Source: an optimization exercise on an open RTL-to-GDS flow (aim: small area and a short achievable clock period). Production flows keep margins and buffers that such runs may drop. RTL that was checked went through simulation tests only; none was proved equivalent to the original. Some runs may be left out. An edit can pass the tests and still lose a function that they never use. No functional check of the RTL was part of run 3. Power and IR drop assume default switching activity.

### Met1 routing, run 1

Supply wires on this layer in gray.
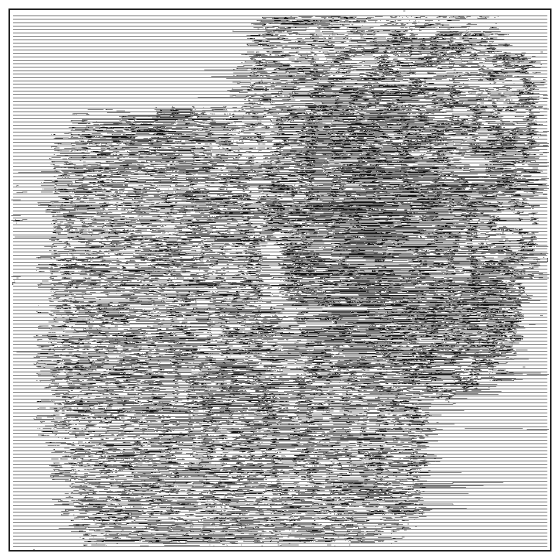
### Met2 routing, run 1

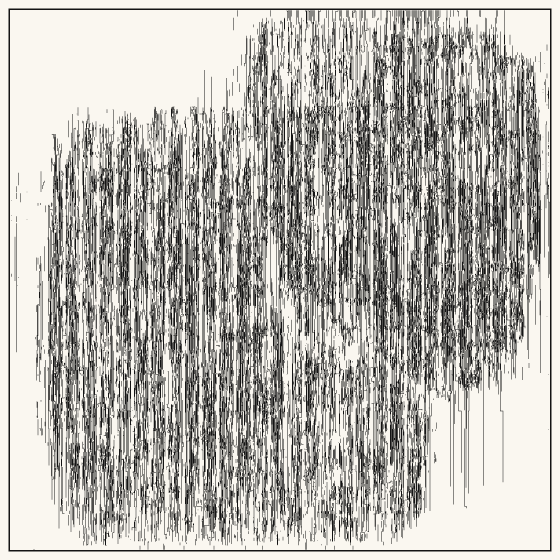
### Metal 3, run 1

Cells faint in the background.
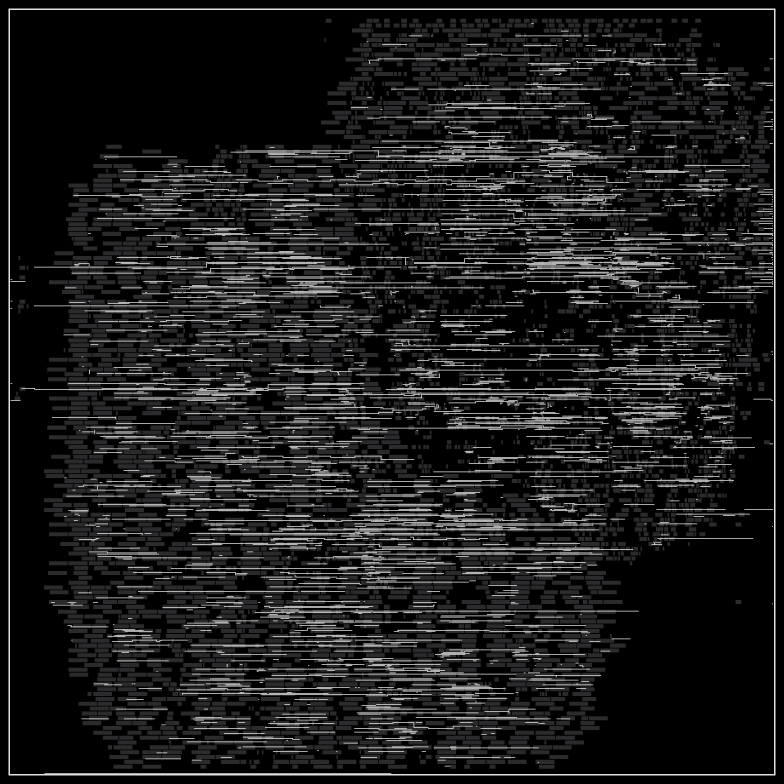
===== flow/config.mk =====
export PLATFORM = sky130hd
export DESIGN_NAME = darkriscv
export DESIGN_NICKNAME = darkriscv
export VERILOG_FILES = /design/flow/design.v
export SDC_FILE = /design/flow/constraint.sdc
export NUM_CORES = 4
export LEC_CHECK = 0
export CAP_MARGIN = 20
export CORE_MARGIN = 2
export CORE_UTILIZATION = 40
export SLEW_MARGIN = 20

===== flow/constraint.sdc =====
create_clock -name core_clock -period 11.0 [get_ports {CLK}]
set_input_delay 2.2000 -clock core_clock [delete_from_list [all_inputs] [get_ports {CLK}]]
set_output_delay 2.2000 -clock core_clock [all_outputs]
set_load 0.01 [all_outputs]

===== flow/design.v =====
`timescale 1ns / 1ps
module darkriscv
#(
    parameter CPTR = 0
)
(
    input             CLK,    
    input             RES,    
    input             HLT,    
    input      [31:0] IDATA,  
    output     [31:0] IADDR,  
    input      [31:0] DATAI,  
    output     [31:0] DATAO,  
    output     [31:0] DADDR,  
    output     [ 2:0] DLEN,  
    output            DRW,   
    output            DRD,   
    output            DWR,   
    output            DAS,   
    output [3:0]  DEBUG        
);
    wire [31:0] ALL0  = 0;
    wire [31:0] ALL1  = -1;
    reg XRES;
    reg        HLT2;
    reg [31:0] IDATA2;
    always@(posedge CLK)
    begin
        HLT2 <= HLT;
        if(HLT2^HLT) IDATA2 <= IDATA;    
    end
    wire[31:0] IDATAX = XRES ? 0 : HLT2 ? IDATA2 : IDATA;
    reg [31:0] XIDATA;
    reg XLUI, XAUIPC, XJAL, XJALR, XBCC, XLCC, XSCC, XMCC, XRCC, XCUS, XSYS;  
    reg [31:0] XSIMM;
    reg [31:0] XUIMM;
    always@(posedge CLK)
    begin
        XIDATA <= HLT ? XIDATA : IDATAX;
        XLUI   <= HLT ? XLUI   : IDATAX[6:0]==7'b01101_11;
        XAUIPC <= HLT ? XAUIPC : IDATAX[6:0]==7'b00101_11;
        XJAL   <= HLT ? XJAL   : IDATAX[6:0]==7'b11011_11;
        XJALR  <= HLT ? XJALR  : IDATAX[6:0]==7'b11001_11;
        XBCC   <= HLT ? XBCC   : IDATAX[6:0]==7'b11000_11;
        XLCC   <= HLT ? XLCC   : IDATAX[6:0]==7'b00000_11;
        XSCC   <= HLT ? XSCC   : IDATAX[6:0]==7'b01000_11;
        XMCC   <= HLT ? XMCC   : IDATAX[6:0]==7'b00100_11;
        XRCC   <= HLT ? XRCC   : IDATAX[6:0]==7'b01100_11;
        XCUS   <= HLT ? XRCC   : IDATAX[6:0]==7'b00010_11;
        XSYS   <= HLT ? XSYS   : IDATAX[6:0]==7'b11100_11;
        XSIMM  <= HLT ? XSIMM :
                 IDATAX[6:0]==7'b01000_11 ? { IDATAX[31] ? ALL1[31:12]:ALL0[31:12], IDATAX[31:25],IDATAX[11:7] } :  
                 IDATAX[6:0]==7'b11000_11 ? { IDATAX[31] ? ALL1[31:13]:ALL0[31:13], IDATAX[31],IDATAX[7],IDATAX[30:25],IDATAX[11:8],ALL0[0] } :  
                 IDATAX[6:0]==7'b11011_11 ? { IDATAX[31] ? ALL1[31:21]:ALL0[31:21], IDATAX[31], IDATAX[19:12], IDATAX[20], IDATAX[30:21], ALL0[0] } :  
                 IDATAX[6:0]==7'b01101_11||
                 IDATAX[6:0]==7'b00101_11 ? { IDATAX[31:12], ALL0[11:0] } :  
                                      { IDATAX[31] ? ALL1[31:12]:ALL0[31:12], IDATAX[31:20] };  
        XUIMM  <= HLT ? XUIMM :
                 IDATAX[6:0]==7'b01000_11 ? { ALL0[31:12], IDATAX[31:25],IDATAX[11:7] } :  
                 IDATAX[6:0]==7'b11000_11 ? { ALL0[31:13], IDATAX[31],IDATAX[7],IDATAX[30:25],IDATAX[11:8],ALL0[0] } :  
                 IDATAX[6:0]==7'b11011_11 ? { ALL0[31:21], IDATAX[31], IDATAX[19:12], IDATAX[20], IDATAX[30:21], ALL0[0] } :  
                 IDATAX[6:0]==7'b01101_11||
                 IDATAX[6:0]==7'b00101_11 ? { IDATAX[31:12], ALL0[11:0] } :  
                                      { ALL0[31:12], IDATAX[31:20] };  
    end
    reg [1:0] FLUSH;   
        wire [4:0] DPTR   = XIDATA[11: 7];  
        wire [4:0] S1PTR  = XIDATA[19:15];
        wire [4:0] S2PTR  = XIDATA[24:20];
    wire [6:0] OPCODE = FLUSH ? 0 : XIDATA[6:0];
    wire [2:0] FCT3   = XIDATA[14:12];
    wire [6:0] FCT7   = XIDATA[31:25];
    wire [31:0] SIMM  = XSIMM;
    wire [31:0] UIMM  = XUIMM;
    wire    LUI = FLUSH ? 0 : XLUI;    
    wire  AUIPC = FLUSH ? 0 : XAUIPC;  
    wire    JAL = FLUSH ? 0 : XJAL;    
    wire   JALR = FLUSH ? 0 : XJALR;   
    wire    BCC = FLUSH ? 0 : XBCC;  
    wire    LCC = FLUSH ? 0 : XLCC;  
    wire    SCC = FLUSH ? 0 : XSCC;  
    wire    MCC = FLUSH ? 0 : XMCC;  
    wire    RCC = FLUSH ? 0 : XRCC;  
    wire    CUS = FLUSH ? 0 : XCUS;  
    wire    SYS = FLUSH ? 0 : XSYS;  
        reg [31:0] NXPC2;        
    reg [31:0] REGS [0:32-1];	 
    reg [31:0] NXPC;         
    reg [31:0] PC;		     
    wire          [31:0] U1REG = REGS[S1PTR];
    wire          [31:0] U2REG = REGS[S2PTR];
    wire signed   [31:0] S1REG = U1REG;
    wire signed   [31:0] S2REG = U2REG;
    wire [31:0] LDATA = FCT3[1:0]==0 ? { FCT3[2]==0&&DATAI[ 7] ? ALL1[31: 8]:ALL0[31: 8] , DATAI[ 7: 0] } :
                        FCT3[1:0]==1 ? { FCT3[2]==0&&DATAI[15] ? ALL1[31:16]:ALL0[31:16] , DATAI[15: 0] } :
                                        DATAI;
    wire EBRK = SYS && FCT3==0 && XIDATA[31:20]==12'b000000000001;  
    wire signed [31:0] S2REGX = XMCC ? SIMM : S2REG;
    wire        [31:0] U2REGX = XMCC ? UIMM : U2REG;
    wire [31:0] RMDATA = FCT3==7 ? U1REG&S2REGX :
                         FCT3==6 ? U1REG|S2REGX :
                         FCT3==4 ? U1REG^S2REGX :
                         FCT3==3 ? U1REG<U2REGX :  
                         FCT3==2 ? S1REG<S2REGX :  
                         FCT3==0 ? (XRCC&&FCT7[5] ? U1REG-S2REGX : U1REG+S2REGX) :
                         FCT3==1 ? S1REG<<U2REGX[4:0] :
                         !FCT7[5] ? S1REG>>U2REGX[4:0] :
                                   $signed(S1REG>>>U2REGX[4:0]);   
    wire BMUX       = FCT3==7 && U1REG>=U2REG  ||  
                      FCT3==6 && U1REG< U2REGX ||  
                      FCT3==5 && S1REG>=S2REG  ||  
                      FCT3==4 && S1REG< S2REGX ||  
                      FCT3==1 && U1REG!=U2REGX ||  
                      FCT3==0 && U1REG==U2REGX;  
    wire [31:0] PCSIMM = PC+SIMM;
    wire        JREQ = JAL||JALR||(BCC && BMUX);
    wire [31:0] JVAL = JALR ? DADDR : PCSIMM;  
    always@(posedge CLK)
    begin
        XRES <= RES;
	    FLUSH <= XRES ? 2 : HLT ? FLUSH :         
	                       FLUSH ? FLUSH-1 :
	                       JREQ ? 2 : 0;   
        REGS[DPTR] <=   XRES||DPTR[4:0]==0 ? 0  :         
                       HLT ? REGS[DPTR] :         
                       LCC ? LDATA :
                     AUIPC ? PCSIMM :
                      JAL||
                      JALR ? NXPC :
                       LUI ? SIMM :
                  MCC||RCC ? RMDATA:
                             REGS[DPTR];
        NXPC <=   HLT ? NXPC : NXPC2;
	    NXPC2 <=  XRES ? 32'd0 : HLT ? NXPC2 :    
	                 JREQ ? JVAL :                     
	                        NXPC2+4;                    
        PC   <=   HLT ? PC : NXPC;  
    end
    assign DATAO = U2REG;
    assign DADDR = U1REG + SIMM;
    assign DRW      = !SCC;
    assign DLEN[0] = (SCC||LCC)&&FCT3[1:0]==0;  
    assign DLEN[1] = (SCC||LCC)&&FCT3[1:0]==1;  
    assign DLEN[2] = (SCC||LCC)&&FCT3[1:0]==2;  
    assign DWR     = SCC;
    assign DRD     = LCC;
    assign DAS     = SCC||LCC;
        assign IADDR = NXPC2;
    assign DEBUG = { XRES, |FLUSH, SCC, LCC };
endmodule

===== flow/run.sh =====
#!/bin/bash
# synth_recipe.tcl (not shown) runs the flow's synth.tcl, then flattens the netlist and writes it again
# the make line also repeats each setting of config.mk as NAME=value (left out here)
make -C /OpenROAD-flow-scripts/flow DESIGN_CONFIG=/design/flow/config.mk WORK_HOME=/design/flow/orfs CLKGATE_MAP_FILE= SYNTH_SCRIPT=/design/flow/synth_recipe.tcl finish

==> results.txt, run 1 <==
Setup-failing EPs final=0; Port Buf Inserts=173; Setup crit end=DADDR[31]; Final Hold Viols=0; pwr/cell area=182 nW/um2; Metal-1 WL=113 mm; final core occ=0.457; gr usage total=0.318; clk root buf=clkbuf_16; Crit path arrival time=8.41 ns; Hold Crit Depth=2; fraction of area in multi-input gates=0.405; clk tree area frac=0.0552; Wirelength per Cell=37.2 um; Synth Area in Simple Gates=0.0731; post-synth top area share=0.499; top layer in use=met5; leakage=28.0 nW; met1 Usage GRT=0.413; Multi-input gate area=33100 um2; achievable clock frequency=94.3 MHz; TritonCTS Buffers=139; GPL Wtd Cong=1.05; clk slew on worst S/H paths=0.06 ns; Ports=174; DR DRC count=0; drt pass-1 iters=7; worst hold start=XIDATA[24]$_DFFE_PN_; max incr delay on CP=0.99 ns; number of antenna diodes=5; RSZ-0062 raised after global routing=false; vias in the first global route=52000; critical-path cell list=buf_4 > mux4_2 > mux2i_1 > o221ai_2 > ha_1 > a211o_1 > a2111oi_0 > o32ai_1 > buf_4 > o211ai_1 > a31oi_1 > a31oi_1 > o21ba_2 > o22ai_1 > or4_1 > a31oi_1 > xnor2_1 > clkdlybuf4s50_1; endpoint type of the worst setup path=primary output; largest family of logic cells by synthesized area=multiplexers; Seq/total area=0.452; Gate Count Post-Synth=5378; largest cell class by area=sequential cells; status=finished clean; Synth Net Count=5652
Back to the opening pictures, 'Met1 routing':
longest straight run	100 um
share of all routed wire	38%
nets with wire on the layer	5571
main direction	horizontal

Back to the opening pictures, 'Met2 routing':
nets with wire on the layer	5067
wire length on this layer	135 mm
Detailed Route WL: 298 mm
met2 GRT Util: 0.495
DR vias: 54100

Back to the opening pictures, 'Metal 3':
main direction	horizontal
share of all routed wire	11%
wire length on this layer	31.8 mm
nets with wire on the layer	882
M3 GR Usage: 0.0743

==> run 1: flip-flops by register name, indices dropped and copies added, names as in the netlist, 2 cells and up, named ones only <==
signal	cells
FLUSH	2
IDATA2	32
NXPC	32
NXPC2	32
PC	32
REGS	1024
XIDATA	19
XSIMM	32
XUIMM	20
==> run 1: critical path: cells and delay by family, from the launching register on <==
family | cells | cell delay [ns]
AO/OA/AOI/OAI | 10 | 3.24
flip-flops | 1 | 0.99
AND/OR/NAND/NOR | 1 | 0.43
adder cells (fa/ha/maj) | 1 | 0.50
buffers and inverters | 3 | 1.36
multiplexers | 2 | 0.75
XOR/XNOR | 1 | 0.24
==> run 1: through the flow <==
step	total power, W	setup WS [ns]	area (um2)
after global placement	0.0102	1.44	77200
after CTS	0.0148	0.506	81800
final	0.0149	0.392	81800
after detailed placement	0.0102	1.47	77200
after global routing	0.0153	0.0513	81800
after floorplan	0.00834	2.76	72200
==> run 1: power by group <==
group	internal (W)	switching, W	total, W
Combinational	0.00160	0.00304	0.00464
Sequential	0.00549	0.000135	0.00562
Clock	0.00261	0.00203	0.00463
Total	0.00970	0.00520	0.0149
### Track usage over the die, run 1

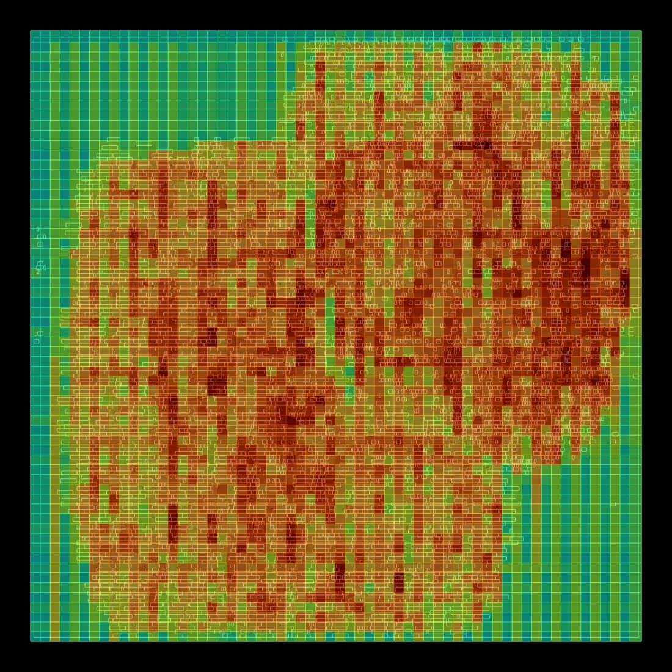

## Run 2: files that changed since run 1, shown whole
==> flow/design.v <==
`timescale 1ns / 1ps
module darkriscv
(
    input             CLK,    
    input             RES,    
    input             HLT,    
    input      [31:0] IDATA,  
    output     [31:0] IADDR,  
    input      [31:0] DATAI,  
    output     [31:0] DATAO,  
    output     [31:0] DADDR,  
    output     [ 2:0] DLEN,  
    output            DRW,   
    output            DRD,   
    output            DWR,   
    output            DAS,   
    output [3:0]  DEBUG        
);
    reg XRES;
    reg        HLT2;
    reg [31:0] IDATA2;
    always@(posedge CLK)
    begin
        HLT2 <= HLT;
        if(HLT2^HLT) IDATA2 <= IDATA;
    end
    wire [31:0] IDATAX = XRES ? 0 : HLT2 ? IDATA2 : IDATA;
    wire [6:0] NOP  = IDATAX[6:0];
    wire [2:0] NF3  = IDATAX[14:12];
    wire [4:0] NRS1 = IDATAX[19:15];
    wire [4:0] NRS2 = IDATAX[24:20];
    wire NLUI   = NOP==7'b01101_11;
    wire NAUIPC = NOP==7'b00101_11;
    wire NJAL   = NOP==7'b11011_11;
    wire NJALR  = NOP==7'b11001_11;
    wire NBCC   = NOP==7'b11000_11;
    wire NLCC   = NOP==7'b00000_11;
    wire NSCC   = NOP==7'b01000_11;
    wire NMCC   = NOP==7'b00100_11;
    wire NRCC   = NOP==7'b01100_11;
    wire [31:0] NSIMM =
                 NSCC ? { {20{IDATAX[31]}}, IDATAX[31:25],IDATAX[11:7] } :
                 NBCC ? { {19{IDATAX[31]}}, IDATAX[31],IDATAX[7],IDATAX[30:25],IDATAX[11:8],1'b0 } :
                 NJAL ? { {11{IDATAX[31]}}, IDATAX[31], IDATAX[19:12], IDATAX[20], IDATAX[30:21], 1'b0 } :
                 NLUI||NAUIPC ? { IDATAX[31:12], 12'd0 } :
                        { {20{IDATAX[31]}}, IDATAX[31:20] };
    reg [4:0]  DPTR;
    reg [2:0]  FCT3;
    reg        F7B5;
    reg [31:0] SIMM;
    reg        XLUI, XAUIPC, XJAL, XJALR, XBCC, XLCC, XSCC, XWR, XSGN, XSUB;
    reg        SADD, SSLL, SLT, SXOR, SSR, SOR, SAND, SLD, SPC, SLNK, SIMMS;
    reg [1:0]  FLUSH;
    reg [31:0] NXPC2;
    reg [31:0] A, B;      
    reg [31:0] REGS [1:31];
    wire        NF = FLUSH==0;
    wire    LUI = NF && XLUI;
    wire  AUIPC = NF && XAUIPC;
    wire    JAL = NF && XJAL;
    wire   JALR = NF && XJALR;
    wire    BCC = NF && XBCC;
    wire    LCC = NF && XLCC;
    wire    SCC = NF && XSCC;
    wire [31:0] LDATA = FCT3[1:0]==0 ? { FCT3[2]==0&&DATAI[ 7] ? 24'hffffff : 24'd0 , DATAI[ 7: 0] } :
                        FCT3[1:0]==1 ? { FCT3[2]==0&&DATAI[15] ? 16'hffff   : 16'd0 , DATAI[15: 0] } :
                                        DATAI;
    wire [31:0] ADDSUB = XSUB ? A-B : A+B;
    wire [32:0] CMPD = {XSGN&A[31],A} - {XSGN&B[31],B};
    wire        LT = CMPD[32];
    wire        EQ = A==B;
    wire [31:0] SLL = A << B[4:0];
    wire [31:0] SRX = $signed({F7B5&A[31],A}) >>> B[4:0];
    wire [31:0] RMDATA = (SADD ? ADDSUB : 0) |
                         (SSLL ? SLL : 0) |
                         (SLT  ? {31'd0,LT} : 0) |
                         (SXOR ? A^B : 0) |
                         (SSR  ? SRX : 0) |
                         (SOR  ? A|B : 0) |
                         (SAND ? A&B : 0);
    wire BMUX = FCT3[2] ? LT^FCT3[0] : !FCT3[1] && (EQ^FCT3[0]);
    wire [31:0] PC     = NXPC2 - 8;
    wire [31:0] NXPC   = NXPC2 - 4;
    wire [31:0] PCSIMM = PC + SIMM;
    assign DADDR = A + SIMM;
    wire        JREQ = JAL||JALR||(BCC && BMUX);
    wire [31:0] JVAL = JALR ? DADDR : PCSIMM;
    wire [31:0] WDATA = SLD   ? LDATA :
                        SPC   ? PCSIMM :
                        SLNK  ? NXPC :
                        SIMMS ? SIMM :
                                RMDATA;
    wire WEN = NF && XWR && !XRES && !HLT;
    integer i;
    always@(posedge CLK)
    begin
        XRES <= RES;
        FLUSH <= XRES ? 2 : HLT ? FLUSH :
                 FLUSH ? FLUSH-1 :
                 JREQ ? 2 : 0;
        NXPC2 <= XRES ? 32'd0 : HLT ? NXPC2 :
                 JREQ ? JVAL :
                        NXPC2+4;
        for(i=1;i!=32;i=i+1)
            if(WEN && DPTR==i) REGS[i] <= WDATA;
        if(!HLT)
        begin
            DPTR   <= IDATAX[11:7];
            FCT3   <= NF3;
            F7B5   <= IDATAX[30];
            SIMM   <= NSIMM;
            XLUI   <= NLUI;
            XAUIPC <= NAUIPC;
            XJAL   <= NJAL;
            XJALR  <= NJALR;
            XBCC   <= NBCC;
            XLCC   <= NLCC;
            XSCC   <= NSCC;
            XWR    <= IDATAX[11:7]!=0 && (NLCC||NAUIPC||NJAL||NJALR||NLUI||NMCC||NRCC);
            XSGN   <= NBCC ? !NF3[1] : !NF3[0];
            XSUB   <= NRCC && NF3==0 && IDATAX[30];
            SLD    <= NLCC;
            SPC    <= NAUIPC;
            SLNK   <= NJAL||NJALR;
            SIMMS  <= NLUI;
            SADD   <= NF3==0;
            SSLL   <= NF3==1;
            SLT    <= NF3==2||NF3==3;
            SXOR   <= NF3==4;
            SSR    <= NF3==5;
            SOR    <= NF3==6;
            SAND   <= NF3==7;
            A <= NRS1==0 ? 0 :
                 WEN && DPTR==NRS1 ? WDATA : REGS[NRS1];
            B <= NMCC ? (NF3==3 ? { 20'd0, IDATAX[31:20] } : NSIMM) :
                 NRS2==0 ? 0 :
                 WEN && DPTR==NRS2 ? WDATA : REGS[NRS2];
        end
    end
    assign DATAO = B;
    assign DRW     = !SCC;
    assign DLEN[0] = (SCC||LCC)&&FCT3[1:0]==0;  
    assign DLEN[1] = (SCC||LCC)&&FCT3[1:0]==1;  
    assign DLEN[2] = (SCC||LCC)&&FCT3[1:0]==2;  
    assign DWR     = SCC;
    assign DRD     = LCC;
    assign DAS     = SCC||LCC;
    assign IADDR = NXPC2;
    assign DEBUG = { XRES, |FLUSH, SCC, LCC };
endmodule
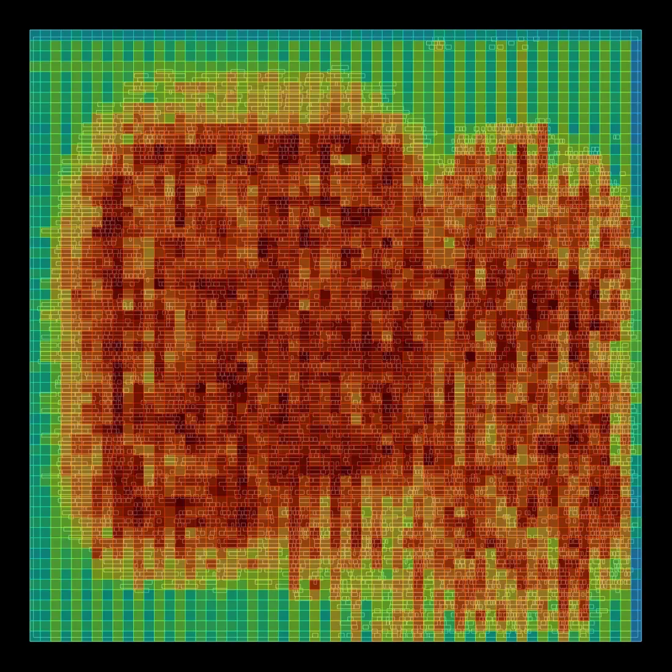
*Track usage over the die, run 2*
grt peak-use layer: met2
final core occ: 0.463
Wirelength per Cell: 44.1 um
gr usage total: 0.411
met2 GRT Util: 0.580

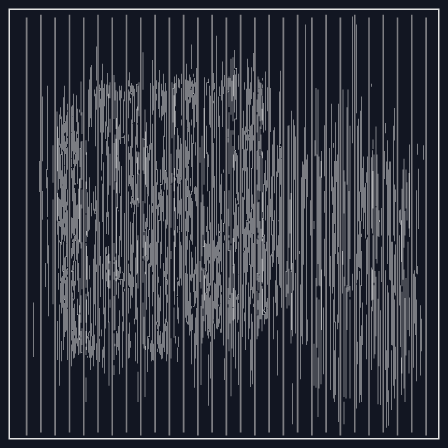
*Met4 routing, run 2*
Supply wires on this layer in gray.
share of all routed wire	11%
main direction	vertical
wire length on this layer	38.9 mm
DR vias: 61600
Detailed Route WL: 356 mm

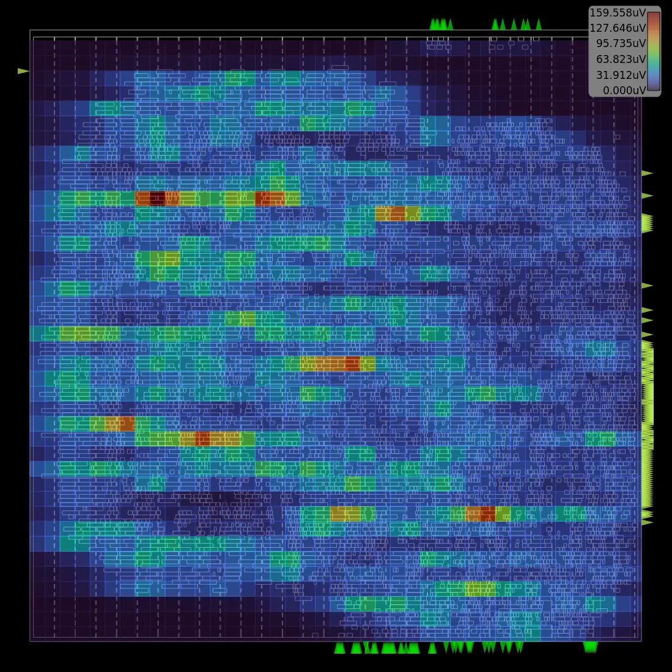
*Static IR drop, run 2*
Power Internal: 0.00862 W
sw power: 0.00422 W

==> run 2 against run 1 <==
  * Non-clock buffer count fell by 3
  * Via count is 14% higher
  * Fmax increased by 47%
  * Largest cell class unchanged
  * Critical endpoint is now DADDR[30]
  * Sequential cell count fell by 63
==> results.txt, run 2 <==
Net Sw Frac=0.328; clock share of power=0.338; max incr delay on CP=0.62 ns; Synth Net Count=5945; status=finished clean; achievable clock frequency=139 MHz; Comb group=0.00312 W; Cell Area, Placed=70300 um2; clk slew on worst S/H paths=0.07 ns; Design Power=0.0128 W; Largest Register=REGS; max reg flops=992; Crit path arrival time=4.99 ns; crit-path leading delay family=compound AO/OA/AOI/OAI gates; Seq/total area=0.472; Port Buf Inserts=173; post-synth top area share=0.530; Multi-input gate area=28000 um2; fraction of area in multi-input gates=0.376; number of antenna diodes=18; TritonCTS Buffers=121; Gate Count Post-Synth=5682; Hold Crit Depth=2; largest cell class by area=sequential cells; Ports=174; DR DRC count=0; clk tree area frac=0.0551; pwr/cell area=172 nW/um2; setup ws final=3.81 ns; clk root buf=clkbuf_16; Final Hold Viols=0; Critical path buffers and inverters=1; endpoint type of the worst setup path=primary output; RSZ-0062 raised after global routing=false; Reg power frac=0.420; Comb pwr share=0.243; dpl ws=4.39 ns; vias in the first global route=56700; Levels on crit path=13; Top Consumer=registers
[run 2: per-layer routing]
layer  GRT usage  routed length (um)  up-vias
met4       0.331               38900       18
met3       0.189               58900     2247
met2       0.580              142000     6683
li1            -                   -    23100
met1       0.479              116000    29600
met5     0.00144                 180        -
[run 2: tightest hold or removal path, stage by stage (launching register included)]
cell	delay, ns
dfxtp_1	0.32
nand2_1	0.05
a21oi_1	0.05
[run 2: worst max-delay path by stage]
stage | end | slack, ns
after CTS | DADDR[30] | 3.89
after global placement | B[16]$_DFFE_PN_ | 4.48
after global routing | DADDR[30] | 3.61
final | DADDR[30] | 3.81
after detailed placement | B[27]$_DFFE_PN_ | 4.39
after floorplan | REGS[10][17]$_DFFE_PP_ | 3.69
[run 2: kinds of logic (layout without fill, tap and decap cells)]
logic type	count (synthesis)	count (layout)	share of synthesized area
AO/OA/AOI/OAI	1989	1989	0.225
XOR/XNOR	112	112	0.0151
adder cells (fa/ha/maj)	196	196	0.0382
buffers and inverters	673	880	0.0410
flip-flops	1183	1183	0.541
multiplexers	185	185	0.0393
other	0	18	0
AND/OR/NAND/NOR	1344	1344	0.100
### Met2 routing, run 2

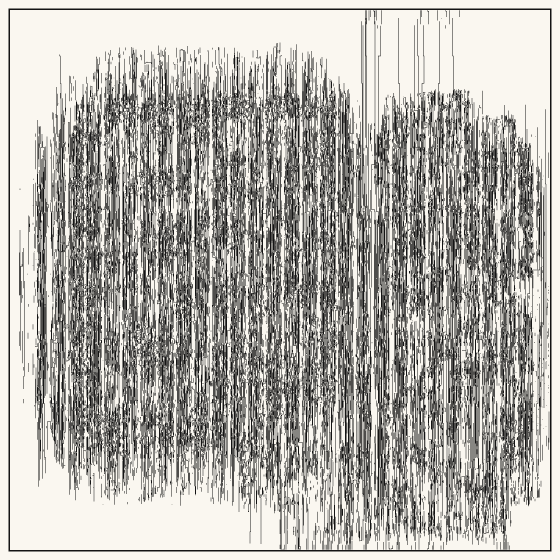

## Run 3: what changed since run 2
--- a/flow/design.v
+++ b/flow/design.v
@@ -50,5 +50,5 @@
     reg [31:0] SIMM;
     reg        XLUI, XAUIPC, XJAL, XJALR, XBCC, XLCC, XSCC, XWR, XSGN, XSUB;
-    reg        SADD, SSLL, SLT, SXOR, SSR, SOR, SAND, SLD, SPC, SLNK, SIMMS;
+    reg        SADD, SSH, SLT, SXOR, SOR, SAND, SLD, SPC, SLNK, SIMMS;
     reg [1:0]  FLUSH;
     reg [31:0] NXPC2;
@@ -66,15 +66,25 @@
                         FCT3[1:0]==1 ? { FCT3[2]==0&&DATAI[15] ? 16'hffff   : 16'd0 , DATAI[15: 0] } :
                                         DATAI;
-    wire [31:0] ADDSUB = XSUB ? A-B : A+B;
-    wire [32:0] CMPD = {XSGN&A[31],A} - {XSGN&B[31],B};
-    wire        LT = CMPD[32];
+    wire [32:0] ASX = {XSGN&A[31],A};
+    wire [32:0] BSX = {XSGN&B[31],B} ^ {33{XSUB}};
+    wire [32:0] ADDSUB = ASX + BSX + {32'd0,XSUB};
+    wire        LT = ADDSUB[32];
     wire        EQ = A==B;
-    wire [31:0] SLL = A << B[4:0];
-    wire [31:0] SRX = $signed({F7B5&A[31],A}) >>> B[4:0];
-    wire [31:0] RMDATA = (SADD ? ADDSUB : 0) |
-                         (SSLL ? SLL : 0) |
+    wire        SLEFT = !FCT3[2];
+    wire [31:0] SHIN;
+    wire [31:0] SHOUT;
+    wire [31:0] SRX = $signed({F7B5&A[31]&!SLEFT,SHIN}) >>> B[4:0];
+    genvar g;
+    generate
+        for(g=0;g!=32;g=g+1)
+        begin : rev
+            assign SHIN[g]  = SLEFT ? A[31-g]   : A[g];
+            assign SHOUT[g] = SLEFT ? SRX[31-g] : SRX[g];
+        end
+    endgenerate
+    wire [31:0] RMDATA = (SADD ? ADDSUB[31:0] : 0) |
+                         (SSH  ? SHOUT : 0) |
                          (SLT  ? {31'd0,LT} : 0) |
                          (SXOR ? A^B : 0) |
-                         (SSR  ? SRX : 0) |
                          (SOR  ? A|B : 0) |
                          (SAND ? A&B : 0);
@@ -83,5 +93,25 @@
     wire [31:0] NXPC   = NXPC2 - 4;
     wire [31:0] PCSIMM = PC + SIMM;
-    assign DADDR = A + SIMM;
+    wire [12:0] DLO   = {1'b0,A[11:0]} + {1'b0,SIMM[11:0]};
+    wire [19:0] AHINC;
+    wire [19:0] AHDEC;
+    genvar h;
+    generate
+        for(h=0;h!=20;h=h+1)
+        begin : incdec
+            if(h==0)
+            begin
+                assign AHINC[h] = !A[12];
+                assign AHDEC[h] = !A[12];
+            end
+            else
+            begin
+                assign AHINC[h] = A[12+h] ^  (&A[12+h-1:12]);
+                assign AHDEC[h] = A[12+h] ^ !(|A[12+h-1:12]);
+            end
+        end
+    endgenerate
+    wire [19:0] DHI   = DLO[12]==SIMM[11] ? A[31:12] : DLO[12] ? AHINC : AHDEC;
+    assign DADDR = { DHI, DLO[11:0] };
     wire        JREQ = JAL||JALR||(BCC && BMUX);
     wire [31:0] JVAL = JALR ? DADDR : PCSIMM;
@@ -119,5 +149,5 @@
             XWR    <= IDATAX[11:7]!=0 && (NLCC||NAUIPC||NJAL||NJALR||NLUI||NMCC||NRCC);
             XSGN   <= NBCC ? !NF3[1] : !NF3[0];
-            XSUB   <= NRCC && NF3==0 && IDATAX[30];
+            XSUB   <= NRCC && NF3==0 && IDATAX[30] || NF3==2 || NF3==3 || NBCC;
             SLD    <= NLCC;
             SPC    <= NAUIPC;
@@ -125,8 +155,7 @@
             SIMMS  <= NLUI;
             SADD   <= NF3==0;
-            SSLL   <= NF3==1;
+            SSH    <= NF3==1||NF3==5;
             SLT    <= NF3==2||NF3==3;
             SXOR   <= NF3==4;
-            SSR    <= NF3==5;
             SOR    <= NF3==6;
             SAND   <= NF3==7;
--- a/flow/config.mk
+++ b/flow/config.mk
@@ -9,3 +9,4 @@
 export CORE_MARGIN = 2
 export CORE_UTILIZATION = 40
+export SETUP_SLACK_MARGIN = 4
 export SLEW_MARGIN = 20
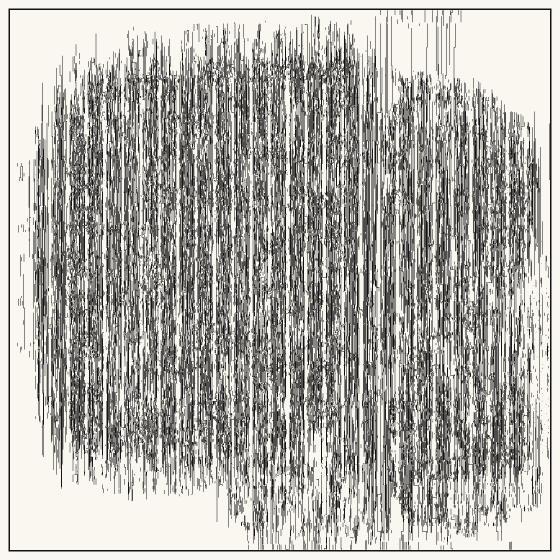
*Met2 routing, run 3*
main direction	vertical
share of all routed wire	41%
DR vias: 58100
met2 GRT Util: 0.611

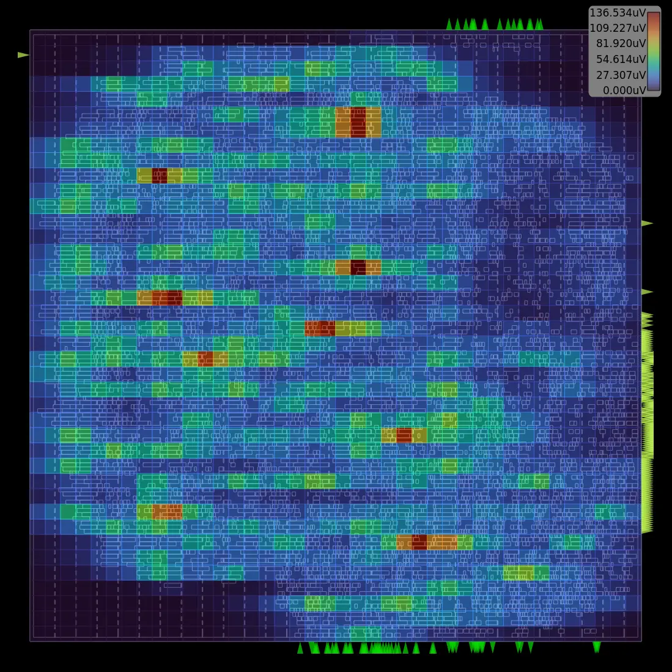
*Static IR drop, run 3*
Power Internal: 0.00845 W
sw power: 0.00406 W
pwr/cell area: 173 nW/um2
Design Power: 0.0125 W

==> run 3 against run 2 <==
  * Still clean on timing, DRC and antenna
  * Critical path depth is 4 lower
  * Power down 2.6%
  * Core utilization about the same
==> results.txt, run 3 <==
worst hold start=FLUSH[1]$_SDFFE_PP1N_; Seq/total area=0.487; met1 Usage GRT=0.497; leakage=24.0 nW; critical-path cell list=ha_1 > a211oi_2 > o21a_1 > o31ai_2 > a31oi_2 > nor2_1 > a31oi_1 > xnor2_1 > clkdlybuf4s50_1; Crit path arrival time=4.82 ns; GPL Wtd Cong=1.02; achievable clock frequency=142 MHz; endpoint type of the worst setup path=primary output; final core occ=0.463; M3 GR Usage=0.159; Synth Net Count=5564; vias in the first global route=53500; Final Hold Viols=0; crit-path leading delay family=compound AO/OA/AOI/OAI gates; clk slew on worst S/H paths=0.06 ns; Critical path buffers and inverters=1; drt pass-1 iters=14; Largest Register=REGS; post-synth top area share=0.548; Comb pwr share=0.230; Setup-failing EPs final=0; Ports=174; clk root buf=clkbuf_16; Gate Count Post-Synth=5316; grt peak-use layer=met2; Net Sw Frac=0.324; status=finished clean; gr usage total=0.420; final instance area=72200 um2; max incr delay on CP=0.67 ns; largest cell class by area=sequential cells; clock share of power=0.337; Reg power frac=0.433; Port Buf Inserts=173; dpl ws=4.26 ns; Cell Area, Placed=68000 um2; DR DRC count=0
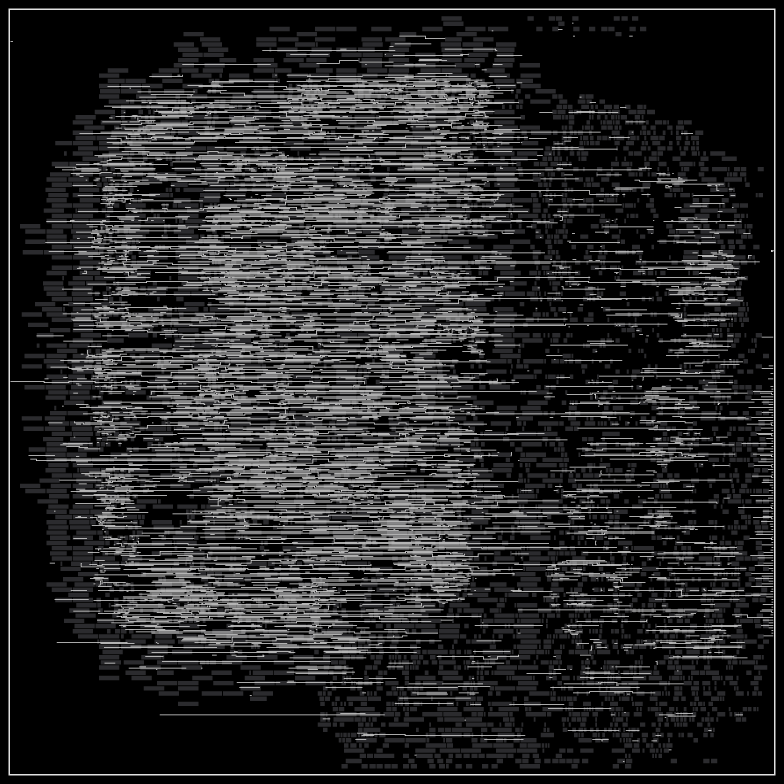
*Metal 3, run 3*
Cells faint in the background.
wire length on this layer	54.1 mm
longest straight run	238 um
nets with wire on the layer	1113
main direction	horizontal

## run 3: cell families after synthesis
kind of cell,after synthesis,synth area share
flops,1182,0.559
compound gates,1808,0.213
simple gates,1219,0.0942
mux,153,0.0346
xor+xnor,162,0.0227
buf+inv,611,0.0401
fa+ha+maj,181,0.0364
## run 3: path summary, 6_finish.rpt
path,to,cells after the start
worst max-delay path,DADDR[20],9
worst min-delay path,FLUSH[0]$_SDFFE_PP0N_,2
worst max register to register,REGS[6][30]$_DFFE_PP_,13
worst min register to register,FLUSH[0]$_SDFFE_PP0N_,2
## run 3: power groups by stage
stage | Sequential [W] | Clock [W] | Combinational, W
after CTS | 0.00540 | 0.00420 | 0.00274
after detailed placement | 0.00550 | 0 | 0.00272
after floorplan | 0.00540 | 0 | 0.00154
after global routing | 0.00540 | 0.00437 | 0.00297
final | 0.00541 | 0.00421 | 0.00288
after global placement | 0.00550 | 0 | 0.00271
## run 3: layer usage
layer | part of all wire | routed length (um)
met1 | 0.33 | 115000
met2 | 0.41 | 143000
met3 | 0.16 | 54100
met4 | 0.11 | 36700
met5 | 0.00045 | 157
### Met4 routing, run 3

Supply wires on this layer in gray.
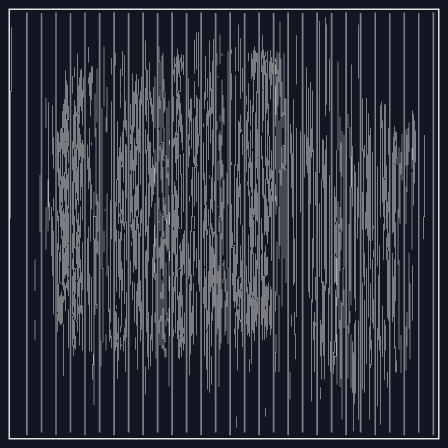

## Run 4: what changed since run 3
--- a/flow/design.v
+++ b/flow/design.v
@@ -25,5 +25,5 @@
         if(HLT2^HLT) IDATA2 <= IDATA;
     end
-    wire [31:0] IDATAX = XRES ? 0 : HLT2 ? IDATA2 : IDATA;
+    wire [31:0] IDATAX = HLT2 ? IDATA2 : IDATA;
     wire [6:0] NOP  = IDATAX[6:0];
     wire [2:0] NF3  = IDATAX[14:12];
@@ -70,5 +70,5 @@
     wire [32:0] ADDSUB = ASX + BSX + {32'd0,XSUB};
     wire        LT = ADDSUB[32];
-    wire        EQ = A==B;
+    wire        EQ = ADDSUB[31:0]==0;  
     wire        SLEFT = !FCT3[2];
     wire [31:0] SHIN;
@@ -93,5 +93,6 @@
     wire [31:0] NXPC   = NXPC2 - 4;
     wire [31:0] PCSIMM = PC + SIMM;
-    wire [12:0] DLO   = {1'b0,A[11:0]} + {1'b0,SIMM[11:0]};
+    reg  [5:0]  DLO;
+    reg         DC6;
     wire [19:0] AHINC;
     wire [19:0] AHDEC;
@@ -112,6 +113,11 @@
         end
     endgenerate
-    wire [19:0] DHI   = DLO[12]==SIMM[11] ? A[31:12] : DLO[12] ? AHINC : AHDEC;
-    assign DADDR = { DHI, DLO[11:0] };
+    wire [6:0]  DMID0 = {1'b0,A[11:6]} + {1'b0,SIMM[11:6]};
+    wire [6:0]  DMID1 = {1'b0,A[11:6]} + {1'b0,SIMM[11:6]} + 7'd1;
+    wire [6:0]  DMID  = DC6 ? DMID1 : DMID0;
+    wire        DINC  = DMID[6] && !SIMM[11];
+    wire        DDEC  = !DMID[6] && SIMM[11];
+    wire [19:0] DHI = DINC ? AHINC : DDEC ? AHDEC : A[31:12];
+    assign DADDR = { DHI, DMID[5:0], DLO };
     wire        JREQ = JAL||JALR||(BCC && BMUX);
     wire [31:0] JVAL = JALR ? DADDR : PCSIMM;
@@ -122,4 +128,6 @@
                                 RMDATA;
     wire WEN = NF && XWR && !XRES && !HLT;
+    wire [31:0] ANEXT   = NRS1==0 ? 0 : WEN && DPTR==NRS1 ? WDATA : REGS[NRS1];
+    wire [6:0]  DLONEXT = {1'b0,ANEXT[5:0]} + {1'b0,NSIMM[5:0]};
     integer i;
     always@(posedge CLK)
@@ -160,6 +168,7 @@
             SOR    <= NF3==6;
             SAND   <= NF3==7;
-            A <= NRS1==0 ? 0 :
-                 WEN && DPTR==NRS1 ? WDATA : REGS[NRS1];
+            A    <= ANEXT;
+            DLO  <= DLONEXT[5:0];
+            DC6  <= DLONEXT[6];
             B <= NMCC ? (NF3==3 ? { 20'd0, IDATAX[31:20] } : NSIMM) :
                  NRS2==0 ? 0 :
==> flow/flow/run.sh (new file) <==
#!/bin/bash
# Layout flow: the standard flow (standard synthesis and every ORFS step
# unchanged), except that the input and output port buffers are buf_4 cells
# instead of ORFS's default choice, a slow delay-cell buffer.
set -euo pipefail
export BUFFER_PORTS_ARGS="-buffer_cell sky130_fd_sc_hd__buf_4"
bash standard.sh > "$PWD/log_standard_flow.log" 2>&1
==> flow/standard.sh (new file) <==
#!/bin/bash
# synth_recipe.tcl (not shown) runs the flow's synth.tcl, then flattens the netlist and writes it again
# the make line also repeats each setting of config.mk as NAME=value (left out here)
make -C /OpenROAD-flow-scripts/flow DESIGN_CONFIG=/design/flow/config.mk WORK_HOME=/design/flow/orfs CLKGATE_MAP_FILE= SYNTH_SCRIPT=/design/flow/synth_recipe.tcl "${@:-finish}"
--- a/flow/config.mk
+++ b/flow/config.mk
@@ -8,5 +8,6 @@
 export CAP_MARGIN = 20
 export CORE_MARGIN = 2
-export CORE_UTILIZATION = 40
-export SETUP_SLACK_MARGIN = 4
+export CORE_UTILIZATION = 30
+export PLACE_DENSITY = 0.5
+export SETUP_SLACK_MARGIN = 5
 export SLEW_MARGIN = 20
removed: flow/run.sh
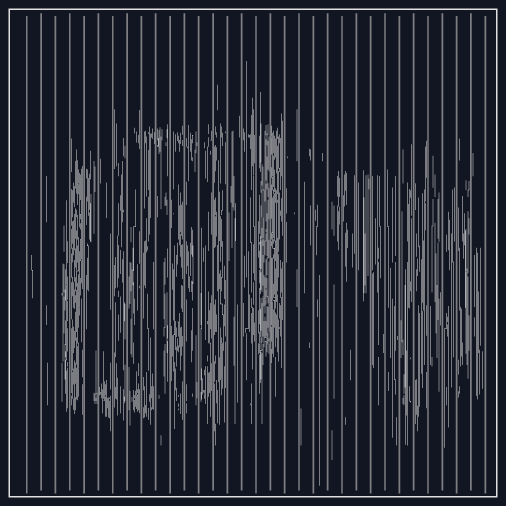
*Met4 routing, run 4*
Supply wires on this layer in gray.
nets with wire on the layer	359
share of all routed wire	7.6%
longest straight run	210 um
wire length on this layer	25.2 mm
main direction	vertical

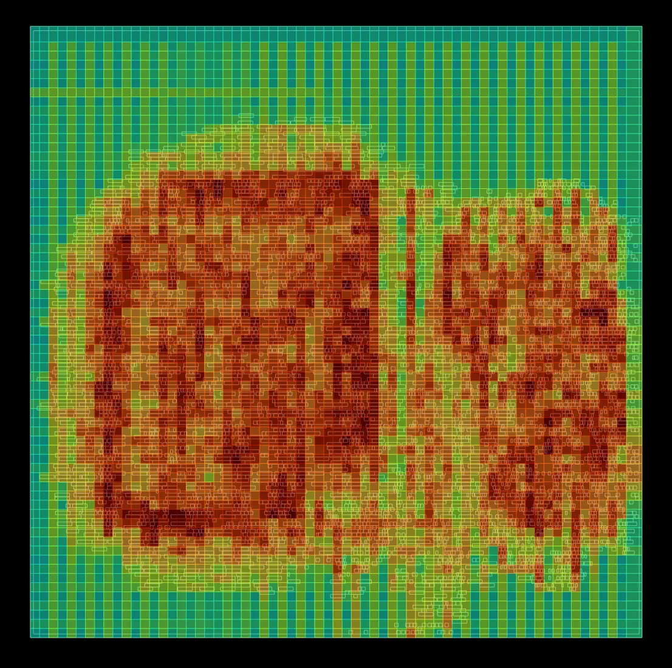
*Track usage over the die, run 4*
gr usage total: 0.302
met2 GRT Util: 0.437
Wirelength per Cell: 40.1 um

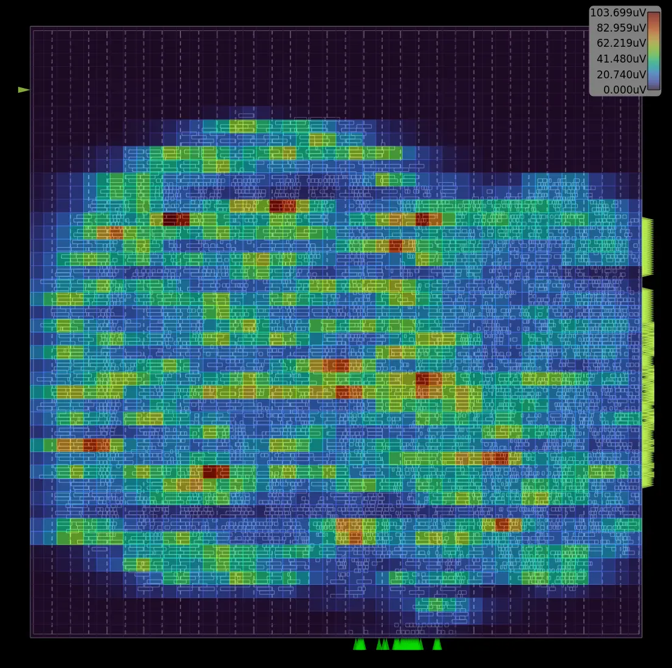
*Static IR drop, run 4*
Design Power: 0.0139 W
pwr/cell area: 189 nW/um2
Power Internal: 0.00911 W
sw power: 0.00479 W

==> run 4 against run 3 <==
  * Sequential share of layout area down 0.72 points
  * First-iteration DRC count is 7.6% higher
  * Clock power up 7.6%
  * Area after synthesis fell by 0.56%
  * Setup slack gained 0.85 ns
  * Highest routed layer unchanged
  * Synthesized cell count decreased by 2.4%
  * Wire length fell by 4.7%
  * Critical path depth is 7 higher
  * Core utilization is 11 points lower
==> results.txt, run 4 <==
status=finished clean; Ports=174; TritonCTS Buffers=131; leakage=24.7 nW; RSZ-0062 raised after global routing=true; max reg flops=992; worst hold start=FLUSH[1]$_SDFFE_PP1N_; max incr delay on CP=0.86 ns; worst-skew pair later-pin latency=0.80 ns; DR DRC count=0; Reg power frac=0.400; grt peak-use layer=met2; met2 WL=136 mm; DR vias=56600; Detailed Route WL=332 mm; met1 Usage GRT=0.378; critical-path cell list=buf_4 > o32ai_1 > nand2_1 > nor2_4 > buf_4 > a22o_1 > a221oi_1 > nand4_1 > o221ai_1 > o21ai_0 > ha_1 > a21o_1 > a21oi_1 > nor2b_1 > o21ai_0 > nand2b_1; top layer in use=met5; Final Hold Viols=0; Comb pwr share=0.274; reg2reg end=DC6$_DFFE_PN_; Critical path buffers and inverters=2; number of antenna diodes=11; P_clk=0.00453 W; drt pass-1 iters=12; vias in the first global route=52400; Gate Count Post-Synth=5189; Setup-failing EPs final=0; endpoint type of the worst setup path=flip-flop; Setup crit end=DC6$_DFFE_PN_; clk tree area frac=0.0585; clk slew on worst S/H paths=0.06 ns; post-synthesis cell area=62500 um2; clk root buf=clkbuf_16; Top Consumer=registers; worst hold endpoint=FLUSH[0]$_SDFFE_PP0N_; Crit path arrival time=6.71 ns; Hold Crit Depth=2; Comb group=0.00380 W; Seq/total area=0.479; crit-path leading delay family=compound AO/OA/AOI/OAI gates; Port Buf Inserts=173; Worst R2R Path Depth=19; post-synth top area share=0.554; Peak VDD IR=0.178 mV; final core occ=0.356; Largest Register=REGS; largest cell class by area=sequential cells; GPL Wtd Cong=1.02; clock share of power=0.326; Multi-input gate area=26300 um2; Initial Util=0.302
-- run 4: cell count changes after synthesis, sizes merged, moves of 14 or more --
cell / delta
buf: -106
inv: +22
a21oi: -18
a21o: -18
a32oi: +16
nand2: -70
mux4: +14
a221oi: -22
a22oi: +18
clkbuf: +80
o211ai: +29
nand3: -27
a222oi: +16
-- run 4: kinds of logic after synthesis --
logic type      count (synthesis)  synth area share
xor+xnor                      150            0.0213
simple gates                 1131            0.0895
fa+ha+maj                     187            0.0379
mux                           154            0.0370
compound gates               1770             0.211
buf+inv                       608            0.0376
flops                        1189             0.566
-- run 4: through the flow --
stage	hold WS, ns	cells	setup slack (ns)	cell area (um2)	total power, W
after floorplan	0.442	5189	5.56	62500	0.00753
after global placement	0.450	7985	4.39	68200	0.00911
after detailed placement	0.474	7987	4.41	68300	0.00912
after CTS	0.482	8263	4.95	73200	0.0137
after global routing	0.534	8288	4.86	73700	0.0142
final	0.483	8298	4.83	73700	0.0139
-- run 4: timing repair --
action | in CTS | in global routing
pin swaps | 16 | 18
cloned | 2 | 1
buffers inserted | 38 | 21
resized for setup | 54 | 43
setup endpoints to repair | 53 | 85
hold buffers | 0 | 0
### Met1 routing, run 4

Supply wires on this layer in gray.
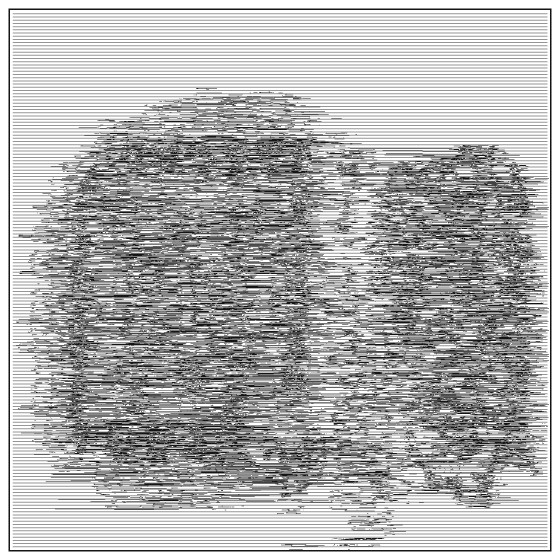

## Run 5: what changed since run 4
--- a/flow/design.v
+++ b/flow/design.v
@@ -94,5 +94,5 @@
     wire [31:0] PCSIMM = PC + SIMM;
     reg  [5:0]  DLO;
-    reg         DC6;
+    reg         DC6, DCS0, DCS1;
     wire [19:0] AHINC;
     wire [19:0] AHDEC;
@@ -113,11 +113,10 @@
         end
     endgenerate
-    wire [6:0]  DMID0 = {1'b0,A[11:6]} + {1'b0,SIMM[11:6]};
-    wire [6:0]  DMID1 = {1'b0,A[11:6]} + {1'b0,SIMM[11:6]} + 7'd1;
-    wire [6:0]  DMID  = DC6 ? DMID1 : DMID0;
-    wire        DINC  = DMID[6] && !SIMM[11];
-    wire        DDEC  = !DMID[6] && SIMM[11];
+    wire [5:0]  DMID = A[11:6] + SIMM[11:6] + {5'd0,DC6};
+    wire        DC12 = DC6 ? DCS1 : DCS0;
+    wire        DINC = DC12 && !SIMM[11];
+    wire        DDEC = !DC12 && SIMM[11];
     wire [19:0] DHI = DINC ? AHINC : DDEC ? AHDEC : A[31:12];
-    assign DADDR = { DHI, DMID[5:0], DLO };
+    assign DADDR = { DHI, DMID, DLO };
     wire        JREQ = JAL||JALR||(BCC && BMUX);
     wire [31:0] JVAL = JALR ? DADDR : PCSIMM;
@@ -130,4 +129,6 @@
     wire [31:0] ANEXT   = NRS1==0 ? 0 : WEN && DPTR==NRS1 ? WDATA : REGS[NRS1];
     wire [6:0]  DLONEXT = {1'b0,ANEXT[5:0]} + {1'b0,NSIMM[5:0]};
+    wire [6:0]  DHNEXT0 = {1'b0,ANEXT[11:6]} + {1'b0,NSIMM[11:6]};          
+    wire [6:0]  DHNEXT1 = {1'b0,ANEXT[11:6]} + {1'b0,NSIMM[11:6]} + 7'd1;   
     integer i;
     always@(posedge CLK)
@@ -171,4 +172,6 @@
             DLO  <= DLONEXT[5:0];
             DC6  <= DLONEXT[6];
+            DCS0 <= DHNEXT0[6];
+            DCS1 <= DHNEXT1[6];
             B <= NMCC ? (NF3==3 ? { 20'd0, IDATAX[31:20] } : NSIMM) :
                  NRS2==0 ? 0 :
==> flow/flow/run.sh (replaced) <==
#!/bin/bash
# Layout flow: the standard flow (standard synthesis and every ORFS step
# unchanged), except:
#  - the input and output port buffers are buf_4 cells instead of ORFS's
#    default choice, a slow delay-cell buffer;
set -euo pipefail
export BUFFER_PORTS_ARGS="-buffer_cell sky130_fd_sc_hd__buf_4"
export MAKEFLAGS="SETUP_SLACK_MARGIN=6"
bash standard.sh > "$PWD/log_standard_flow.log" 2>&1
--- a/flow/config.mk
+++ b/flow/config.mk
@@ -9,5 +9,7 @@
 export CORE_MARGIN = 2
 export CORE_UTILIZATION = 30
+export CTS_CLUSTER_DIAMETER = 75
+export CTS_CLUSTER_SIZE = 25
 export PLACE_DENSITY = 0.5
-export SETUP_SLACK_MARGIN = 5
 export SLEW_MARGIN = 20
+export TNS_END_PERCENT = 10
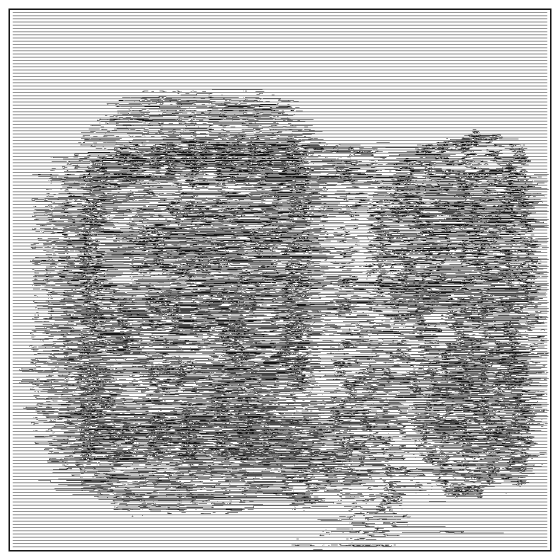
*Met1 routing, run 5*
Supply wires on this layer in gray.
nets with wire on the layer	5364
share of all routed wire	36%
wire length on this layer	120 mm
main direction	horizontal
longest straight run	123 um
met1 Usage GRT: 0.378
DR vias: 56100

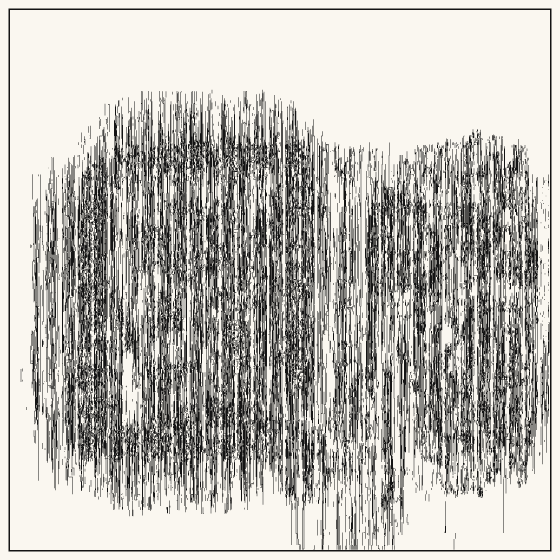
*Met2 routing, run 5*
share of all routed wire	41%
main direction	vertical
nets with wire on the layer	4918
longest straight run	129 um

==> run 5 against run 4 <==
  * Still clean on timing, DRC and antenna
  * Non-clock buffer count rose by 72
  * Die area is 0.53% lower
  * Via count shrank 0.89%
  * Sequential cell count increased by 2
  * Clock skew is 0.026 ns higher
==> results.txt, run 5 <==
worst hold start=FLUSH[1]$_SDFFE_PP1N_; Post-CTS Resized=228; Levels on crit path=20; max reg flops=992; GPL Wtd Cong=1.01; Largest Register=REGS; RSZ-0062 raised after global routing=true; Worst R2R Path Depth=22; Fin Hold WS=0.475 ns; reg2reg end=DCS1$_DFFE_PN_; clk root buf=clkbuf_16; Ports=174; final instance area=73600 um2; drt pass-1 iters=13; Placed Cells=7884; Worst setup SP type=input port; post-synth top area share=0.558; Synth area leaders=edfxtp_1, a22oi_1, ha_1; Peak VDD IR=0.122 mV; clk slew on worst S/H paths=0.09 ns; Critical path buffers and inverters=3; Port Buf Inserts=173; Gate Count Post-Synth=5195; hold buffers post-CTS=0; worst setup path start=IDATA[16]; setup ws final=5.37 ns; Cell Area, Placed=67800 um2; worst hold endpoint=FLUSH[0]$_SDFFE_PP0N_; TritonCTS Buffers=81; Hold Crit Depth=2; Setup-failing EPs final=0; Detailed Route WL=334 mm; status=finished clean; Initial Util=0.301; Final Hold Viols=0; post-synthesis cell area=62100 um2; Crit path arrival time=6.12 ns; crit-path leading delay family=simple AND/OR/NAND/NOR gates; Fin Clk Skew=0.0691 ns; endpoint type of the worst setup path=flip-flop; Post CTS Setup Buffer Count=129; vias in the first global route=52600; max incr delay on CP=0.36 ns; Design Power=0.0130 W; DR DRC count=0; Setup crit end=DCS1$_DFFE_PN_; critical-path cell list=buf_4 > mux2i_4 > nand2_4 > nor2_4 > buf_4 > buf_8 > a22oi_1 > nand3_1 > nor4_2 > nor3_1 > a31oi_1 > nor2_2 > ha_1 > a21o_1 > a21o_1 > a21o_1 > a21oi_2 > xor2_1 > nor4_1 > xor2_1; achievable clock frequency=178 MHz; pwr/cell area=176 nW/um2; leakage=24.7 nW
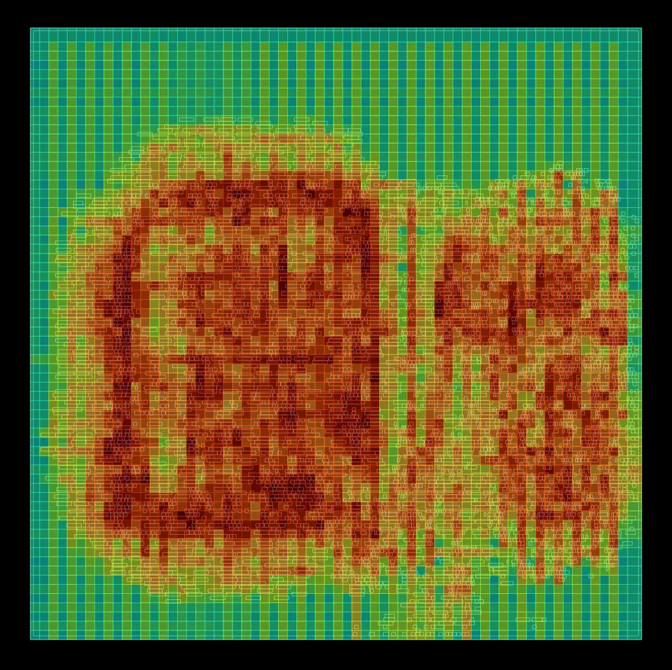
*Track usage over the die, run 5*
met2 GRT Util: 0.448
final core occ: 0.356
M3 GR Usage: 0.121
Wirelength per Cell: 40.7 um
gr usage total: 0.305

run 5: routing by layer:
layer	track usage	wire length, um
met1	0.378	120000
met2	0.448	137000
met3	0.121	49300
met4	0.177	26500
met5	0.0262	793
run 5: area by class of cell:
class	instances	area (um2)
clock buffer	83	2060
clock inverter	55	850
fill	20000	133000
timing repair inverter	5	32.5
timing repair buffer	505	4500
tap	2704	3380
sequential	1191	35400
antenna	8	20.0
inverter	246	956
multi-input combinational	3403	26400
run 5: tightest hold or removal path: stages, from the launching register on:
cell and delay, ns:
dfxtp_1 0.32, nand2_1 0.06, a21oi_1 0.05
run 5: power by group:
part	internal [W]	leakage [nW]	switching (W)
sequential	0.00532	10.8	0.000220
clock	0.00159	1.40	0.00188
combinational	0.00132	12.5	0.00265
run 5: cells by family after synthesis:
family,Yosys count,share of synthesized area
AO/OA/AOI/OAI,1779,0.211
XOR/XNOR,147,0.0207
flip-flops,1191,0.570
AND/OR/NAND/NOR,1144,0.0901
buffers and inverters,604,0.0373
multiplexers,139,0.0321
adder cells (fa/ha/maj),191,0.0392
### Static IR drop, run 5

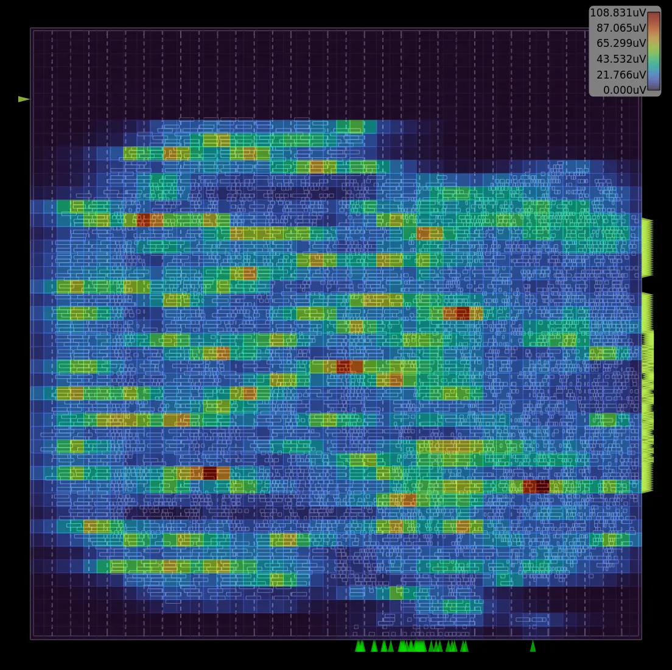

## Run 6: what changed since run 5
--- a/flow/config.mk
+++ b/flow/config.mk
@@ -9,6 +9,6 @@
 export CORE_MARGIN = 2
 export CORE_UTILIZATION = 30
-export CTS_CLUSTER_DIAMETER = 75
-export CTS_CLUSTER_SIZE = 25
+export CTS_CLUSTER_DIAMETER = 60
+export CTS_CLUSTER_SIZE = 20
 export PLACE_DENSITY = 0.5
 export SLEW_MARGIN = 20
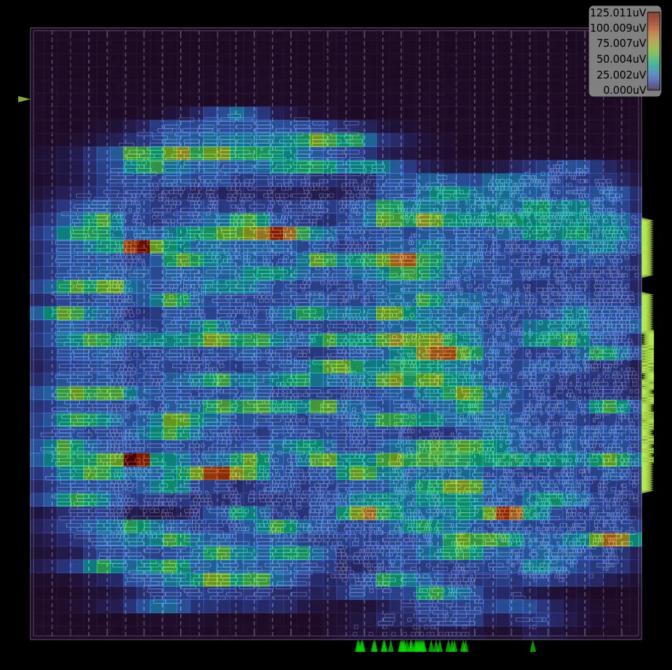
*Static IR drop, run 6*
sw power: 0.00484 W
Design Power: 0.0134 W
Power Internal: 0.00859 W
pwr/cell area: 182 nW/um2

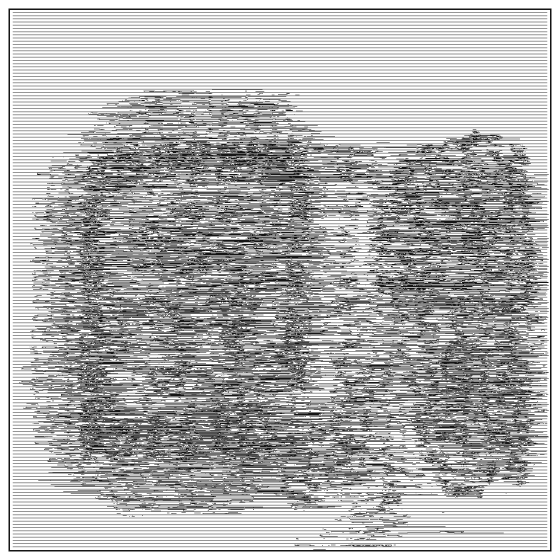
*Met1 routing, run 6*
Supply wires on this layer in gray.
main direction	horizontal
wire length on this layer	120 mm

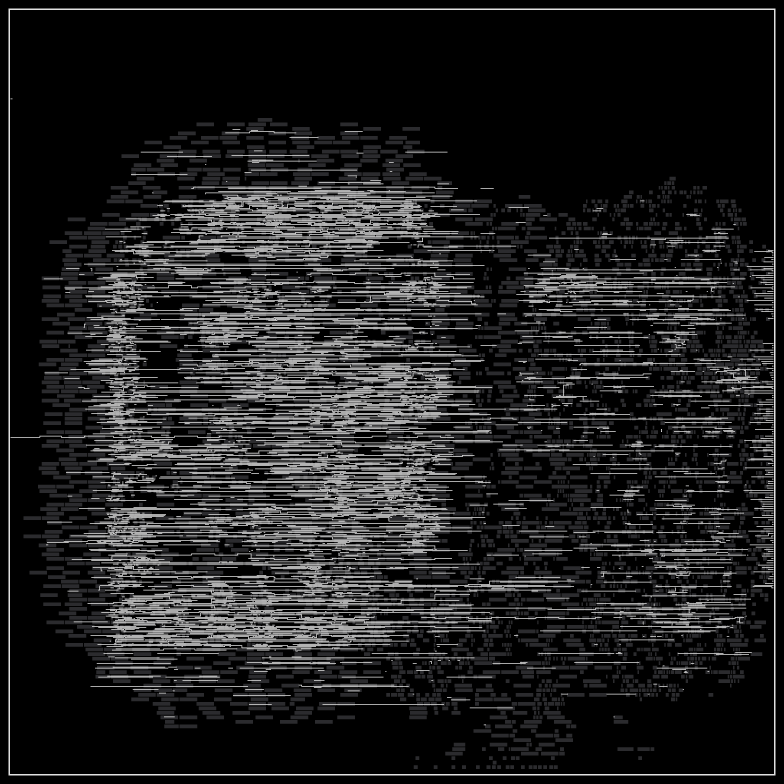
*Metal 3, run 6*
Cells faint in the background.
main direction	horizontal
share of all routed wire	15%
DR vias: 56000
Detailed Route WL: 333 mm
M3 GR Usage: 0.121

==> run 6 against run 5 <==
  * Still clean
  * Power grew 3.4%
  * Wire length down 0.35%
  * Fmax decreased by 0.11%
  * Hold slack improved by 0.0010 ns
  * Clock skew grew 0.022 ns
  * Synthesized cell count unchanged
  * Clock-buffer cell count up 21
  * Global-route usage fell by 0.16 points
  * Critical path type is now flip-flop to primary output
  * Critical endpoint is now DADDR[25]
==> results.txt, run 6 <==
Synth Net Count=5453; Wirelength per Cell=40.5 um; hold buffers post-CTS=0; leakage=24.9 nW; compound-gate portion of the synthesized area=0.211; crit-path leading delay family=simple AND/OR/NAND/NOR gates; max reg flops=992; XOR/XNOR Fraction of Synth Area=0.0207; drt pass-1 iters=13; clk root buf=clkbuf_16; filler cell count=20000; Synth Area in Simple Gates=0.0901; worst hold endpoint=FLUSH[0]$_SDFFE_PP0N_; Final Non-Filler Cells=8219; multiplexer share of the synthesized area=0.0321; clk slew on worst S/H paths=0.08 ns; final core occ=0.358; Largest Register=REGS; largest family of logic cells by synthesized area=compound AO/OA/AOI/OAI gates; RSZ-0062 raised after global routing=true; Cell Area, Placed=67800 um2; Peak VDD IR=0.135 mV; Synth area leaders=edfxtp_1, a22oi_1, ha_1; Crit path arrival time=3.43 ns; post-synth top area share=0.558; DR DRC count=0; Worst setup SP type=flip-flop; status=finished clean; Setup-failing EPs final=0; Placed Cells=7884; Levels on crit path=12; achievable clock frequency=178 MHz; post-synthesis cell area=62100 um2; Post-Synth Adder-Cell Area=0.0392; endpoint type of the worst setup path=primary output; reg2reg end=DCS1$_DFFE_PN_; Hold Crit Depth=2; Ports=174; max incr delay on CP=0.55 ns; Setup crit end=DADDR[25]; Fin Clk Skew=0.0914 ns; setup ws final=5.37 ns; worst setup path start=A[12]$_SDFFCE_PP0N_; Worst R2R Path Depth=18
==> run 6: power breakdown <==
group	total, W	internal (W)	switching [W]	leakage (nW)
sequential	0.00555	0.00532	0.000225	10.8
combinational	0.00391	0.00129	0.00262	12.4
clock	0.00397	0.00198	0.00199	1.75
total	0.0134	0.00859	0.00484	24.9
==> run 6: cell type report <==
cell class                 instances  area (um2)  share of cell area
inverter                         246         956              0.0129
timing repair buffer             485        4210              0.0569
multi-input combinational       3403       26300               0.356
timing repair inverter             5        30.0            0.000406
antenna                            6        15.0            0.000203
sequential                      1191       35400               0.479
clock inverter                    75        1070              0.0145
clock buffer                     104        2560              0.0346
tap                             2704        3380              0.0458
==> run 6: per-layer routing <==
layer / part of all wire / GRT usage / vias up / routed length (um)
met5: 0.00033 / 0 / - / 111
met4: 0.077 / 0.177 / 14 / 25700
met3: 0.15 / 0.121 / 1546 / 49700
met2: 0.41 / 0.445 / 5407 / 138000
met1: 0.36 / 0.377 / 27500 / 120000
li1: - / - / 21500 / -
### Track usage over the die, run 6

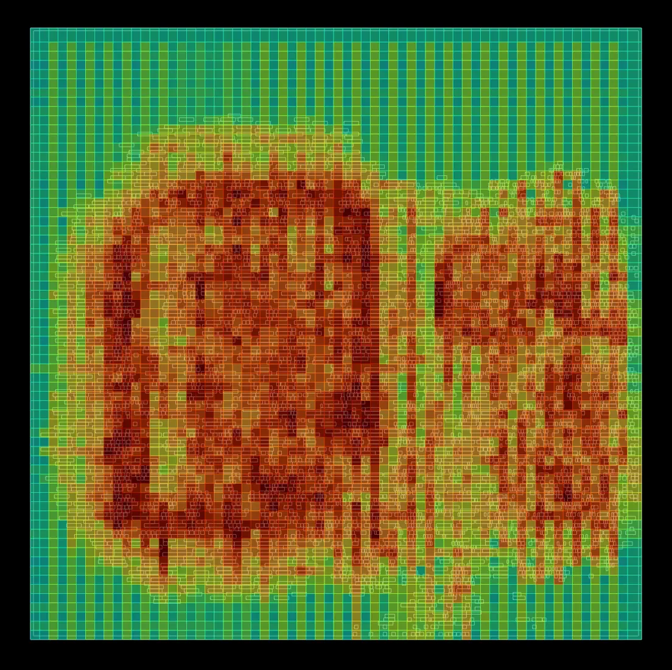

## Run 7: what changed since run 6
==> flow/flow/run.sh (replaced) <==
#!/bin/bash
# Layout flow: the standard flow (standard synthesis and every ORFS step
# unchanged), except:
#  - the input and output port buffers are buf_2 cells instead of ORFS's
#    default choice, a slow delay-cell buffer;
set -euo pipefail
export BUFFER_PORTS_ARGS="-buffer_cell sky130_fd_sc_hd__buf_2"
export MAKEFLAGS="SETUP_SLACK_MARGIN=6"
bash standard.sh > "$PWD/log_standard_flow.log" 2>&1
==> flow/config.mk (replaced) <==
export PLATFORM = sky130hd
export DESIGN_NAME = darkriscv
export DESIGN_NICKNAME = darkriscv
export VERILOG_FILES = /design/flow/design.v
export SDC_FILE = /design/flow/constraint.sdc
export NUM_CORES = 4
export LEC_CHECK = 0
export CAP_MARGIN = 10
export CORE_MARGIN = 2
export CORE_UTILIZATION = 30
export CTS_CLUSTER_DIAMETER = 75
export CTS_CLUSTER_SIZE = 25
export PLACE_DENSITY = 0.62
export SLEW_MARGIN = 10
export TNS_END_PERCENT = 10
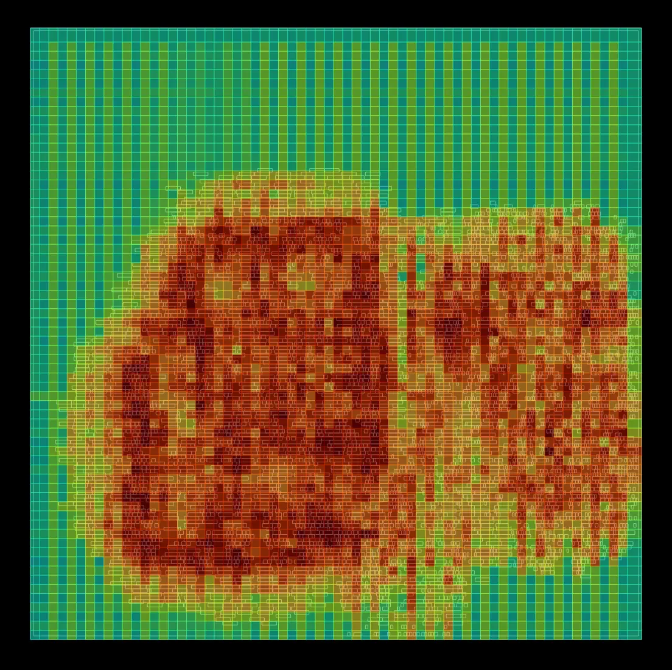
*Track usage over the die, run 7*
met1 Usage GRT: 0.356
final core occ: 0.354

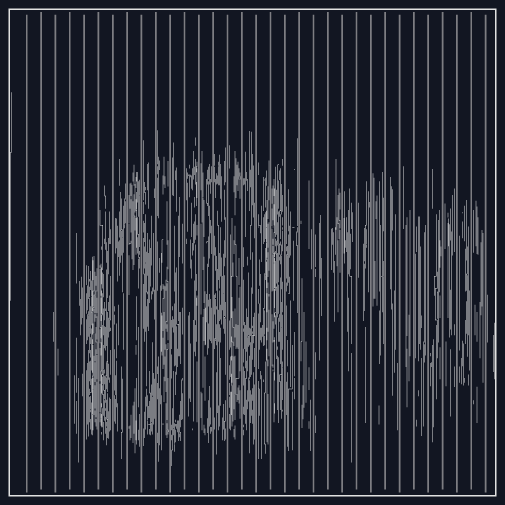
*Met4 routing, run 7*
Supply wires on this layer in gray.
nets with wire on the layer	414
share of all routed wire	9.0%
longest straight run	141 um
wire length on this layer	29.3 mm
main direction	vertical

==> run 7 against run 6 <==
  * Now fails the layout checks on capacitance limit, slew limit
  * Setup slack better by 0.11 ns
  * Cell area down 1.2%
  * Cell count barely moved
  * Wire length decreased by 2.3%
  * Clock skew decreased by 0.034 ns
  * Clock-buffer cell count shrank 28
  * Clock power fell by 24%
  * Critical path depth grew 5
  * Highest routed layer unchanged
==> results.txt, run 7 <==
largest family of logic cells by synthesized area=compound AO/OA/AOI/OAI gates; Peak VDD IR=0.112 mV; Levels on crit path=17; Hold Crit Depth=2; Top Consumer=registers; clk slew on worst S/H paths=0.10 ns; Setup crit end=DCS1$_DFFE_PN_; leakage=24.7 nW; Final Non-Filler Cells=8223; TritonCTS Buffers=70; Ports=174; Gate Count Post-Synth=5195; DR vias=57100; Initial Util=0.301; clk root buf=clkbuf_16; critical-path cell list=buf_2 > mux2_4 > or3_4 > nor2_4 > buf_6 > buf_12 > buf_4 > a221oi_1 > nand4_1 > nor3_1 > buf_4 > o22ai_1 > ha_1 > a21oi_2 > xor2_1 > nor4_2 > xor2_1; Metal-1 WL=112 mm; status=failed layout checks; vias in the first global route=52300; Slew Viols, Final=5; met2 GRT Util=0.409; Wirelength per Cell=39.5 um; Port Buf Inserts=173; met2 WL=128 mm; Final Hold Viols=0; Synth Net Count=5453; max reg flops=992; Fin Clk Skew=0.0579 ns; worst hold endpoint=FLUSH[0]$_SDFFE_PP0N_; achievable clock frequency=181 MHz; Cell Area, Placed=67400 um2; Net Sw Frac=0.366; M3 GR Usage=0.136; Synth Area in Simple Gates=0.0901; XOR/XNOR Fraction of Synth Area=0.0207; reg2reg end=DCS1$_DFFE_PN_; Max Cap Viol=2; SO Faults=capacitance limit, slew limit; compound-gate portion of the synthesized area=0.211
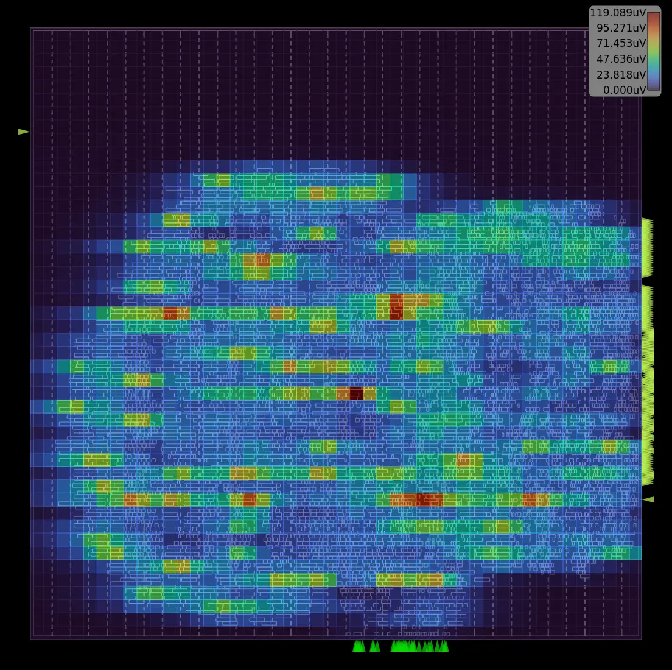
*Static IR drop, run 7*
pwr/cell area: 171 nW/um2
Design Power: 0.0125 W
Power Internal: 0.00792 W
sw power: 0.00458 W

==> run 7: cell count changes in the layout (fill, tap and decap cells not counted), sizes merged, moves of 3 or more <==
cell and delta:
buf +69, bufbuf -3, bufinv -6, clkbuf -22
clkinv -23, clkinvlp -6, inv -7
==> run 7: timing repair <==
action                     CTS  global route
setup endpoints to repair  504           543
setup buffers              124            72
resized for setup          218           112
hold buffers                 0             0
pin swaps                   62            56
hold endpoints to repair     0             0
gates cloned                 6             8
==> run 7: area by class of cell <==
| class | instances | area [um2] |
|---|---|---|
| fill | 20000 | 133000 |
| sequential | 1191 | 35400 |
| multi-input combinational | 3403 | 26400 |
| timing repair buffer | 557 | 4600 |
| tap | 2704 | 3380 |
| clock buffer | 76 | 1840 |
| inverter | 246 | 946 |
| clock inverter | 34 | 498 |
| timing repair inverter | 4 | 22.5 |
| antenna | 8 | 20.0 |
==> run 7: metrics by stage <==
step / hold WS (ns) / power (W)
2_1_floorplan: 0.442 / 0.00754
3_3_place_gp: 0.452 / 0.00897
3_5_place_dp: 0.467 / 0.00899
4_1_cts: 0.479 / 0.0121
5_1_grt: 0.508 / 0.0128
6_report: 0.475 / 0.0125
### Met2 routing, run 7

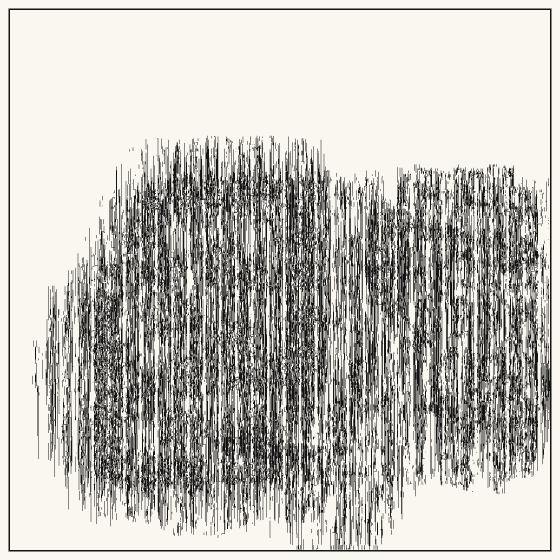

## Run 8: what changed since run 7
--- a/flow/config.mk
+++ b/flow/config.mk
@@ -11,5 +11,5 @@
 export CTS_CLUSTER_DIAMETER = 75
 export CTS_CLUSTER_SIZE = 25
-export PLACE_DENSITY = 0.62
+export PLACE_DENSITY = 0.5
 export SLEW_MARGIN = 10
 export TNS_END_PERCENT = 10
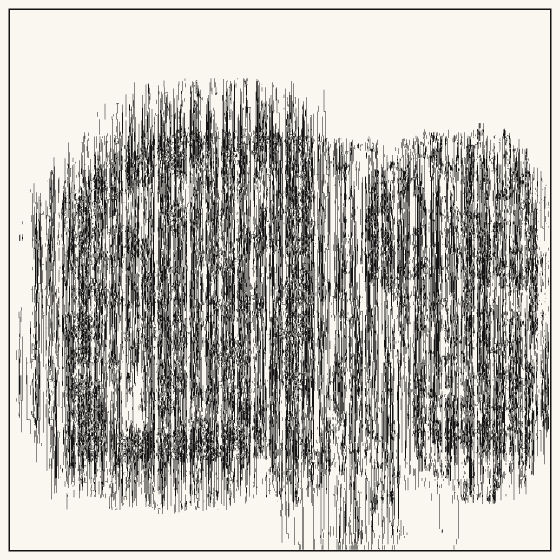
*Met2 routing, run 8*
main direction	vertical
longest straight run	147 um
share of all routed wire	42%
nets with wire on the layer	4988
wire length on this layer	143 mm
DR vias: 56800
Detailed Route WL: 343 mm
met2 GRT Util: 0.462

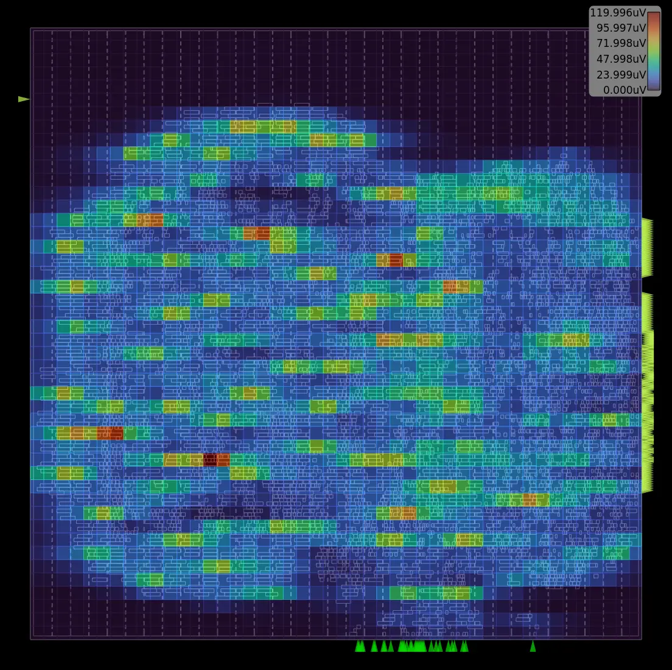
*Static IR drop, run 8*
pwr/cell area: 176 nW/um2
Design Power: 0.0131 W
sw power: 0.00486 W
Power Internal: 0.00828 W

==> run 8 against run 7 <==
  * Now clean on timing, DRC and antenna
  * Largest power group unchanged
  * First-iteration DRC count fell by 8.8%
  * Core utilization up 0.83 points
  * Area after synthesis stayed put
  * Critical endpoint is now DADDR[25]
==> results.txt, run 8 <==
status=finished clean; Largest Register=REGS; gr usage total=0.310; Levels on crit path=12; filler cell count=20100; DR DRC count=0; clk slew on worst S/H paths=0.07 ns; Crit path arrival time=3.21 ns; achievable clock frequency=185 MHz; Synth Area in Simple Gates=0.0901; hold buffers post-CTS=0; clk root buf=clkbuf_16; Ports=174; worst-skew pair later-pin latency=0.78 ns; compound-gate portion of the synthesized area=0.211; vias in the first global route=52400; Setup-failing EPs final=0; met1 Usage GRT=0.387; worst hold endpoint=FLUSH[0]$_SDFFE_PP0N_; Gate Count Post-Synth=5195; Metal-1 WL=124 mm; drt pass-1 iters=12; Initial Util=0.301; post-synth top area share=0.558; Fin Clk Skew=0.0906 ns; top layer in use=met5; Synth area leaders=edfxtp_1, a22oi_1, ha_1; worst hold start=FLUSH[1]$_SDFFE_PP1N_; register area=35400 um2; max reg flops=992; multiplexer share of the synthesized area=0.0321; Fin Hold WS=0.472 ns; Hold Crit Depth=2; max incr delay on CP=0.51 ns; Synth Net Count=5453; reg2reg end=REGS[25][24]$_DFFE_PP_; crit-path leading delay family=simple AND/OR/NAND/NOR gates; Max Cap Viol=0; Worst R2R Path Depth=15; TritonCTS Buffers=83; leakage=25.4 nW; met2 WL=143 mm; Post-Synth Adder-Cell Area=0.0392; Slew Viols, Final=0; GPL Wtd Cong=0.978; Critical path buffers and inverters=3; Multi-input gate area=26600 um2; Final Hold Viols=0; largest family of logic cells by synthesized area=compound AO/OA/AOI/OAI gates
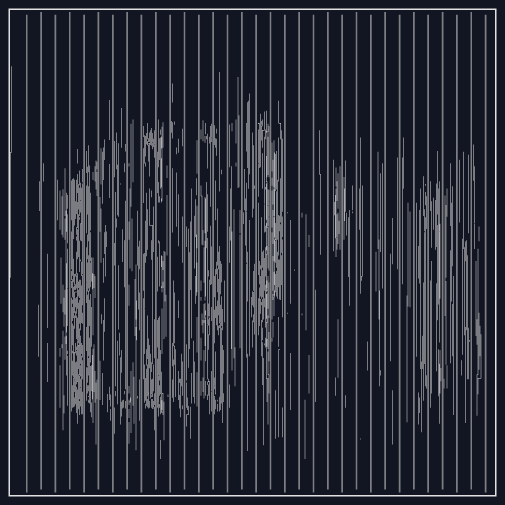
*Met4 routing, run 8*
Supply wires on this layer in gray.
share of all routed wire	7.9%
wire length on this layer	26.9 mm
main direction	vertical
longest straight run	184 um

-- run 8: cell counts after synthesis --
No cell type changed its count.
-- run 8: what timing repair did --
action	in CTS	in global routing
pin swaps	52	82
setup endpoints to repair	974	691
gates cloned	6	15
buffers inserted	144	129
endpoints found under the hold margin	0	0
resized for setup	191	203
-- run 8: final cells by class --
| cell class | instances | share of cell area |
|---|---|---|
| antenna | 11 | 0.000368 |
| clock inverter | 59 | 0.0116 |
| tap | 2704 | 0.0452 |
| multi-input combinational | 3404 | 0.356 |
| sequential | 1191 | 0.473 |
| clock buffer | 84 | 0.0278 |
| inverter | 246 | 0.0129 |
| timing repair buffer | 639 | 0.0723 |
| timing repair inverter | 5 | 0.000401 |
-- run 8: power breakdown --
part	switching, W	total, W	internal (W)
Clock	0.00192	0.00352	0.00160
Sequential	0.000187	0.00551	0.00532
Combinational	0.00276	0.00411	0.00136
Total	0.00486	0.0131	0.00828
-- run 8: per-stage QoR --
stage,std cells,setup WS [ns],utilization,instance area (um2)
after detailed placement,7894,3.84,0.326,67400
final,8343,5.59,0.362,74800
after CTS,8187,5.65,0.351,72500
after floorplan,5195,5.61,-,62400
after global routing,8334,5.51,0.362,74800
after global placement,7894,3.86,0.326,67400
### Metal 3, run 8

Cells faint in the background.
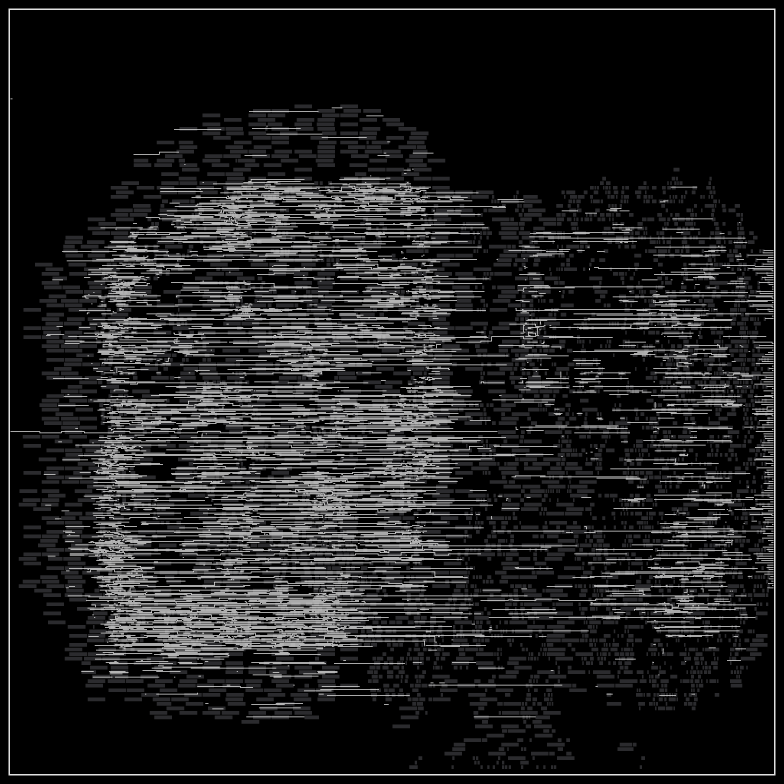

## Run 9: what changed since run 8
--- a/flow/config.mk
+++ b/flow/config.mk
@@ -13,3 +13,3 @@
 export PLACE_DENSITY = 0.5
 export SLEW_MARGIN = 10
-export TNS_END_PERCENT = 10
+export TNS_END_PERCENT = 0
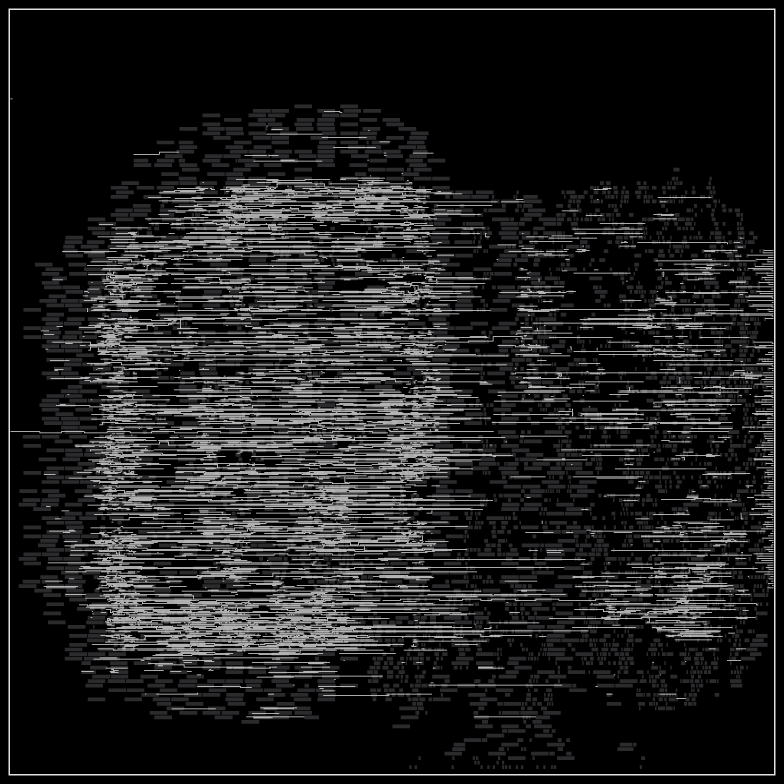
*Metal 3, run 9*
Cells faint in the background.
nets with wire on the layer	1135
main direction	horizontal
longest straight run	219 um
wire length on this layer	48.4 mm
share of all routed wire	14%
DR vias: 56000
Detailed Route WL: 339 mm
M3 GR Usage: 0.106

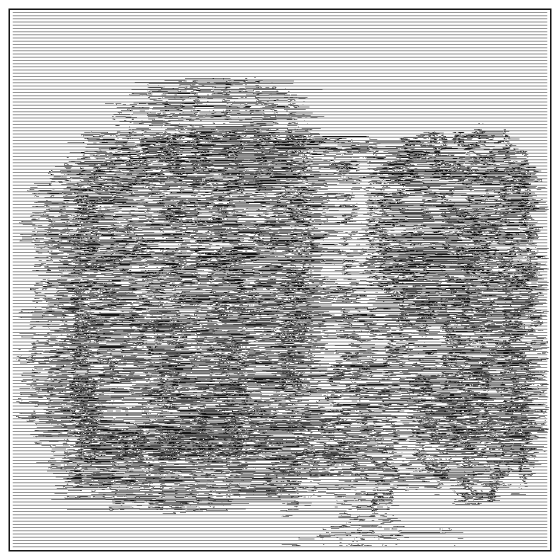
*Met1 routing, run 9*
Supply wires on this layer in gray.
longest straight run	134 um
wire length on this layer	123 mm
main direction	horizontal
met1 Usage GRT: 0.389

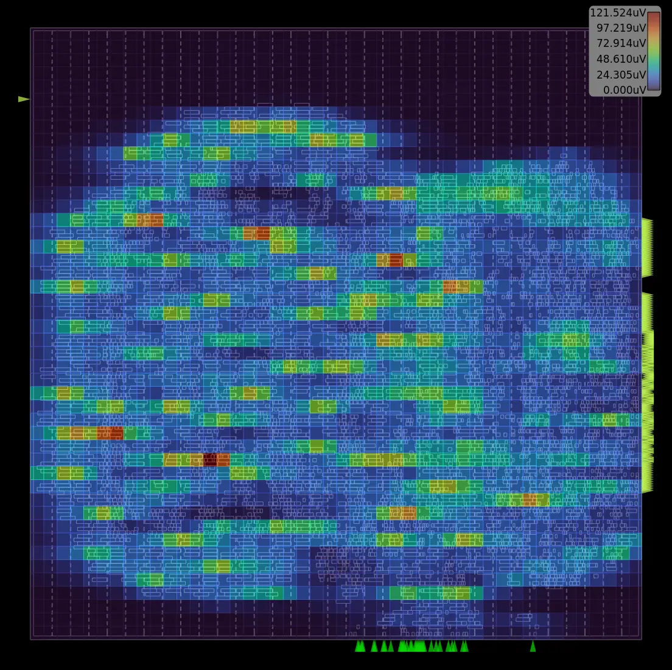
*Static IR drop, run 9*
Power Internal: 0.00816 W
sw power: 0.00479 W

==> run 9 against run 8 <==
  * Wire length shrank 1.3%
  * Via count shrank 1.4%
  * Fmax is 2.5% lower
  * Power is 1.4% lower
  * Clock power is essentially flat
  * Sequential share of layout area grew 1.4 points
  * Global-route usage down 0.15 points
  * Clock-buffer cell count unchanged
  * Non-clock buffer count decreased by 136
  * Die area unchanged
  * Still clean
  * Sequential power barely moved
  * Critical endpoint is now B[24]$_DFFE_PN_
==> results.txt, run 9 <==
status=finished clean; Top Consumer=registers; grt peak-use layer=met2; clk root buf=clkbuf_16; clk slew on worst S/H paths=0.06 ns; Ports=174; Peak VDD IR=0.127 mV; crit-path leading delay family=simple AND/OR/NAND/NOR gates; GPL Wtd Cong=0.978; Critical path buffers and inverters=2; Port Buf Inserts=173; achievable clock frequency=180 MHz; Final Non-Filler Cells=8201; met2 WL=141 mm; XOR/XNOR Fraction of Synth Area=0.0207; metal3 WL=48.4 mm; Gate Count Post-Synth=5195; largest family of logic cells by synthesized area=compound AO/OA/AOI/OAI gates; max incr delay on CP=0.74 ns; final instance area=72600 um2; Metal-1 WL=123 mm; Cell Area, Placed=67400 um2; P_clk=0.00353 W; Crit path arrival time=6.08 ns; top layer in use=met5; Synth Area in Simple Gates=0.0901
-- run 9: path summary, 6_finish.rpt --
kind | startpoint | endpoint | slack (ns) | depth (start not counted)
setup / recovery | IDATA[21] | B[24]$_DFFE_PN_ | 5.45 | 11
hold / removal | FLUSH[1]$_SDFFE_PP1N_ | FLUSH[0]$_SDFFE_PP0N_ | 0.47 | 2
setup reg to reg | XSUB$_DFFE_PN_ | NXPC2[18]$_SDFFE_PP0N_ | 5.66 | 17
hold reg to reg | FLUSH[1]$_SDFFE_PP1N_ | FLUSH[0]$_SDFFE_PP0N_ | 0.47 | 2
-- run 9: cell type report --
class / instances / area, um2 / share of cell area
sequential: 1191 / 35400 / 0.487
multi-input combinational: 3401 / 26100 / 0.359
timing repair buffer: 503 / 3850 / 0.0530
tap: 2704 / 3380 / 0.0466
clock buffer: 84 / 2080 / 0.0286
inverter: 246 / 961 / 0.0132
clock inverter: 59 / 865 / 0.0119
timing repair inverter: 4 / 27.5 / 0.000379
antenna: 9 / 22.5 / 0.000310
-- run 9: logic make-up after synthesis --
kind of cell               after synthesis
and+or+nand+nor                       1144
adders and majority gates              191
buffers and inverters                  604
xor gates and xnor gates               147
AOI/OAI and AO/OA                     1779
DFF                                   1191
muxes                                  139
### Met4 routing, run 9

Supply wires on this layer in gray.
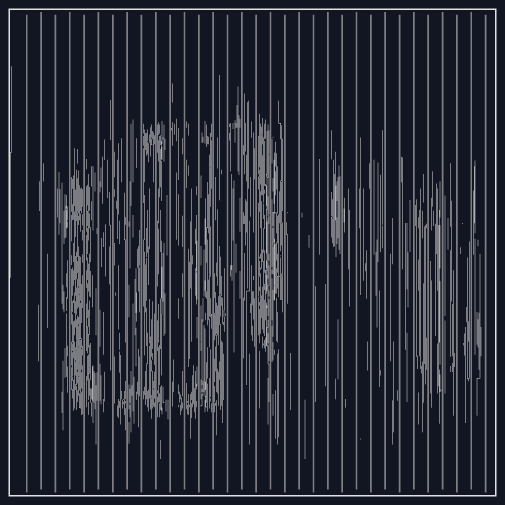

## Run 10: what changed since run 9
--- a/flow/config.mk
+++ b/flow/config.mk
@@ -6,10 +6,10 @@
 export NUM_CORES = 4
 export LEC_CHECK = 0
-export CAP_MARGIN = 10
+export CAP_MARGIN = 15
 export CORE_MARGIN = 2
 export CORE_UTILIZATION = 30
 export CTS_CLUSTER_DIAMETER = 75
 export CTS_CLUSTER_SIZE = 25
-export PLACE_DENSITY = 0.5
+export PLACE_DENSITY = 0.55
 export SLEW_MARGIN = 10
-export TNS_END_PERCENT = 0
+export TNS_END_PERCENT = 10
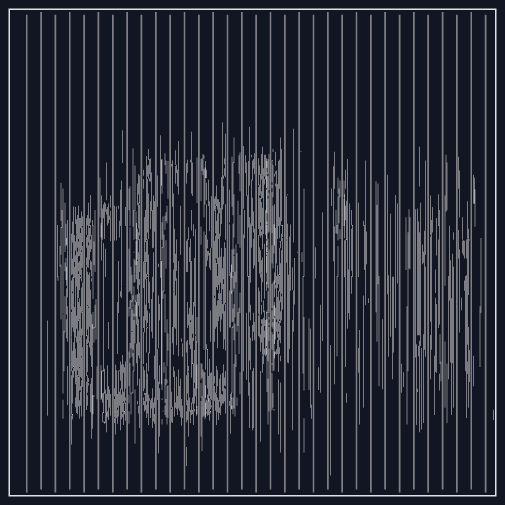
*Met4 routing, run 10*
Supply wires on this layer in gray.
share of all routed wire	9.0%
wire length on this layer	29.8 mm
nets with wire on the layer	417
longest straight run	161 um
main direction	vertical

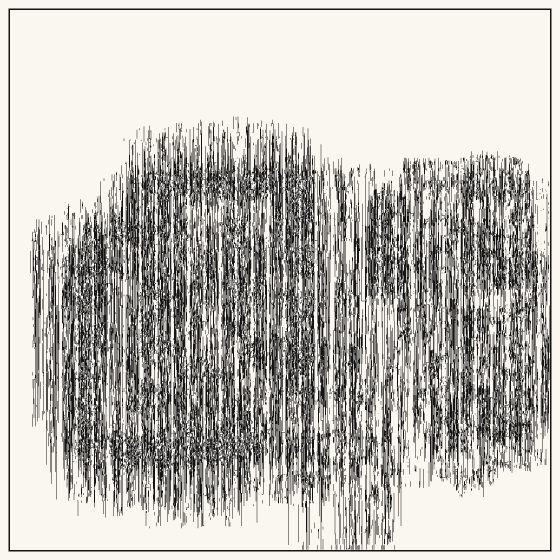
*Met2 routing, run 10*
main direction	vertical
wire length on this layer	132 mm
longest straight run	141 um
nets with wire on the layer	4886
share of all routed wire	40%

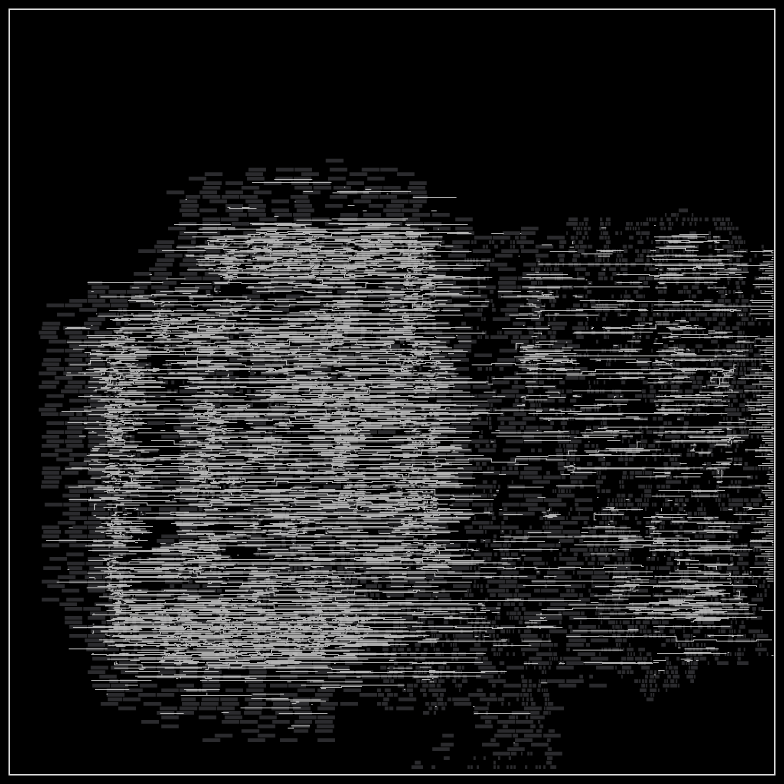
*Metal 3, run 10*
Cells faint in the background.
wire length on this layer	54.0 mm
share of all routed wire	16%
nets with wire on the layer	1262
Detailed Route WL: 331 mm
DR vias: 57100
M3 GR Usage: 0.130

==> run 10 against run 9 <==
  * Clock skew fell by 0.025 ns
  * Via count increased by 2.1%
  * Wire length down 2.3%
  * Clock-buffer cell count shrank 10
  * Non-clock buffer count rose by 38
  * Critical endpoint is now B[12]$_DFFE_PN_
==> results.txt, run 10 <==
Gate Count Post-Synth=5195; worst setup path start=IDATA[22]; worst hold endpoint=FLUSH[0]$_SDFFE_PP0N_; TritonCTS Buffers=71; GPL Wtd Cong=1.05; Critical path buffers and inverters=2; clock share of power=0.237; clk slew on worst S/H paths=0.07 ns; Crit path arrival time=6.09 ns; Wirelength per Cell=40.3 um; worst-skew pair later-pin latency=0.77 ns; status=finished clean; max incr delay on CP=0.94 ns; reg2reg start=A[17]$_SDFFCE_PP0N_; filler cell count=20100; top layer in use=met5; max reg flops=992; Reg power frac=0.445; Post-Synth Adder-Cell Area=0.0392; Net Sw Frac=0.366; Multi-input gate area=26200 um2; crit-path leading delay family=simple AND/OR/NAND/NOR gates; Hold Crit Depth=2; DR DRC count=0; metal3 WL=54.0 mm; Cell Area, Placed=67500 um2; Peak VDD IR=0.122 mV; Slew Viols, Final=0; Final Hold Viols=0; Initial Util=0.301; Setup crit end=B[12]$_DFFE_PN_; clk root buf=clkbuf_16; post-synth top area share=0.558
run 10: cell counts after synthesis:
Identical to the previous run, type by type.
run 10: repair_timing:
item	in CTS	in global routing
gates resized for setup	220	41
pin swaps	75	13
gates cloned	9	3
buffers inserted	152	17
setup endpoints to repair	463	544
run 10: power groups by stage:
stage	sequential [W]	clock, W	combinational [W]
finish	0.00553	0.00295	0.00394
detailed placement	0.00566	0	0.00335
global route	0.00552	0.00310	0.00408
CTS	0.00551	0.00295	0.00369
floorplan	0.00552	0	0.00202
global placement	0.00566	0	0.00335
run 10: stage by stage:
stage	std cells	util	total power [W]	hold WS (ns)	setup WS, ns
after floorplan	5195	-	0.00754	0.442	5.61
after global routing	8200	0.351	0.0127	0.493	5.40
final	8211	0.351	0.0124	0.475	5.38
after detailed placement	7905	0.327	0.00902	0.475	3.91
after CTS	8176	0.349	0.0121	0.484	5.58
after global placement	7904	0.327	0.00901	0.453	3.84
run 10: cell type report:
cell class	instances	share of cell area
Antenna cell	12	0.000414
Multi-Input combinational cell	3402	0.361
Sequential cell	1191	0.488
Timing Repair Buffer	541	0.0599
Clock inverter	36	0.00593
Tap cell	2704	0.0466
Inverter	246	0.0131
Timing Repair inverter	5	0.000414
Clock buffer	74	0.0249

==> static timing again, ports no longer ideal <==
The flow's constraints put no driver on any port. The routed layouts listed below were extracted and timed again, unchanged, in two steps. Step 1 assumes that a clkbuf_16 drives the clock port and a buf_2 every other input. Step 2, shift: input delay + t, output delay - t, t = (earliest + latest rising clock arrival at the registers) / 2. This alone moves slack from input paths to output paths. Three values: ideal, step 1, step 2; two values: the first two.
run | shift t [ns] | slack for setup (ns) | hold slack, ns | clock arrival spread, ns | pins driven straight from the clock port
run 1 | 0.900 | 0.392 / 0.314 / 1.214 | 0.463 / 0.463 / 0.463 | 0.054 / 0.054 | 1
run 2 | 0.833 | 3.807 / 3.725 / 4.016 | 0.470 / 0.470 / 0.470 | 0.101 / 0.100 | 1
run 3 | 0.849 | 3.980 / 3.900 / 3.803 | 0.474 / 0.474 / 0.474 | 0.054 / 0.055 | 1
run 4 | 0.871 | 4.826 / 4.805 / 4.011 | 0.483 / 0.483 / 0.483 | 0.044 / 0.043 | 1
run 5 | 0.837 | 5.374 / 5.299 / 4.600 | 0.475 / 0.475 / 0.475 | 0.069 / 0.070 | 1
run 6 | 0.858 | 5.368 / 5.282 / 4.661 | 0.476 / 0.476 / 0.476 | 0.093 / 0.093 | 1
run 7 | 0.816 | 5.482 / 5.520 / 4.731 | 0.475 / 0.475 / 0.475 | 0.058 / 0.057 | 1
run 8 | 0.827 | 5.588 / 5.500 / 4.847 | 0.472 / 0.472 / 0.472 | 0.091 / 0.091 | 1
run 9 | 0.837 | 5.446 / 5.481 / 4.664 | 0.472 / 0.472 / 0.472 | 0.094 / 0.094 | 1
run 10 | 0.820 | 5.381 / 5.437 / 4.627 | 0.475 / 0.475 / 0.475 | 0.067 / 0.067 | 1
The setup slack of run 4, which loses most, moves by -0.021 ns with the drivers and by -0.815 ns with both steps.
